Background: an optimization exercise with open tools, aiming at small area. Do not read the settings as production practice. Only simulation tests tie the RTL to the original design; equivalence was not proved. Some runs may be left out. An edit can pass the tests and still lose a function that they never use. No activity file was given, so power comes from the tool's default toggle rates.

==> flow/design.v <==
module subbytes#(
    parameter SBOX_WIDTH = 8,
    parameter SBOX_DEPTH = 256,
    parameter DATA_WIDTH = 16
)(
    input clk,
    input reset_n,
    input sbox_valid,
    input [SBOX_WIDTH-1:0] sbox_out,
    input tvalid,
    input [DATA_WIDTH-1:0] in,
    output reg valid,
    output reg [DATA_WIDTH-1:0] out
);
    localparam NUM_BYTES = DATA_WIDTH / 8;
    reg [7:0] index;
    reg sbox_ready;
    reg [7:0] sbox_mem [0:255];
    integer i;
    always @(posedge clk or negedge reset_n) begin
        if (!reset_n) begin
            index <= 0;
            sbox_ready <= 0;
        end else if (sbox_valid && !sbox_ready) begin
            index <= index + 1;
            if (index == SBOX_DEPTH - 1) sbox_ready <= 1;
        end
    end
    always @(posedge clk) begin
        if (sbox_valid && !sbox_ready)
            sbox_mem[index] <= sbox_out;
    end
    always @(posedge clk or negedge reset_n) begin
        if (!reset_n) begin
            valid <= 0;
            out <= 0;
        end else begin
            valid <= tvalid && sbox_ready;
            if (tvalid && sbox_ready)
                for (i = 0; i < NUM_BYTES; i = i + 1)
                    out[i*8 +: 8] <= sbox_mem[in[i*8 +: 8]];
        end
    end
endmodule
==> flow/run.sh <==
#!/bin/bash
# synth_recipe.tcl (not shown) runs the flow's synth.tcl, then flattens the netlist and writes it again
# the make line also repeats each setting of config.mk as NAME=value (left out here)
make -C /OpenROAD-flow-scripts/flow DESIGN_CONFIG=/design/flow/config.mk WORK_HOME=/design/flow/orfs CLKGATE_MAP_FILE= SYNTH_SCRIPT=/design/flow/synth_recipe.tcl finish
==> flow/config.mk <==
export PLATFORM = sky130hd
export DESIGN_NAME = subbytes
export DESIGN_NICKNAME = subbytes
export VERILOG_FILES = /design/flow/design.v
export SDC_FILE = /design/flow/constraint.sdc
export NUM_CORES = 4
export LEC_CHECK = 0
export CAP_MARGIN = 20
export CORE_MARGIN = 2
export CORE_UTILIZATION = 45
export PLACE_DENSITY = 0.6
export SLEW_MARGIN = 20
==> flow/constraint.sdc <==
create_clock -name core_clock -period 10.0 [get_ports {clk}]
set_input_delay 2.0000 -clock core_clock [delete_from_list [all_inputs] [get_ports {clk}]]
set_output_delay 2.0000 -clock core_clock [all_outputs]
set_load 0.01 [all_outputs]
==> flow_metrics.env, run 1 <==
export IMPL_drt_first_pass_iters=8
export IMPL_cp_max_fo=97
export IMPL_cp_top_family="compound AO/OA/AOI/OAI gates"
export IMPL_fillers=17700
export IMPL_synth_top_cell_by_area="edfxtp_1"
export IMPL_drc=0
export IMPL_crit_start="in[9]"
export IMPL_grt_start_max_net_pins=142
export IMPL_die_area_um2=221000
export IMPL_path_class="in2reg"
export IMPL_post_cts_buffers=0
export IMPL_place_inst=8122
export IMPL_grt_pass1_vias=57700
export IMPL_cpMostUsedCell="buf_12"
export IMPL_drv_cap=0
export IMPL_place_hpwl_um=209000
export IMPL_postCtsHoldBufs=0
export IMPL_synthTopCellsByCount="edfxtp_1 (2048), mux4_2 (706), mux2i_1 (610), nor2_1 (337), o22ai_1 (225)"
export IMPL_cts_buffer_depth=3
export IMPL_final_nets=5520
export IMPL_r2r_cells=4
export IMPL_ys_types=80
export IMPL_power_density_nw_per_um2=184
export IMPL_worstSetupEndpointType="flop"
export IMPL_routed_via_density=6.96
export IMPL_hp_start="index[5]"
export IMPL_start_kind="input port"
export IMPL_core_area_um2=217000
export IMPL_ys_ff_latch=2074
export IMPL_pin_count=45
export IMPL_outcome="complete, no violations"
export IMPL_avgRoutedWirePerCell_um=38.3
export IMPL_synth_edf_count=2048
export IMPL_ys_top_cells_by_area="edfxtp_1 (63%), mux4_2 (16%), mux2i_1 (6.2%)"
export IMPL_crit_path_cell_trace="buf_8, buf_12, buf_12, mux4_2, mux2i_1, a221oi_1, o21ai_0, a31oi_1, o2111ai_1, nand3_1"
export IMPL_cts_repair_resized=0
export IMPL_setup_viol=0
export IMPL_hold_class="reg2reg"
export IMPL_port_buffers=44
export IMPL_p_leak_nw=34.3
export IMPL_hold_viol=0
export IMPL_clock_sinks=2074
export IMPL_crit_required_ns=10.82
export IMPL_std_cell_rows=171
export IMPL_synth_top_area_frac=0.628
export IMPL_ant_nets=0
export IMPL_htree_levels=4
export IMPL_grt_ovfl_total=0
export IMPL_drive_above_1_share=0.225
export IMPL_clkTransAtPathRegs_ns=0.07
[run 1: kinds of logic after synthesis]
family / after synthesis / synth area share
AOI/OAI and AO/OA: 849 / 0.0604
xor gates and xnor gates: 7 / 0.000626
buffers and inverters: 455 / 0.0320
and+or+nand+nor: 756 / 0.0344
muxes: 1369 / 0.238
DFF: 2074 / 0.634
adders and majority gates: 4 / 0.000511
[run 1: layout make-up]
class,instances,area share
clock buffer,267,0.0534
antenna,9,0.000209
clock inverter,132,0.0124
multi-input combinational,2985,0.305
inverter,13,0.000500
sequential,2074,0.578
tap,2854,0.0332
timing repair buffer,198,0.0173
[run 1: worst max path at each step]
| stage | endpoint | slack (ns) | depth (start not counted) |
|---|---|---|---|
| final | out[9] | 4.26 | 10 |
| after global routing | out[0] | 4.46 | 9 |
| after CTS | out[9] | 4.46 | 10 |
| after detailed placement | out[9] | 3.50 | 10 |
| after global placement | out[8] | 3.26 | 10 |
| after floorplan | out[2] | 5.92 | 9 |
[run 1: where the power goes]
group | internal (mW) | total, mW | switching (mW)
Sequential | 9.65 | 9.71 | 0.0612
Clock | 4.63 | 8.13 | 3.50
Combinational | 0.572 | 1.91 | 1.34
Total | 14.9 | 19.8 | 4.90
[run 1: layer usage]
metal	GRT usage	routed length [um]
met5	0	55
met4	0.141	18300
met3	0.0616	34700
met2	0.435	147000
met1	0.406	126000
[run 1: stage by stage]
stage | hold slack (ns) | cell area, um2 | power [mW] | setup WS [ns]
final | 0.538 | 108000 | 19.8 | 4.26
after global routing | 0.549 | 108000 | 20.2 | 4.46
after CTS | 0.538 | 108000 | 19.8 | 4.46
after detailed placement | 0.528 | 100000 | 11.7 | 3.50
after global placement | 0.509 | 100000 | 11.7 | 3.26
after floorplan | 0.493 | 98000 | 10.9 | 5.92
[run 1: layout by cell type, fill, tap and decap left out, drive strengths merged, types with 26 or more instances in the layout]
master,n
nand2,179
o21ai,74
clkbuf,269
o22ai,225
buf,169
a2111oi,37
a211oi,93
a21oi,113
mux4,753
mux2i,610
edfxtp,2048
clkinv,95
nand3,53
a22oi,99
nor3,56
o221ai,101
nor2,337
clkdlybuf4s50,27
dfrtp,26
[run 1: registers in the layout, indices dropped and copies added, names as in the netlist]
name and flops:
sbox_ready 1, valid 1, index 8, out 16
sbox_mem 2048
Figure 1. Routed clock nets over the placement (run 1).
(1 px per um)
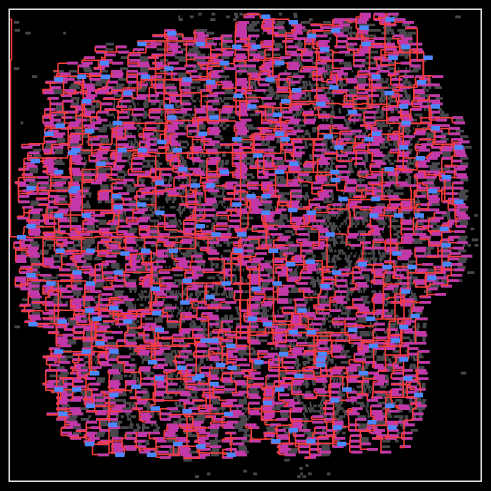
[red] clock wires | length: 25.3 mm
[magenta] flip-flops | count: 2074
[blue] clock-net drivers | count: 216
routed clock nets	217

Figure 2. Port wiring (run 1).
(1 px per um)
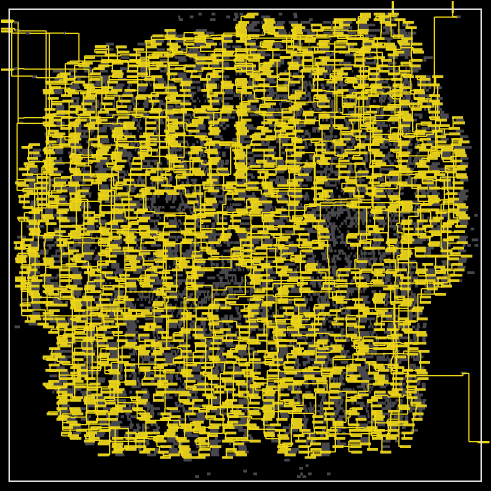
colour	port	bits	direction	edge	end cells	buffers	wire
yellow	sbox_out	8	input	5 west, 2 north, 1 east	2048	24	32.5 mm

Figure 3. Critical path on the layout (run 1).
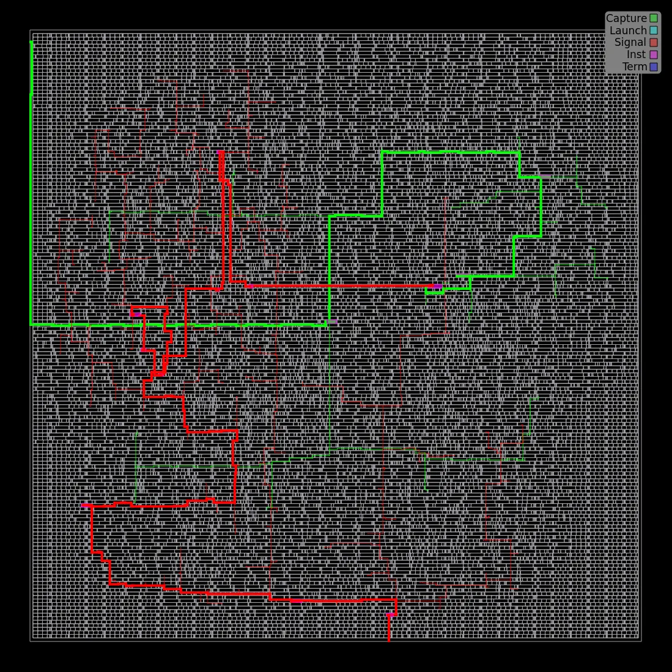
Post-Layout Cell Count: 8532
post-layout min period: 5.74 ns
Total Neg Setup Slack: 0 ns
setup ws final: 4.26 ns
fin util: 0.496

Figure 4. Wiring heat map (run 1).
24 x 24 tiles, from dark blue (low) to red (high), scaled to the fullest tile. Values are wire area over tile area, all layers added.
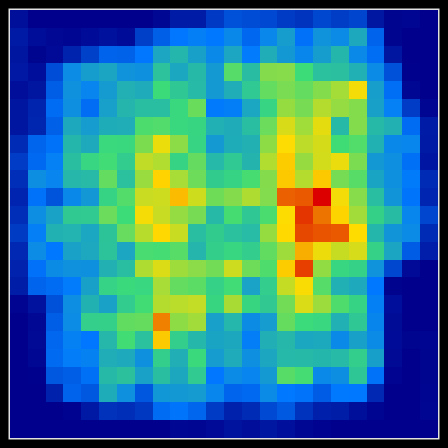

--- run 2 (changed files replaced; the others as in run 1) ---
==> flow/design.v <==
module subbytes#(
    parameter SBOX_WIDTH = 8,
    parameter SBOX_DEPTH = 256,
    parameter DATA_WIDTH = 16
)(
    input clk,
    input reset_n,
    input sbox_valid,
    input [SBOX_WIDTH-1:0] sbox_out,
    input tvalid,
    input [DATA_WIDTH-1:0] in,
    output reg valid,
    output reg [DATA_WIDTH-1:0] out
);
    localparam NUM_BYTES = DATA_WIDTH / 8;
    reg [7:0] index;                     
    reg sbox_ready;                      
    reg [8:0] wk;                        
    reg [7:0] t;                         
    wire load = sbox_valid && !sbox_ready;
    always @(posedge clk or negedge reset_n) begin
        if (!reset_n) begin
            index <= 0;
            sbox_ready <= 0;
        end else if (load) begin
            index <= index + 1;
            if (index == SBOX_DEPTH - 1) sbox_ready <= 1;
        end
    end
    reg [63:0] fq;
    wire [2:0] fw = t[2:0] + 3'd1 - index[2:0];    
    wire [63:0] fq_prev = {fq[55:0], fq[63:56]};
    wire [63:0] fq_next;
    wire pending = (wk != {sbox_ready, index});
    wire [7:0] d = t - wk[7:0];          
    wire ins = pending && (d[2:0] == 0);
    wire [7:0] ins_data = fq[7:0];
    always @(posedge clk or negedge reset_n) begin
        if (!reset_n) begin
            wk <= 0;
            t <= 0;
        end else begin
            t <= t + 1;
            if (ins) wk <= wk + 1;
        end
    end
    reg [2047:0] ring;
    wire [2047:0] ring_prev = {ring[2039:0], ring[2047:2040]};
    wire [2047:0] ring_next;
    genvar g, j, b;
    generate
        for (j = 0; j < 8; j = j + 1) begin : FQ
            wire sel = load && (fw == j);
            wire [7:0] x = (j % 2) ? sbox_out : ~sbox_out;
            for (b = 0; b < 8; b = b + 1) begin : BIT
                sb_ins u (.en(sel), .en_n(~sel), .x(x[b]), .q(fq_prev[8*j + b]),
                          .y(fq_next[8*j + b]));
            end
        end
    endgenerate
    always @(posedge clk) fq <= fq_next;
    generate
        for (j = 0; j < 32; j = j + 1) begin : SEG
            wire sel = ins && (d[7:3] == j);
            wire [7:0] x = (j % 2) ? ins_data : ~ins_data;
            for (b = 0; b < 8; b = b + 1) begin : BIT
                sb_ins u (.en(sel), .en_n(~sel), .x(x[b]), .q(ring_prev[64*j + b]),
                          .y(ring_next[64*j + b]));
            end
            assign ring_next[64*j + 8 +: 56] = ring_prev[64*j + 8 +: 56];
        end
    endgenerate
    always @(posedge clk) ring <= ring_next;
    wire [7:0] rd [0:NUM_BYTES-1];
    generate
        for (g = 0; g < NUM_BYTES; g = g + 1) begin : RD
            wire [7:0] a = in[g*8 +: 8];
            wire [7:0] st = t + ~a;
            wire fwd = !wk[8] && (a[7:3] == 5'h1f) && (a[2:0] >= wk[2:0]);
            wire [15:0] hi, lo;
            for (j = 0; j < 16; j = j + 1) begin : PD
                assign hi[j] = (st[7:4] == j) && !fwd;
                assign lo[j] = (st[3:0] == j);
            end
            wire [255:0] s = {hi[15]&lo[15], hi[15]&lo[14], hi[15]&lo[13], hi[15]&lo[12], hi[15]&lo[11], hi[15]&lo[10], hi[15]&lo[9], hi[15]&lo[8], hi[15]&lo[7], hi[15]&lo[6], hi[15]&lo[5], hi[15]&lo[4], hi[15]&lo[3], hi[15]&lo[2], hi[15]&lo[1], hi[15]&lo[0],
                              hi[14]&lo[15], hi[14]&lo[14], hi[14]&lo[13], hi[14]&lo[12], hi[14]&lo[11], hi[14]&lo[10], hi[14]&lo[9], hi[14]&lo[8], hi[14]&lo[7], hi[14]&lo[6], hi[14]&lo[5], hi[14]&lo[4], hi[14]&lo[3], hi[14]&lo[2], hi[14]&lo[1], hi[14]&lo[0],
                              hi[13]&lo[15], hi[13]&lo[14], hi[13]&lo[13], hi[13]&lo[12], hi[13]&lo[11], hi[13]&lo[10], hi[13]&lo[9], hi[13]&lo[8], hi[13]&lo[7], hi[13]&lo[6], hi[13]&lo[5], hi[13]&lo[4], hi[13]&lo[3], hi[13]&lo[2], hi[13]&lo[1], hi[13]&lo[0],
                              hi[12]&lo[15], hi[12]&lo[14], hi[12]&lo[13], hi[12]&lo[12], hi[12]&lo[11], hi[12]&lo[10], hi[12]&lo[9], hi[12]&lo[8], hi[12]&lo[7], hi[12]&lo[6], hi[12]&lo[5], hi[12]&lo[4], hi[12]&lo[3], hi[12]&lo[2], hi[12]&lo[1], hi[12]&lo[0],
                              hi[11]&lo[15], hi[11]&lo[14], hi[11]&lo[13], hi[11]&lo[12], hi[11]&lo[11], hi[11]&lo[10], hi[11]&lo[9], hi[11]&lo[8], hi[11]&lo[7], hi[11]&lo[6], hi[11]&lo[5], hi[11]&lo[4], hi[11]&lo[3], hi[11]&lo[2], hi[11]&lo[1], hi[11]&lo[0],
                              hi[10]&lo[15], hi[10]&lo[14], hi[10]&lo[13], hi[10]&lo[12], hi[10]&lo[11], hi[10]&lo[10], hi[10]&lo[9], hi[10]&lo[8], hi[10]&lo[7], hi[10]&lo[6], hi[10]&lo[5], hi[10]&lo[4], hi[10]&lo[3], hi[10]&lo[2], hi[10]&lo[1], hi[10]&lo[0],
                              hi[9]&lo[15], hi[9]&lo[14], hi[9]&lo[13], hi[9]&lo[12], hi[9]&lo[11], hi[9]&lo[10], hi[9]&lo[9], hi[9]&lo[8], hi[9]&lo[7], hi[9]&lo[6], hi[9]&lo[5], hi[9]&lo[4], hi[9]&lo[3], hi[9]&lo[2], hi[9]&lo[1], hi[9]&lo[0],
                              hi[8]&lo[15], hi[8]&lo[14], hi[8]&lo[13], hi[8]&lo[12], hi[8]&lo[11], hi[8]&lo[10], hi[8]&lo[9], hi[8]&lo[8], hi[8]&lo[7], hi[8]&lo[6], hi[8]&lo[5], hi[8]&lo[4], hi[8]&lo[3], hi[8]&lo[2], hi[8]&lo[1], hi[8]&lo[0],
                              hi[7]&lo[15], hi[7]&lo[14], hi[7]&lo[13], hi[7]&lo[12], hi[7]&lo[11], hi[7]&lo[10], hi[7]&lo[9], hi[7]&lo[8], hi[7]&lo[7], hi[7]&lo[6], hi[7]&lo[5], hi[7]&lo[4], hi[7]&lo[3], hi[7]&lo[2], hi[7]&lo[1], hi[7]&lo[0],
                              hi[6]&lo[15], hi[6]&lo[14], hi[6]&lo[13], hi[6]&lo[12], hi[6]&lo[11], hi[6]&lo[10], hi[6]&lo[9], hi[6]&lo[8], hi[6]&lo[7], hi[6]&lo[6], hi[6]&lo[5], hi[6]&lo[4], hi[6]&lo[3], hi[6]&lo[2], hi[6]&lo[1], hi[6]&lo[0],
                              hi[5]&lo[15], hi[5]&lo[14], hi[5]&lo[13], hi[5]&lo[12], hi[5]&lo[11], hi[5]&lo[10], hi[5]&lo[9], hi[5]&lo[8], hi[5]&lo[7], hi[5]&lo[6], hi[5]&lo[5], hi[5]&lo[4], hi[5]&lo[3], hi[5]&lo[2], hi[5]&lo[1], hi[5]&lo[0],
                              hi[4]&lo[15], hi[4]&lo[14], hi[4]&lo[13], hi[4]&lo[12], hi[4]&lo[11], hi[4]&lo[10], hi[4]&lo[9], hi[4]&lo[8], hi[4]&lo[7], hi[4]&lo[6], hi[4]&lo[5], hi[4]&lo[4], hi[4]&lo[3], hi[4]&lo[2], hi[4]&lo[1], hi[4]&lo[0],
                              hi[3]&lo[15], hi[3]&lo[14], hi[3]&lo[13], hi[3]&lo[12], hi[3]&lo[11], hi[3]&lo[10], hi[3]&lo[9], hi[3]&lo[8], hi[3]&lo[7], hi[3]&lo[6], hi[3]&lo[5], hi[3]&lo[4], hi[3]&lo[3], hi[3]&lo[2], hi[3]&lo[1], hi[3]&lo[0],
                              hi[2]&lo[15], hi[2]&lo[14], hi[2]&lo[13], hi[2]&lo[12], hi[2]&lo[11], hi[2]&lo[10], hi[2]&lo[9], hi[2]&lo[8], hi[2]&lo[7], hi[2]&lo[6], hi[2]&lo[5], hi[2]&lo[4], hi[2]&lo[3], hi[2]&lo[2], hi[2]&lo[1], hi[2]&lo[0],
                              hi[1]&lo[15], hi[1]&lo[14], hi[1]&lo[13], hi[1]&lo[12], hi[1]&lo[11], hi[1]&lo[10], hi[1]&lo[9], hi[1]&lo[8], hi[1]&lo[7], hi[1]&lo[6], hi[1]&lo[5], hi[1]&lo[4], hi[1]&lo[3], hi[1]&lo[2], hi[1]&lo[1], hi[1]&lo[0],
                              hi[0]&lo[15], hi[0]&lo[14], hi[0]&lo[13], hi[0]&lo[12], hi[0]&lo[11], hi[0]&lo[10], hi[0]&lo[9], hi[0]&lo[8], hi[0]&lo[7], hi[0]&lo[6], hi[0]&lo[5], hi[0]&lo[4], hi[0]&lo[3], hi[0]&lo[2], hi[0]&lo[1], hi[0]&lo[0]};
            wire [2:0] fa = st[2:0] + 3'd1;
            wire [7:0] fs;
            for (j = 0; j < 8; j = j + 1) begin : FS
                assign fs[j] = fwd && (fa == j);
            end
            for (b = 0; b < 8; b = b + 1) begin : BIT
                wire [127:0] tq, ts;
                wire [42:0] tn;          
                for (j = 0; j < 128; j = j + 1) begin : TQ
                    assign tq[j] = ring[64*(2*(j/8)) + 8*(j%8) + b];
                    assign ts[j] = s[8*(2*(j/8)) + (j%8)];
                end
                for (j = 0; j < 42; j = j + 1) begin : TA
                    sb_aoi3 u (.s0(ts[3*j]), .s1(ts[3*j+1]), .s2(ts[3*j+2]),
                               .m0(tq[3*j]), .m1(tq[3*j+1]), .m2(tq[3*j+2]), .y(tn[j]));
                end
                assign tn[42] = ~((ts[126] & tq[126]) | (ts[127] & tq[127]));
                wire [63:0] ip;          
                for (j = 0; j < 64; j = j + 1) begin : IA
                    sb_oai2 u (.sn0(~s[8*(2*(j/4)+1) + 2*(j%4)]), .sn1(~s[8*(2*(j/4)+1) + 2*(j%4) + 1]),
                               .q0(ring[64*(2*(j/4)+1) + 8*(2*(j%4)) + b]),
                               .q1(ring[64*(2*(j/4)+1) + 8*(2*(j%4)+1) + b]), .y(ip[j]));
                end
                wire [7:0] fv;
                for (j = 0; j < 8; j = j + 1) begin : FV
                    assign fv[j] = fs[j] & (fq[8*j + b] ^ (j % 2));
                end
                assign rd[g][b] = (|ip) | ~(&tn) | (|fv);
            end
        end
    endgenerate
    always @(posedge clk or negedge reset_n) begin
        if (!reset_n) begin
            valid <= 0;
            out <= 0;
        end else begin
            valid <= tvalid && sbox_ready;
            if (tvalid && sbox_ready)
                out <= {rd[1], rd[0]};
        end
    end
endmodule
module sb_aoi3(input s0, input s1, input s2, input m0, input m1, input m2, output y);
    assign y = ~((s0 & m0) | (s1 & m1) | (s2 & m2));
endmodule
module sb_oai2(input sn0, input sn1, input q0, input q1, output y);
    assign y = ~((sn0 | q0) & (sn1 | q1));
endmodule
module sb_ins(input en, input en_n, input x, input q, output y);
    assign y = ~((en | q) & (en_n | x));
endmodule
==> flow/config.mk <==
export PLATFORM = sky130hd
export DESIGN_NAME = subbytes
export DESIGN_NICKNAME = subbytes
export VERILOG_FILES = /design/flow/design.v
export SDC_FILE = /design/flow/constraint.sdc
export NUM_CORES = 4
export LEC_CHECK = 0
export CAP_MARGIN = 35
export CORE_MARGIN = 2
export CORE_UTILIZATION = 40
export CTS_CLUSTER_DIAMETER = 60
export CTS_CLUSTER_SIZE = 20
export PLACE_DENSITY = 0.5
export SLEW_MARGIN = 30
export SYNTH_HIERARCHICAL = 1
Figure 5. Wiring heat map (run 2).
(1 px per um) 21 x 21 tiles, from dark blue (low) to red (high), scaled to the fullest tile. Values are wire area over tile area, all layers added.
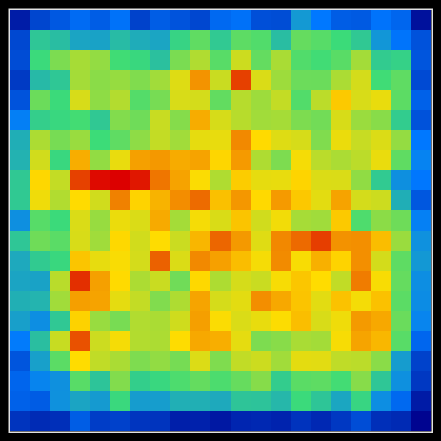
densest ninth of the die	centre
mean over tiles	0.49
tiles over half the peak	66%
nearly empty tiles	0.20%
GRT Util Overall: 0.509
wire per inst: 51.3 um
Via Count: 70.3k
routed wire length: 470000 um

Figure 6. Routed clock nets over the placement (run 2).
(1 px per um)
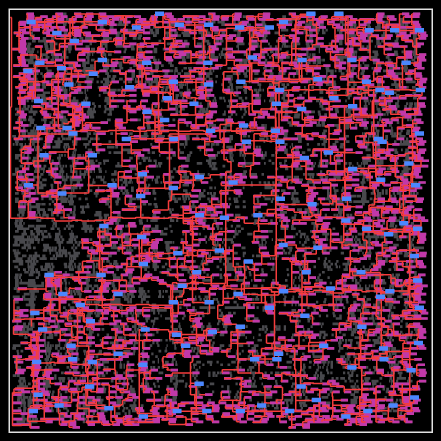
[blue] clock-net drivers | count: 159
[red] clock wires | length: 25.1 mm
[magenta] flip-flops | count: 2155
flops lie	all over the die
routed clock nets	160
clk latency of the worst-skew pair: 0.89 ns
clk_skew: 0.0327 ns
Clock Power: 6.95 mW

==> flow_metrics.env, run 2 <==
export IMPL_outcome="complete, no violations"
export IMPL_fin_ws_ns=0.861
export IMPL_drive_above_1_share=0.126
export IMPL_layoutNonFillerInstCount=9170
export IMPL_std_cell_rows=153
export IMPL_ant_nets=0
export IMPL_setup_viol=0
export IMPL_grt_pass1_vias=62600
export IMPL_place_inst=8782
export IMPL_timing_hold_ws_ns=0.350
export IMPL_routed_via_density=7.67
export IMPL_final_common_cell="dfxtp_1"
export IMPL_grt_start_max_net_pins=44
export IMPL_grt_ovfl_total=0
export IMPL_die_area_um2=178000
export IMPL_crit_required_ns=10.72
export IMPL_seq_power_share=0.511
export IMPL_final_nets=6706
export IMPL_synth_top_area_frac=0.607
export IMPL_clock_sinks=2155
export IMPL_path_class="in2reg"
export IMPL_ys_types=74
export IMPL_drt_first_pass_iters=11
export IMPL_fillers=16200
export IMPL_p_clk_frac=0.354
export IMPL_final_cell_area_um2=82100
export IMPL_cp_top_family="simple AND/OR/NAND/NOR gates"
export IMPL_port_buffers=44
export IMPL_p_switching_mw=6.33
export IMPL_synthTopCellsByCount="dfxtp_1 (2112), o22ai_1 (1349), a222oi_1 (673), nor2_1 (333), nand2_1 (330)"
export IMPL_dpl_worst_slack_ns=0.653
export IMPL_hold_viol=0
export IMPL_crit_start="in[8]"
export IMPL_fin_crit_ns=9.14
export IMPL_use_met3=0.206
export IMPL_synth_edf_count=0
export IMPL_post_route_util=0.473
export IMPL_met2_usage=0.720
export IMPL_hold_class="reg2reg"
export IMPL_cp_num_cells=20
export IMPL_clkTransAtPathRegs_ns=0.09
export IMPL_cts_repair_resized=0
export IMPL_p_int_mw=13.3
Figure 7. Port wiring (run 2).
(1 px per um)
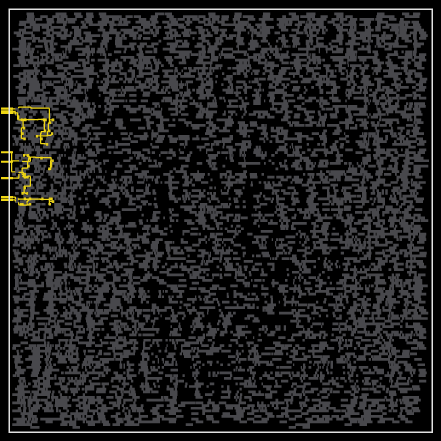
colour	port	bits	direction	edge	end cells	buffers	wire
yellow	sbox_out	8	input	west	40	8	460 um

run 2: cells by family (layout without fill, tap and decap cells):
| group | count (synthesis) | after routing | share of synthesized area |
|---|---|---|---|
| compound gates | 2191 | 2191 | 0.237 |
| flops | 2155 | 2155 | 0.622 |
| simple gates | 1488 | 1488 | 0.110 |
| buf+inv | 167 | 790 | 0.00903 |
| xor+xnor | 55 | 55 | 0.00691 |
| mux | 43 | 43 | 0.00826 |
| fa+ha+maj | 35 | 35 | 0.00650 |
| other cells | 0 | 88 | 0 |
run 2: path summary, 6_finish.rpt:
| kind | to | slack [ns] |
|---|---|---|
| min reg2reg | ring[2033] | 0.35 |
| min | ring[2033] | 0.35 |
| max in group asynchronous | wk[7] | 8.10 |
| max reg2reg | out[9] | 1.92 |
| min in group asynchronous | valid | 1.26 |
| max | out[9] | 0.86 |
run 2: cell type report:
class	count	area share
multi-input combinational	3812	0.324
tap	2325	0.0354
clock inverter	89	0.0127
sequential	2155	0.528
inverter	65	0.00297
antenna	88	0.00268
timing repair buffer	450	0.0420
clock buffer	186	0.0520
run 2: power groups by stage:
stage	sequential, mW	combinational, mW	clock (mW)
after CTS	9.97	2.39	6.86
after global placement	10.2	2.34	0
after floorplan	9.86	0.980	0
after global routing	10.1	2.51	7.21
final	10.0	2.65	6.95
after detailed placement	10.2	2.38	0
run 2: worst register-to-register path, cell delays in order, from the launching register on:
cell	delay, ns
dfrtp_1	0.54
ha_1	0.27
inv_1	0.07
fa_2	0.37
nor2b_1	0.14
o21ai_0	0.20
a2111oi_1	0.92
a211oi_4	0.26
buf_6	0.25
o2111ai_1	0.30
nor2_1	0.31
a222oi_1	0.76
buf_4	0.30
buf_6	0.16
nor4b_1	0.81
nand4_1	0.82
nor4_2	0.95
a41o_1	0.36
o21ai_0	0.12
run 2: layer usage:
metal	wire [um]	share of wire
met3	64900	0.14
met2	190000	0.40
met1	163000	0.35
met4	52000	0.11
met5	341	0.00073
run 2: modules after synthesis (local to each module, per instance):
module	flops+latches	cells	times used
sb_aoi3	0	1	672
subbytes	2155	4118	1
sb_oai2	0	1	1024
sb_ins	0	1	320
Figure 8. Critical path on the layout (run 2).
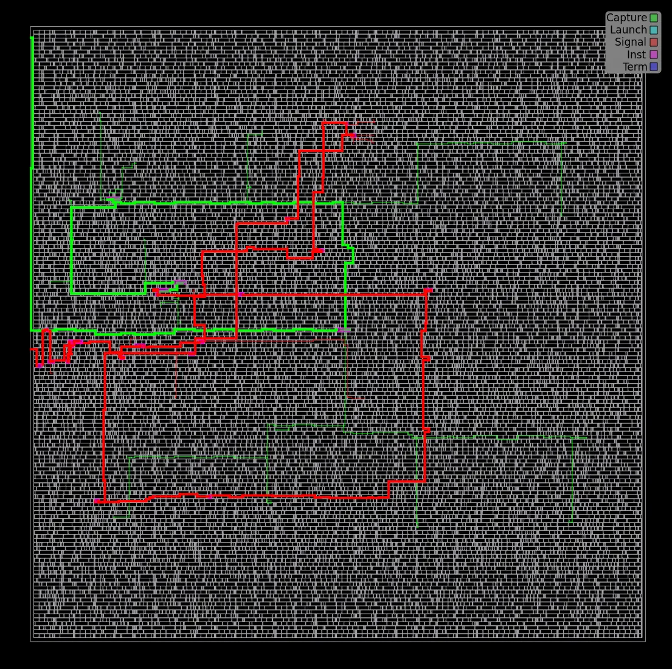

==> inputs of run 3 (changes only) <==
--- a/flow/config.mk
+++ b/flow/config.mk
@@ -8,8 +8,6 @@
 export CAP_MARGIN = 35
 export CORE_MARGIN = 2
 export CORE_UTILIZATION = 40
-export CTS_CLUSTER_DIAMETER = 60
-export CTS_CLUSTER_SIZE = 20
 export PLACE_DENSITY = 0.5
 export SLEW_MARGIN = 30
 export SYNTH_HIERARCHICAL = 1
Figure 9. Critical path on the layout (run 3).
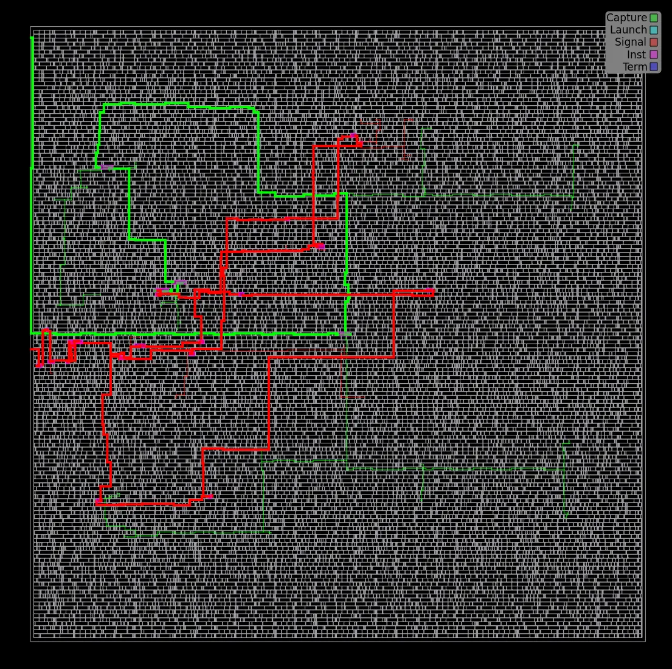
Post-Layout Cell Count: 9291
post-layout min period: 9.02 ns
fin util: 0.486
setup ws final: 0.980 ns

Figure 10. Wiring heat map (run 3).
(1 px per um) 21 x 21 tiles, from dark blue (low) to red (high), scaled to the fullest tile. Values are wire area over tile area, all layers added.
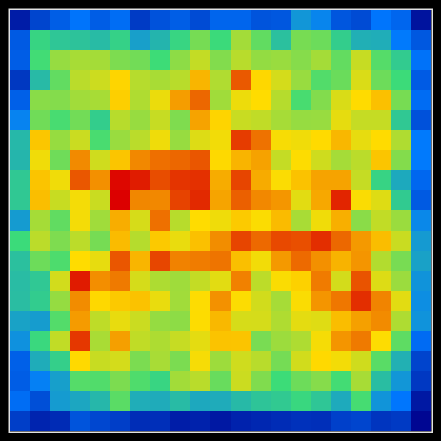
fullest tile	0.84
nearly empty tiles	0.20%
mean over tiles	0.50

==> flow_metrics.env, run 3 <==
export IMPL_grt_util_all_layers=0.510
export IMPL_met2_usage=0.717
export IMPL_clkTransAtPathRegs_ns=0.07
export IMPL_setup_viol=0
export IMPL_synthAdderAreaFrac=0.00650
export IMPL_grt_ovfl_total=0
export IMPL_outcome="complete, but fails checks"
export IMPL_synth_edf_count=0
export IMPL_insertion_delay_ns=0.91
export IMPL_dpl_worst_slack_ns=0.653
export IMPL_clock_sinks=2155
export IMPL_finClkSkew_ns=0.0368
export IMPL_avgRoutedWirePerCell_um=50.7
export IMPL_yosys_area_share_simple=0.110
export IMPL_drt_wl_total_um=471000
export IMPL_grt_start_max_net_pins=44
export IMPL_so_faults="max-capacitance violations, max-slew violations"
export IMPL_use_met3=0.209
export IMPL_die_area_um2=178000
export IMPL_synth_top_area_frac=0.607
export IMPL_finalMaxSlewViolations=2
export IMPL_synth_compound_area_frac=0.237
export IMPL_final_common_cell="dfxtp_1"
export IMPL_crit_required_ns=10.75
export IMPL_drv_cap=1
Figure 11. Port wiring (run 3).
(1 px per um)
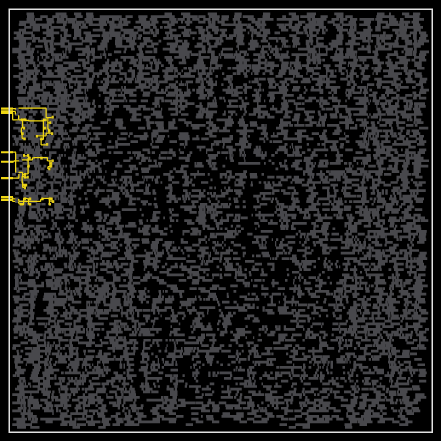
colour	port	bits	direction	edge	end cells	buffers	wire
yellow	sbox_out	8	input	west	40	8	440 um
Buffers on Ports: 44
num ports: 45

run 3: cell counts after synthesis:
Identical to the previous run, type by type.
run 3: area by class of cell:
class                      count  area [um2]  area share
clock buffer                 294        6190      0.0734
timing repair buffer         454        3520      0.0418
tap                         2325        2910      0.0345
antenna                       74         185     0.00220
clock inverter               112        1350      0.0160
multi-input combinational   3812       26600       0.315
inverter                      65         244     0.00289
sequential                  2155       43400       0.514
run 3: power breakdown:
part | total [mW] | internal [mW] | switching [mW]
clock | 8.73 | 4.95 | 3.78
combinational | 2.67 | 0.669 | 2.00
sequential | 10.0 | 9.28 | 0.749
total | 21.4 | 14.9 | 6.53
run 3: cells by family after synthesis:
| logic type | after synthesis |
|---|---|
| compound gates | 2191 |
| flops | 2155 |
| simple gates | 1488 |
| buf+inv | 167 |
| xor+xnor | 55 |
| mux | 43 |
| fa+ha+maj | 35 |
run 3: final timing paths:
path	slack [ns]	depth (start not counted)	from	endpoint
min in group asynchronous	1.24	2	reset_n	valid
max in group asynchronous	8.21	2	reset_n	index[5]
max reg2reg	2.03	18	t[0]	out[9]
min reg2reg	0.35	0	ring[2025]	ring[2033]
min	0.35	0	ring[2025]	ring[2033]
max	0.98	20	in[8]	out[9]
run 3: worst max-delay path: cells and delay by family:
kind / cells / cell delay (ns)
AND/OR/NAND/NOR: 5 / 3.00
adder cells (fa/ha/maj): 2 / 0.57
buffers and inverters: 6 / 1.28
AO/OA/AOI/OAI: 7 / 2.87
run 3: Yosys stat by module, one instance, submodules excluded:
module,cell area (um2),flip-flops and latches
subbytes,54500,2155
sb_oai2,6.26,0
sb_ins,6.26,0
sb_aoi3,10.0,0
run 3: metrics by stage:
step	hold WS, ns	instances	utilization
after detailed placement	0.355	8782	0.439
final	0.352	9291	0.486
after CTS	0.350	9188	0.483
after global routing	0.360	9246	0.486
after floorplan	0.348	6134	-
after global placement	0.351	8717	0.435
run 3: routing by layer:
layer / vias to the layer above / wire length [um] / share of wire
li1: 27200 / - / -
met1: 34800 / 163000 / 0.35
met2: 6792 / 188000 / 0.40
met3: 1825 / 66500 / 0.14
met4: 42 / 53300 / 0.11
met5: - / 345 / 0.00073
Figure 12. Routed clock nets over the placement (run 3).
(1 px per um)
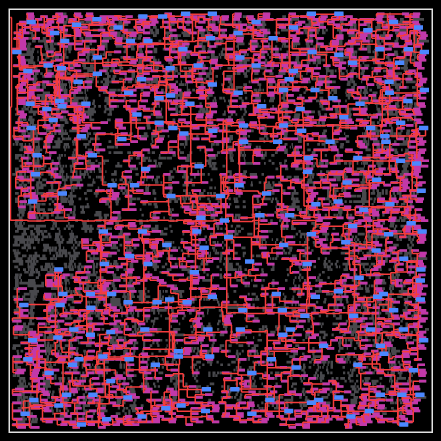

==> inputs of run 4 (changes only) <==
--- a/flow/config.mk
+++ b/flow/config.mk
@@ -6,8 +6,12 @@
 export NUM_CORES = 4
 export LEC_CHECK = 0
 export CAP_MARGIN = 35
+export CELL_PAD_IN_SITES_DETAIL_PLACEMENT = 1
+export CELL_PAD_IN_SITES_GLOBAL_PLACEMENT = 2
 export CORE_MARGIN = 2
-export CORE_UTILIZATION = 40
-export PLACE_DENSITY = 0.5
+export CORE_UTILIZATION = 45
+export CTS_CLUSTER_DIAMETER = 60
+export CTS_CLUSTER_SIZE = 20
+export PLACE_DENSITY = 0.55
 export SLEW_MARGIN = 30
 export SYNTH_HIERARCHICAL = 1
Figure 13. Routed clock nets over the placement (run 4).
(1 px per um)
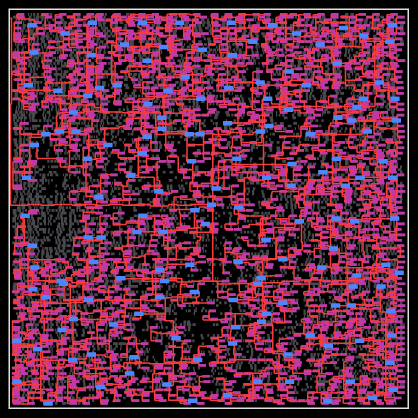
[red] clock wires | length: 24.3 mm
[blue] clock-net drivers | count: 157
[magenta] flip-flops | count: 2155
routed clock nets	158

Figure 14. Port wiring (run 4).
(1 px per um)
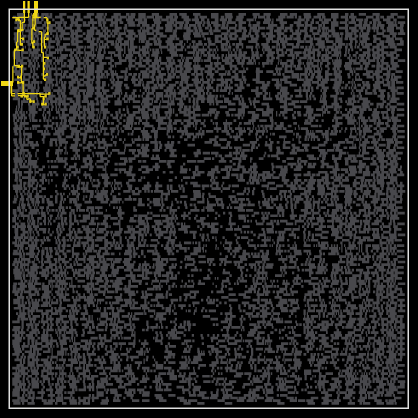
colour	port	bits	direction	edge	end cells	buffers	wire
yellow	sbox_out	8	input	5 north, 3 west	40	8	494 um

Figure 15. Critical path on the layout (run 4).
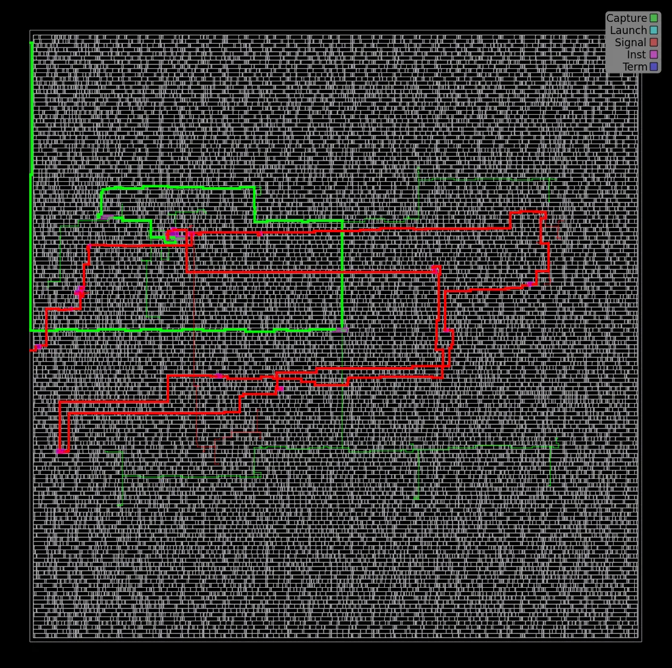
setup ws final: 1.35 ns
post-layout min period: 8.65 ns

==> flow_metrics.env, run 4 <==
export IMPL_p_switching_mw=6.27
export IMPL_avgRoutedWirePerCell_um=52.1
export IMPL_p_comb_frac=0.132
export IMPL_outcome="complete, no violations"
export IMPL_dpl_worst_slack_ns=0.905
export IMPL_pin_count=45
export IMPL_grt_start_max_net_pins=44
export IMPL_drt_wl_total_um=460000
export IMPL_drv_cap=0
export IMPL_post_cts_buffers=0
export IMPL_seq_power_share=0.512
export IMPL_clkTransAtPathRegs_ns=0.09
export IMPL_worstSetupEndpointType="flop"
export IMPL_post_route_util=0.529
export IMPL_p_clk_frac=0.356
export IMPL_clock_sinks=2155
export IMPL_r2r_setup_slack_ns=2.41
export IMPL_final_common_cell="dfxtp_1"
export IMPL_switching_share=0.321
export IMPL_port_buffers=44
export IMPL_critPathBufInv=5
export IMPL_arrival_ns=9.35
export IMPL_p_leak_nw=29.3
export IMPL_setup_viol=0
export IMPL_die_area_um2=158000
export IMPL_finClkSkew_ns=0.0566
export IMPL_synth_top_area_frac=0.607
export IMPL_finalMaxSlewViolations=0
export IMPL_cts_buffer_depth=3
-- run 4: cell counts after synthesis --
Identical to the previous run, type by type.
-- run 4: stage by stage --
step           hold slack, ns  instances  TNS (ns)  cell area (um2)  power, mW
4_1_cts                 0.333       8712         0            80800       19.1
5_1_grt                 0.342       8785         0            81300       19.7
3_5_place_dp            0.357       8442         0            75500       12.4
2_1_floorplan           0.348       6134         0            69700       10.8
3_3_place_gp            0.352       8385     -1.69            74700       12.3
6_report                0.342       8824         0            81400       19.5
-- run 4: per-module statistics from Yosys (local to each module, per instance) --
module / flip-flops and latches / copies in the design / cells
sb_aoi3: 0 / 672 / 1
sb_ins: 0 / 320 / 1
sb_oai2: 0 / 1024 / 1
subbytes: 2155 / 1 / 4118
-- run 4: kinds of logic after synthesis --
kind of cell	synth area share
AO/OA/AOI/OAI	0.237
XOR/XNOR	0.00691
adder cells (fa/ha/maj)	0.00650
buffers and inverters	0.00903
flip-flops	0.622
multiplexers	0.00826
AND/OR/NAND/NOR	0.110
-- run 4: per-layer routing --
layer	wire length, um	global-route usage
met1	154000	0.635
met3	68500	0.248
met5	322	0.00393
met2	182000	0.778
met4	55800	0.532
-- run 4: path summary, 6_finish.rpt --
path / start / end / cells after the start
setup / recovery: in[12] / out[14] / 18
setup reg to reg: t[0] / out[8] / 17
hold / removal: ring[2024] / ring[2032] / 0
max in group asynchronous: reset_n / out[15] / 2
min in group asynchronous: reset_n / index[0] / 2
hold reg to reg: ring[2024] / ring[2032] / 0
-- run 4: power groups by stage --
stage                     registers (mW)  logic, mW  clock network (mW)
after floorplan                     9.86      0.980                   0
after global placement              10.1       2.21                   0
after detailed placement            10.1       2.29                   0
after CTS                           9.95       2.30                6.84
after global routing                10.0       2.46                7.18
final                               9.99       2.58                6.96
-- run 4: final cells by class --
class	instances	area (um2)
Antenna cell	82	205
Clock buffer	178	4140
Clock inverter	92	1190
Fill cell	16100	72500
Inverter	65	244
Multi-Input combinational cell	3812	26600
Sequential cell	2155	43400
Tap cell	2044	2560
Timing Repair Buffer	396	3070
Figure 16. Wiring heat map (run 4).
(1 px per um) 40 x 40 tiles, from dark blue (low) to red (high), scaled to the fullest tile. Values are wire area over tile area, all layers added.
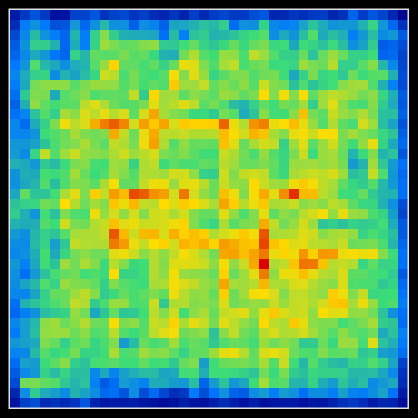

==> inputs of run 5 (changes only) <==
--- a/flow/config.mk
+++ b/flow/config.mk
@@ -10,8 +10,8 @@
 export CELL_PAD_IN_SITES_GLOBAL_PLACEMENT = 2
 export CORE_MARGIN = 2
 export CORE_UTILIZATION = 45
-export CTS_CLUSTER_DIAMETER = 60
-export CTS_CLUSTER_SIZE = 20
+export CTS_CLUSTER_DIAMETER = 70
+export CTS_CLUSTER_SIZE = 22
 export PLACE_DENSITY = 0.55
 export SLEW_MARGIN = 30
 export SYNTH_HIERARCHICAL = 1
Figure 17. Wiring heat map (run 5).
(1 px per um) 40 x 40 tiles, from dark blue (low) to red (high), scaled to the fullest tile. Values are wire area over tile area, all layers added.
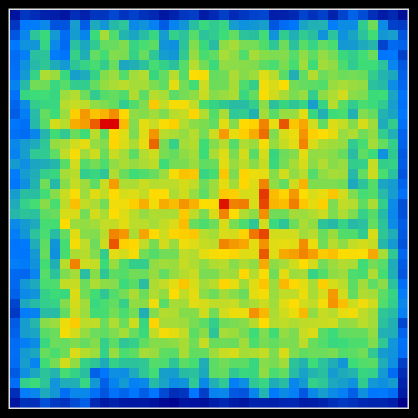
fullest tile	1.1
tiles over half the peak	61%
nearly empty tiles	0.20%
densest ninth of the die	centre

Figure 18. Routed clock nets over the placement (run 5).
(1 px per um)
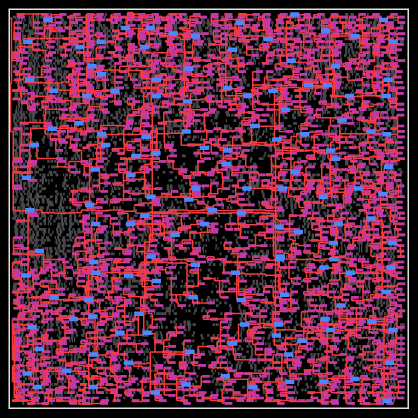
[blue] clock-net drivers | count: 141
[magenta] flip-flops | count: 2155
[red] clock wires | length: 24.0 mm
flops lie	all over the die
routed clock nets	142

Figure 19. Port wiring (run 5).
(1 px per um)
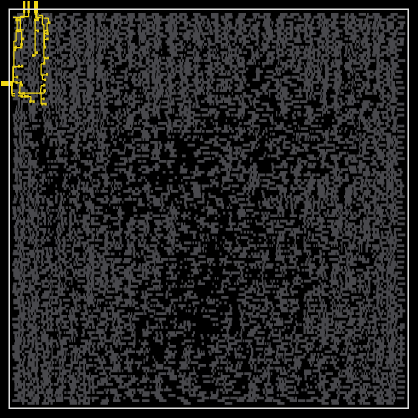
colour	port	bits	direction	edge	end cells	buffers	wire
yellow	sbox_out	8	input	5 north, 3 west	40	8	514 um

==> flow_metrics.env, run 5 <==
export IMPL_layout_common_cells="dfxtp_1 (2112), o22ai_1 (1329), a222oi_1 (673)"
export IMPL_use_met1=0.643
export IMPL_outcome="complete, no violations"
export IMPL_finClkSkew_ns=0.0422
export IMPL_setup_viol=0
export IMPL_met2_usage=0.780
export IMPL_die_area_um2=158000
export IMPL_ys_top_cells_by_area="dfxtp_1 (61%), o22ai_1 (12%), a222oi_1 (9.7%)"
export IMPL_fin_crit_ns=8.70
export IMPL_use_met3=0.230
export IMPL_yosysWarnings=7
export IMPL_port_buffers=44
export IMPL_die_y_um=398
export IMPL_pin_count=45
export IMPL_top_regs="ring (2048), fq (64), out (16)"
export IMPL_syn_nets=6197
export IMPL_avgSynthCellArea_um2=11.4
export IMPL_netlist_instances=6134
export IMPL_drv_cap=0
export IMPL_busiest_layer="met2"
export IMPL_postCtsHoldBufs=0
export IMPL_drt_wl_total_um=459000
export IMPL_ys_ff_latch=2155
export IMPL_grt_start_max_net_pins=44
export IMPL_area_growth_pct=15.9
export IMPL_clock_sinks=2155
export IMPL_cts_buffer_depth=3
export IMPL_slew_headroom=0.194
export IMPL_layoutNonFillerInstCount=8793
export IMPL_via_count=70800
export IMPL_clockRootBuffer="clkbuf_16"
export IMPL_worstSetupEndpointType="flop"
export IMPL_power_density_nw_per_um2=236
export IMPL_grt_antenna_before_repair=81
export IMPL_finalMaxSlewViolations=0
export IMPL_final_nets=6636
export IMPL_clkTransAtPathRegs_ns=0.10
export IMPL_hold_class="reg2reg"
export IMPL_ys_seq_area_frac=0.622
export IMPL_fillers=16100
export IMPL_fin_tns_setup_ns=0
export IMPL_synth_top_area_frac=0.607
export IMPL_core_area_um2=154000
export IMPL_p_leak_nw=29.0
export IMPL_arrival_ns=9.38
export IMPL_power_mw=19.1
export IMPL_post_route_util=0.525
export IMPL_post_cts_buffers=0
export IMPL_r2r_setup_slack_ns=2.42
export IMPL_avgRoutedWirePerCell_um=52.2
export IMPL_std_cell_rows=144
export IMPL_final_common_cell="dfxtp_1"
export IMPL_place_inst=8442
export IMPL_hold_viol=0
export IMPL_die_w_um=398
==> run 5: logic make-up after synthesis <==
| kind of cell | share of synthesized area |
|---|---|
| AOI/OAI and AO/OA | 0.237 |
| xor gates and xnor gates | 0.00691 |
| adders and majority gates | 0.00650 |
| buffers and inverters | 0.00903 |
| DFF | 0.622 |
| muxes | 0.00826 |
| and+or+nand+nor | 0.110 |
==> run 5: critical path, stage by stage <==
cell and delay, ns:
clkdlybuf4s50_1 0.52, inv_1 0.07, ha_1 0.33, and2_1 0.18, a221o_1 0.35, o21ai_0 0.71, nand3_2 0.62, nand4_1 0.79
nor2_1 0.34, a222oi_1 0.75, buf_4 0.29, buf_6 0.15, nor4b_2 0.67, buf_6 0.25, nand4_1 0.09, or4_1 0.75
o32ai_1 0.32, o21ai_0 0.13
==> run 5: worst paths after layout <==
kind	to	start	cells after the start
hold reg to reg	ring[440]	ring[432]	0
max in group asynchronous	out[12]	reset_n	2
setup reg to reg	out[8]	t[0]	18
min in group asynchronous	out[0]	reset_n	2
setup / recovery	out[14]	in[12]	18
hold / removal	ring[440]	ring[432]	0
==> run 5: final cells by class <==
cell class / count / area (um2) / area share
diodes: 90 / 225 / 0.00279
clock buffers: 165 / 3890 / 0.0482
clock inverters: 64 / 845 / 0.0105
inverters: 65 / 244 / 0.00302
multi-input cells: 3812 / 26600 / 0.329
flip-flops and latches: 2155 / 43400 / 0.537
well taps: 2044 / 2560 / 0.0317
repair buffers: 398 / 3090 / 0.0383
==> run 5: report_power, final <==
part / internal [mW] / switching (mW)
logic: 0.648 / 1.94
registers: 9.27 / 0.734
clock network: 3.15 / 3.37
==> run 5: metrics by stage <==
stage / cell area, um2 / setup slack (ns) / hold slack, ns
floorplan: 69700 / 3.70 / 0.348
global placement: 74700 / -1.21 / 0.352
detailed placement: 75500 / 0.905 / 0.357
CTS: 80200 / 1.76 / 0.338
global route: 80700 / 1.44 / 0.354
finish: 80800 / 1.30 / 0.350
==> run 5: metal layers <==
metal	up-vias	part of all wire
met4	24	0.12
li1	26800	-
met3	1910	0.14
met1	35300	0.34
met2	6696	0.40
met5	-	0.00035
Figure 20. Critical path on the layout (run 5).
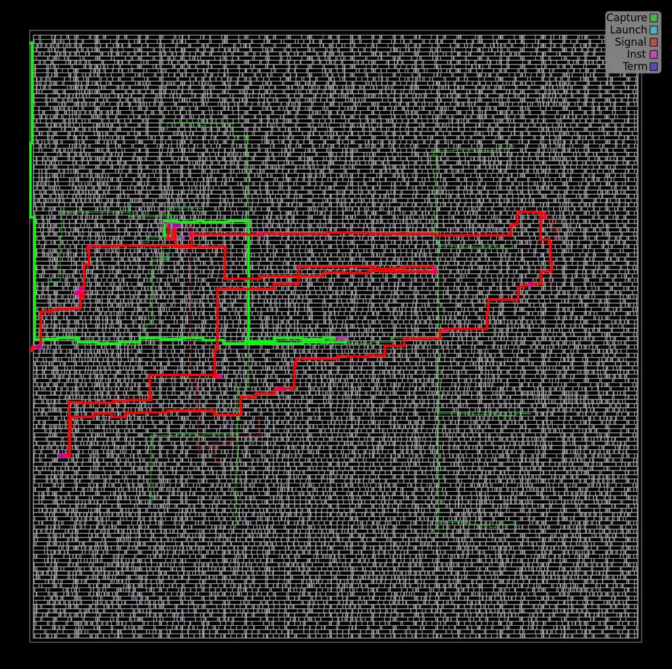

==> inputs of run 6 (changes only) <==
--- a/flow/config.mk
+++ b/flow/config.mk
@@ -9,9 +9,9 @@
 export CELL_PAD_IN_SITES_DETAIL_PLACEMENT = 1
 export CELL_PAD_IN_SITES_GLOBAL_PLACEMENT = 2
 export CORE_MARGIN = 2
-export CORE_UTILIZATION = 45
+export CORE_UTILIZATION = 50
 export CTS_CLUSTER_DIAMETER = 70
 export CTS_CLUSTER_SIZE = 22
-export PLACE_DENSITY = 0.55
+export PLACE_DENSITY = 0.6
 export SLEW_MARGIN = 30
 export SYNTH_HIERARCHICAL = 1
Figure 21. Critical path on the layout (run 6).
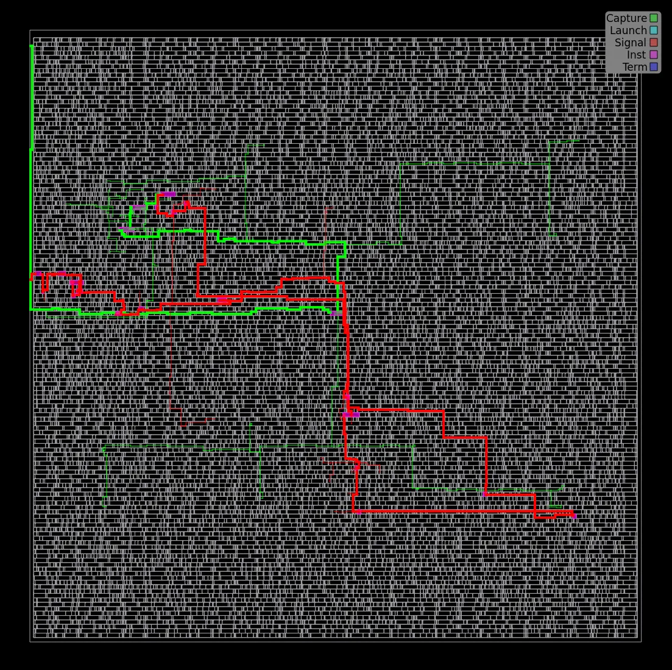
setup ws final: 1.41 ns
Post-Layout Cell Count: 8495
fin util: 0.579
post-layout min period: 8.59 ns

Figure 22. Routed clock nets over the placement (run 6).
(1 px per um)
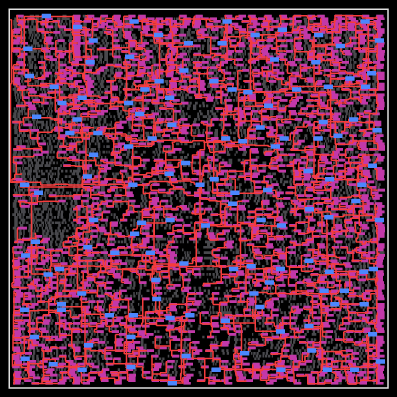
[blue] clock-net drivers | count: 134
[magenta] flip-flops | count: 2155
[red] clock wires | length: 22.7 mm
flops lie	all over the die
routed clock nets	135
Clock Power: 6.12 mW
clk latency of the worst-skew pair: 0.86 ns
clk_skew: 0.0277 ns
power share of the clock group: 0.326

==> flow_metrics.env, run 6 <==
export IMPL_worstSetupEndpointType="flop"
export IMPL_slew_headroom=0.111
export IMPL_outcome="complete, no violations"
export IMPL_numCtsBuffers=134
export IMPL_layout_common_cells="dfxtp_1 (2112), o22ai_1 (1334), a222oi_1 (673)"
export IMPL_yosysWarnings=7
export IMPL_die_area_um2=142000
export IMPL_die_w_um=377
export IMPL_area_growth_pct=14.4
export IMPL_timing_hold_ws_ns=0.355
export IMPL_seq_area_frac=0.544
export IMPL_grt_pass1_wl_um=583000
export IMPL_port_buffers=44
export IMPL_core_area_um2=138000
export IMPL_hold_class="reg2reg"
export IMPL_p_leak_nw=28.6
export IMPL_placed_cell_area_um2=74800
export IMPL_top_regs="ring (2048), fq (64), out (16)"
export IMPL_clockRootBuffer="clkbuf_16"
export IMPL_ys_ff_latch=2155
export IMPL_multi_input_area_share=0.332
export IMPL_final_nets=6609
export IMPL_ys_top_cells_by_area="dfxtp_1 (61%), o22ai_1 (12%), a222oi_1 (9.7%)"
export IMPL_fillers=14200
export IMPL_final_cell_area_um2=79700
export IMPL_multi_input_area_um2=26500
export IMPL_ys_seq_area_frac=0.622
export IMPL_pin_count=45
export IMPL_netlist_instances=6134
export IMPL_num_multi_input_gates=3812
export IMPL_avgRoutedWirePerCell_um=52.3
export IMPL_nWellTaps=1794
export IMPL_clock_sinks=2155
export IMPL_postCtsHoldBufs=0
export IMPL_final_common_cell="dfxtp_1"
export IMPL_nFlopsAndLatches=2155
export IMPL_power_mw=18.8
export IMPL_place_inst=8171
export IMPL_hold_viol=0
export IMPL_cts_buffer_depth=3
export IMPL_regArea_um2=43400
export IMPL_netlist_area_um2=69700
export IMPL_n_all_buffers=378
export IMPL_clkbuf_count=158
export IMPL_final_clk_cell_share=0.0545
export IMPL_post_cts_buffers=0
export IMPL_clkTransAtPathRegs_ns=0.10
export IMPL_largest_class="sequential cells"
export IMPL_inverters_excl_clock=65
export IMPL_dpl_worst_slack_ns=0.911
export IMPL_grt_ovfl_total=0
export IMPL_setup_viol=0
export IMPL_die_y_um=377
export IMPL_synth_top_area_frac=0.607
export IMPL_std_cell_rows=136
export IMPL_nonClkBufAreaFrac=0.0364
export IMPL_syn_nets=6197
export IMPL_n_antenna_cell=73
Figure 23. Port wiring (run 6).
(1 px per um)
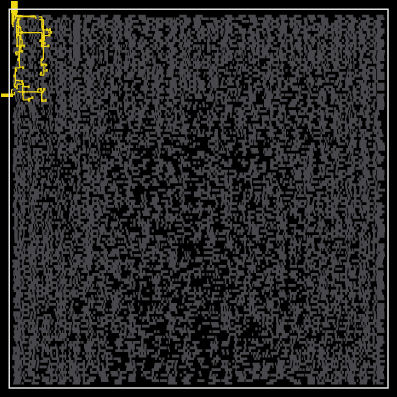
colour	port	bits	direction	edge	end cells	buffers	wire
yellow	sbox_out	8	input	6 north, 2 west	40	8	566 um

run 6: cell count changes in the layout (fill, tap and decap cells not counted), sizes merged:
cell           previous run  this run
clkinvlp                 10         5
inv                      87        92
buf                     341       315
diode                    90        73
clkinv                   21        25
clkdlybuf4s18             1         6
clkbuf                  178       172
bufinv                   11         3
run 6: power breakdown:
| part | internal [mW] | switching (mW) |
|---|---|---|
| sequential | 9.27 | 0.740 |
| combinational | 0.649 | 1.98 |
| clock | 2.80 | 3.31 |
| total | 12.7 | 6.03 |
run 6: per-module statistics from Yosys, one instance, submodules excluded:
module | copies in the design | cells inside | cell area (um2) | flip-flops and latches
sb_ins | 320 | 1 | 6.26 | 0
sb_oai2 | 1024 | 1 | 6.26 | 0
sb_aoi3 | 672 | 1 | 10.0 | 0
subbytes | 1 | 4118 | 54500 | 2155
run 6: final timing paths:
kind / start / slack [ns] / cells past startpoint / endpoint
worst max-delay path: in[8] / 1.41 / 19 / out[10]
worst min-delay path: ring[144] / 0.35 / 0 / ring[152]
worst max register to register: t[0] / 2.41 / 17 / out[10]
worst min register to register: ring[144] / 0.35 / 0 / ring[152]
max in group asynchronous: reset_n / 8.21 / 2 / wk[7]
min in group asynchronous: reset_n / 1.29 / 2 / index[0]
run 6: logic make-up after synthesis:
kind of cell / Yosys count / synth area share
compound gates: 2191 / 0.237
xor+xnor: 55 / 0.00691
fa+ha+maj: 35 / 0.00650
buf+inv: 167 / 0.00903
flops: 2155 / 0.622
mux: 43 / 0.00826
simple gates: 1488 / 0.110
run 6: critical path: stages:
cell             delay (ns)
clkdlybuf4s50_1        0.41
inv_1                  0.11
ha_1                   0.20
inv_1                  0.07
fa_2                   0.37
nor2b_1                0.12
o21ai_0                0.18
a2111oi_1              0.92
a211o_1                0.61
buf_8                  0.25
buf_4                  0.18
a2111oi_4              0.09
nand2_1                0.37
o22ai_1                0.34
nor4_1                 0.69
nand4_1                1.03
or4_1                  0.83
o32ai_1                0.33
o21ai_0                0.16
run 6: per-layer routing:
metal	global-route usage	share of wire	up-vias
met5	0.0686	0.0036	-
met2	0.812	0.38	7830
li1	-	-	26700
met1	0.643	0.31	35200
met3	0.346	0.17	2560
met4	0.585	0.13	58
Figure 24. Wiring heat map (run 6).
(1 px per um) 38 x 38 tiles, from dark blue (low) to red (high), scaled to the fullest tile. Values are wire area over tile area, all layers added.
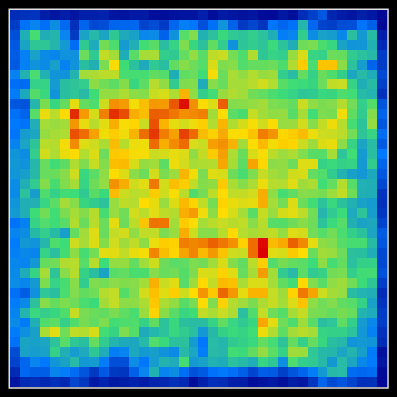

==> inputs of run 7 (changes only) <==
--- a/flow/config.mk
+++ b/flow/config.mk
@@ -9,9 +9,9 @@
 export CELL_PAD_IN_SITES_DETAIL_PLACEMENT = 1
 export CELL_PAD_IN_SITES_GLOBAL_PLACEMENT = 2
 export CORE_MARGIN = 2
-export CORE_UTILIZATION = 50
-export CTS_CLUSTER_DIAMETER = 70
-export CTS_CLUSTER_SIZE = 22
-export PLACE_DENSITY = 0.6
+export CORE_UTILIZATION = 45
+export CTS_CLUSTER_DIAMETER = 80
+export CTS_CLUSTER_SIZE = 25
+export PLACE_DENSITY = 0.55
 export SLEW_MARGIN = 30
 export SYNTH_HIERARCHICAL = 1
Figure 25. Wiring heat map (run 7).
(1 px per um) 40 x 40 tiles, from dark blue (low) to red (high), scaled to the fullest tile. Values are wire area over tile area, all layers added.
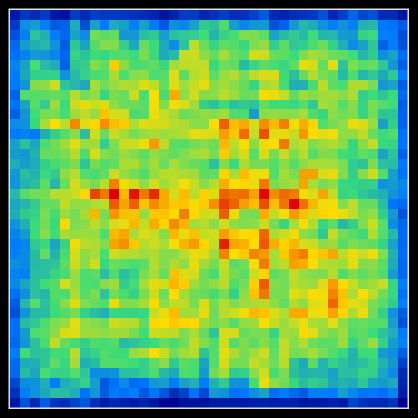
fullest tile	1.0
tiles over half the peak	63%
nearly empty tiles	0.20%
densest ninth of the die	centre
mean over tiles	0.55

Figure 26. Port wiring (run 7).
(1 px per um)
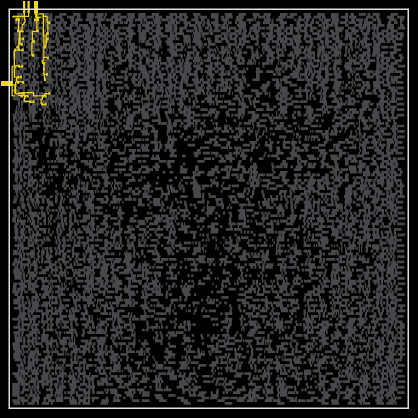
colour	port	bits	direction	edge	end cells	buffers	wire
yellow	sbox_out	8	input	5 north, 3 west	40	8	503 um

Figure 27. Routed clock nets over the placement (run 7).
(1 px per um)
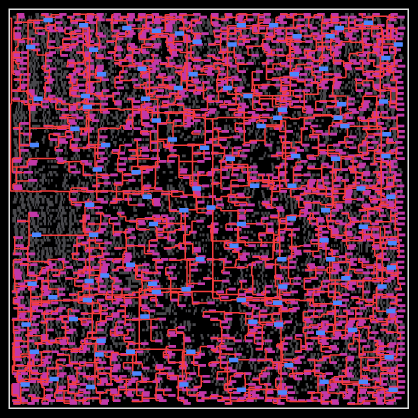
[blue] clock-net drivers | count: 113
[magenta] flip-flops | count: 2155
[red] clock wires | length: 23.0 mm
flops lie	all over the die
routed clock nets	114

==> flow_metrics.env, run 7 <==
export IMPL_syn_nets=6197
export IMPL_core_area_um2=154000
export IMPL_p_clk_frac=0.309
export IMPL_final_common_cell="dfxtp_1"
export IMPL_worstSetupEndpointType="flop"
export IMPL_use_met3=0.228
export IMPL_std_cell_rows=144
export IMPL_n_all_buffers=394
export IMPL_post_route_util=0.518
export IMPL_use_met1=0.641
export IMPL_wl_met3_um=66200
export IMPL_port_buffers=44
export IMPL_switching_share=0.324
export IMPL_seq_power_share=0.550
export IMPL_inverters_excl_clock=65
export IMPL_clkTransAtPathRegs_ns=0.10
export IMPL_wl_met1_um=154000
export IMPL_netlist_instances=6134
export IMPL_fin_ws_ns=1.17
export IMPL_p_int_mw=12.3
export IMPL_n_antenna_cell=96
export IMPL_outcome="complete, no violations"
export IMPL_met2_usage=0.777
export IMPL_ys_seq_area_frac=0.622
export IMPL_ys_ff_latch=2155
-- run 7: cell counts after synthesis --
Identical to the previous run, type by type.
-- run 7: logic make-up (layout without fill, tap and decap cells) --
kind of cell             Yosys count  count (layout)  share of synthesized area
XOR/XNOR                          55              55                    0.00691
buffers and inverters            167             637                    0.00903
multiplexers                      43              43                    0.00826
adder cells (fa/ha/maj)           35              35                    0.00650
AND/OR/NAND/NOR                 1488            1488                      0.110
AO/OA/AOI/OAI                   2191            2191                      0.237
other                              0              96                          0
flip-flops                      2155            2155                      0.622
-- run 7: path summary, 6_finish.rpt --
| path | endpoint | slack, ns | depth (start not counted) |
|---|---|---|---|
| max in group asynchronous | out[14] | 8.14 | 2 |
| min in group asynchronous | valid | 1.35 | 2 |
| worst max-delay path | out[14] | 1.17 | 18 |
| worst min-delay path | ring[477] | 0.35 | 0 |
| worst min register to register | ring[477] | 0.35 | 0 |
| worst max register to register | out[8] | 2.36 | 17 |
-- run 7: per-stage QoR --
step           setup TNS (ns)  std cells  cell area, um2  hold WS, ns  power (mW)
3_3_place_gp            -1.69       8385           74700        0.352        12.3
4_1_cts                     0       8620           79200        0.346        17.8
5_1_grt                     0       8687           79600        0.359        18.3
2_1_floorplan               0       6134           69700        0.348        10.8
3_5_place_dp                0       8442           75500        0.357        12.4
6_report                    0       8744           79700        0.350        18.2
-- run 7: modules after synthesis, one instance, submodules excluded --
module	area, um2	flops+latches	cells
sb_aoi3	10.0	0	1
subbytes	54500	2155	4118
sb_ins	6.26	0	1
sb_oai2	6.26	0	1
-- run 7: power groups by stage --
stage | combinational, mW | clock [mW] | sequential [mW]
detailed placement | 2.29 | 0 | 10.1
finish | 2.56 | 5.62 | 10.0
global route | 2.45 | 5.82 | 10.0
floorplan | 0.980 | 0 | 9.86
CTS | 2.30 | 5.52 | 9.95
global placement | 2.21 | 0 | 10.1
-- run 7: worst max-delay path, stage by stage --
cell,delay (ns)
clkdlybuf4s50_1,0.52
inv_1,0.07
ha_1,0.32
and2_1,0.18
a221o_1,0.35
o21ai_0,0.72
nand3_2,0.64
nand4_1,0.82
nor2_1,0.36
a222oi_1,0.80
buf_4,0.30
buf_6,0.16
nor4b_2,0.69
buf_6,0.26
nand4_1,0.09
or4_1,0.71
o32ai_1,0.30
o21ai_0,0.13

==> afterwards: timing with drivers on the ports <==
Ports are ideal in the flow. The routed layouts listed here were re-timed in OpenROAD. Step 1, drivers: a clkbuf_16 drives clk and a buf_2 each remaining input, both assumed. Step 2, shift: input delay + t, output delay - t, t = (earliest + latest rising clock arrival at the registers) / 2. This alone moves slack from input paths to output paths. Slacks: no drivers / after step 1 / after step 2; pairs: no drivers / after step 1.
run	shift t [ns]	setup slack, ns	worst hold slack (ns)	clock arrival spread, ns	cell pins on the clock port's net
run 1	0.939	4.263 / 4.295 / 3.357	0.538 / 0.538 / 0.538	0.081 / 0.081	1
run 2	0.961	0.861 / 0.926 / -0.035	0.350 / 0.350 / 0.350	0.039 / 0.040	1
run 3	0.990	0.980 / 1.048 / 0.058	0.352 / 0.352 / 0.352	0.043 / 0.043	1
run 4	0.936	1.347 / 1.414 / 0.478	0.342 / 0.342 / 0.342	0.057 / 0.057	1
run 5	0.929	1.299 / 1.375 / 0.445	0.350 / 0.350 / 0.350	0.043 / 0.043	1
run 6	0.932	1.409 / 1.477 / 0.544	0.355 / 0.355 / 0.355	0.031 / 0.031	1
run 7	0.899	1.173 / 1.241 / 0.342	0.350 / 0.350 / 0.350	0.042 / 0.042	1
With both steps, setup timing fails in run 2, where it was met with ideal ports. For run 3, which loses most, drivers alone change the setup slack by +0.068 ns; drivers and shift together by -0.922 ns.
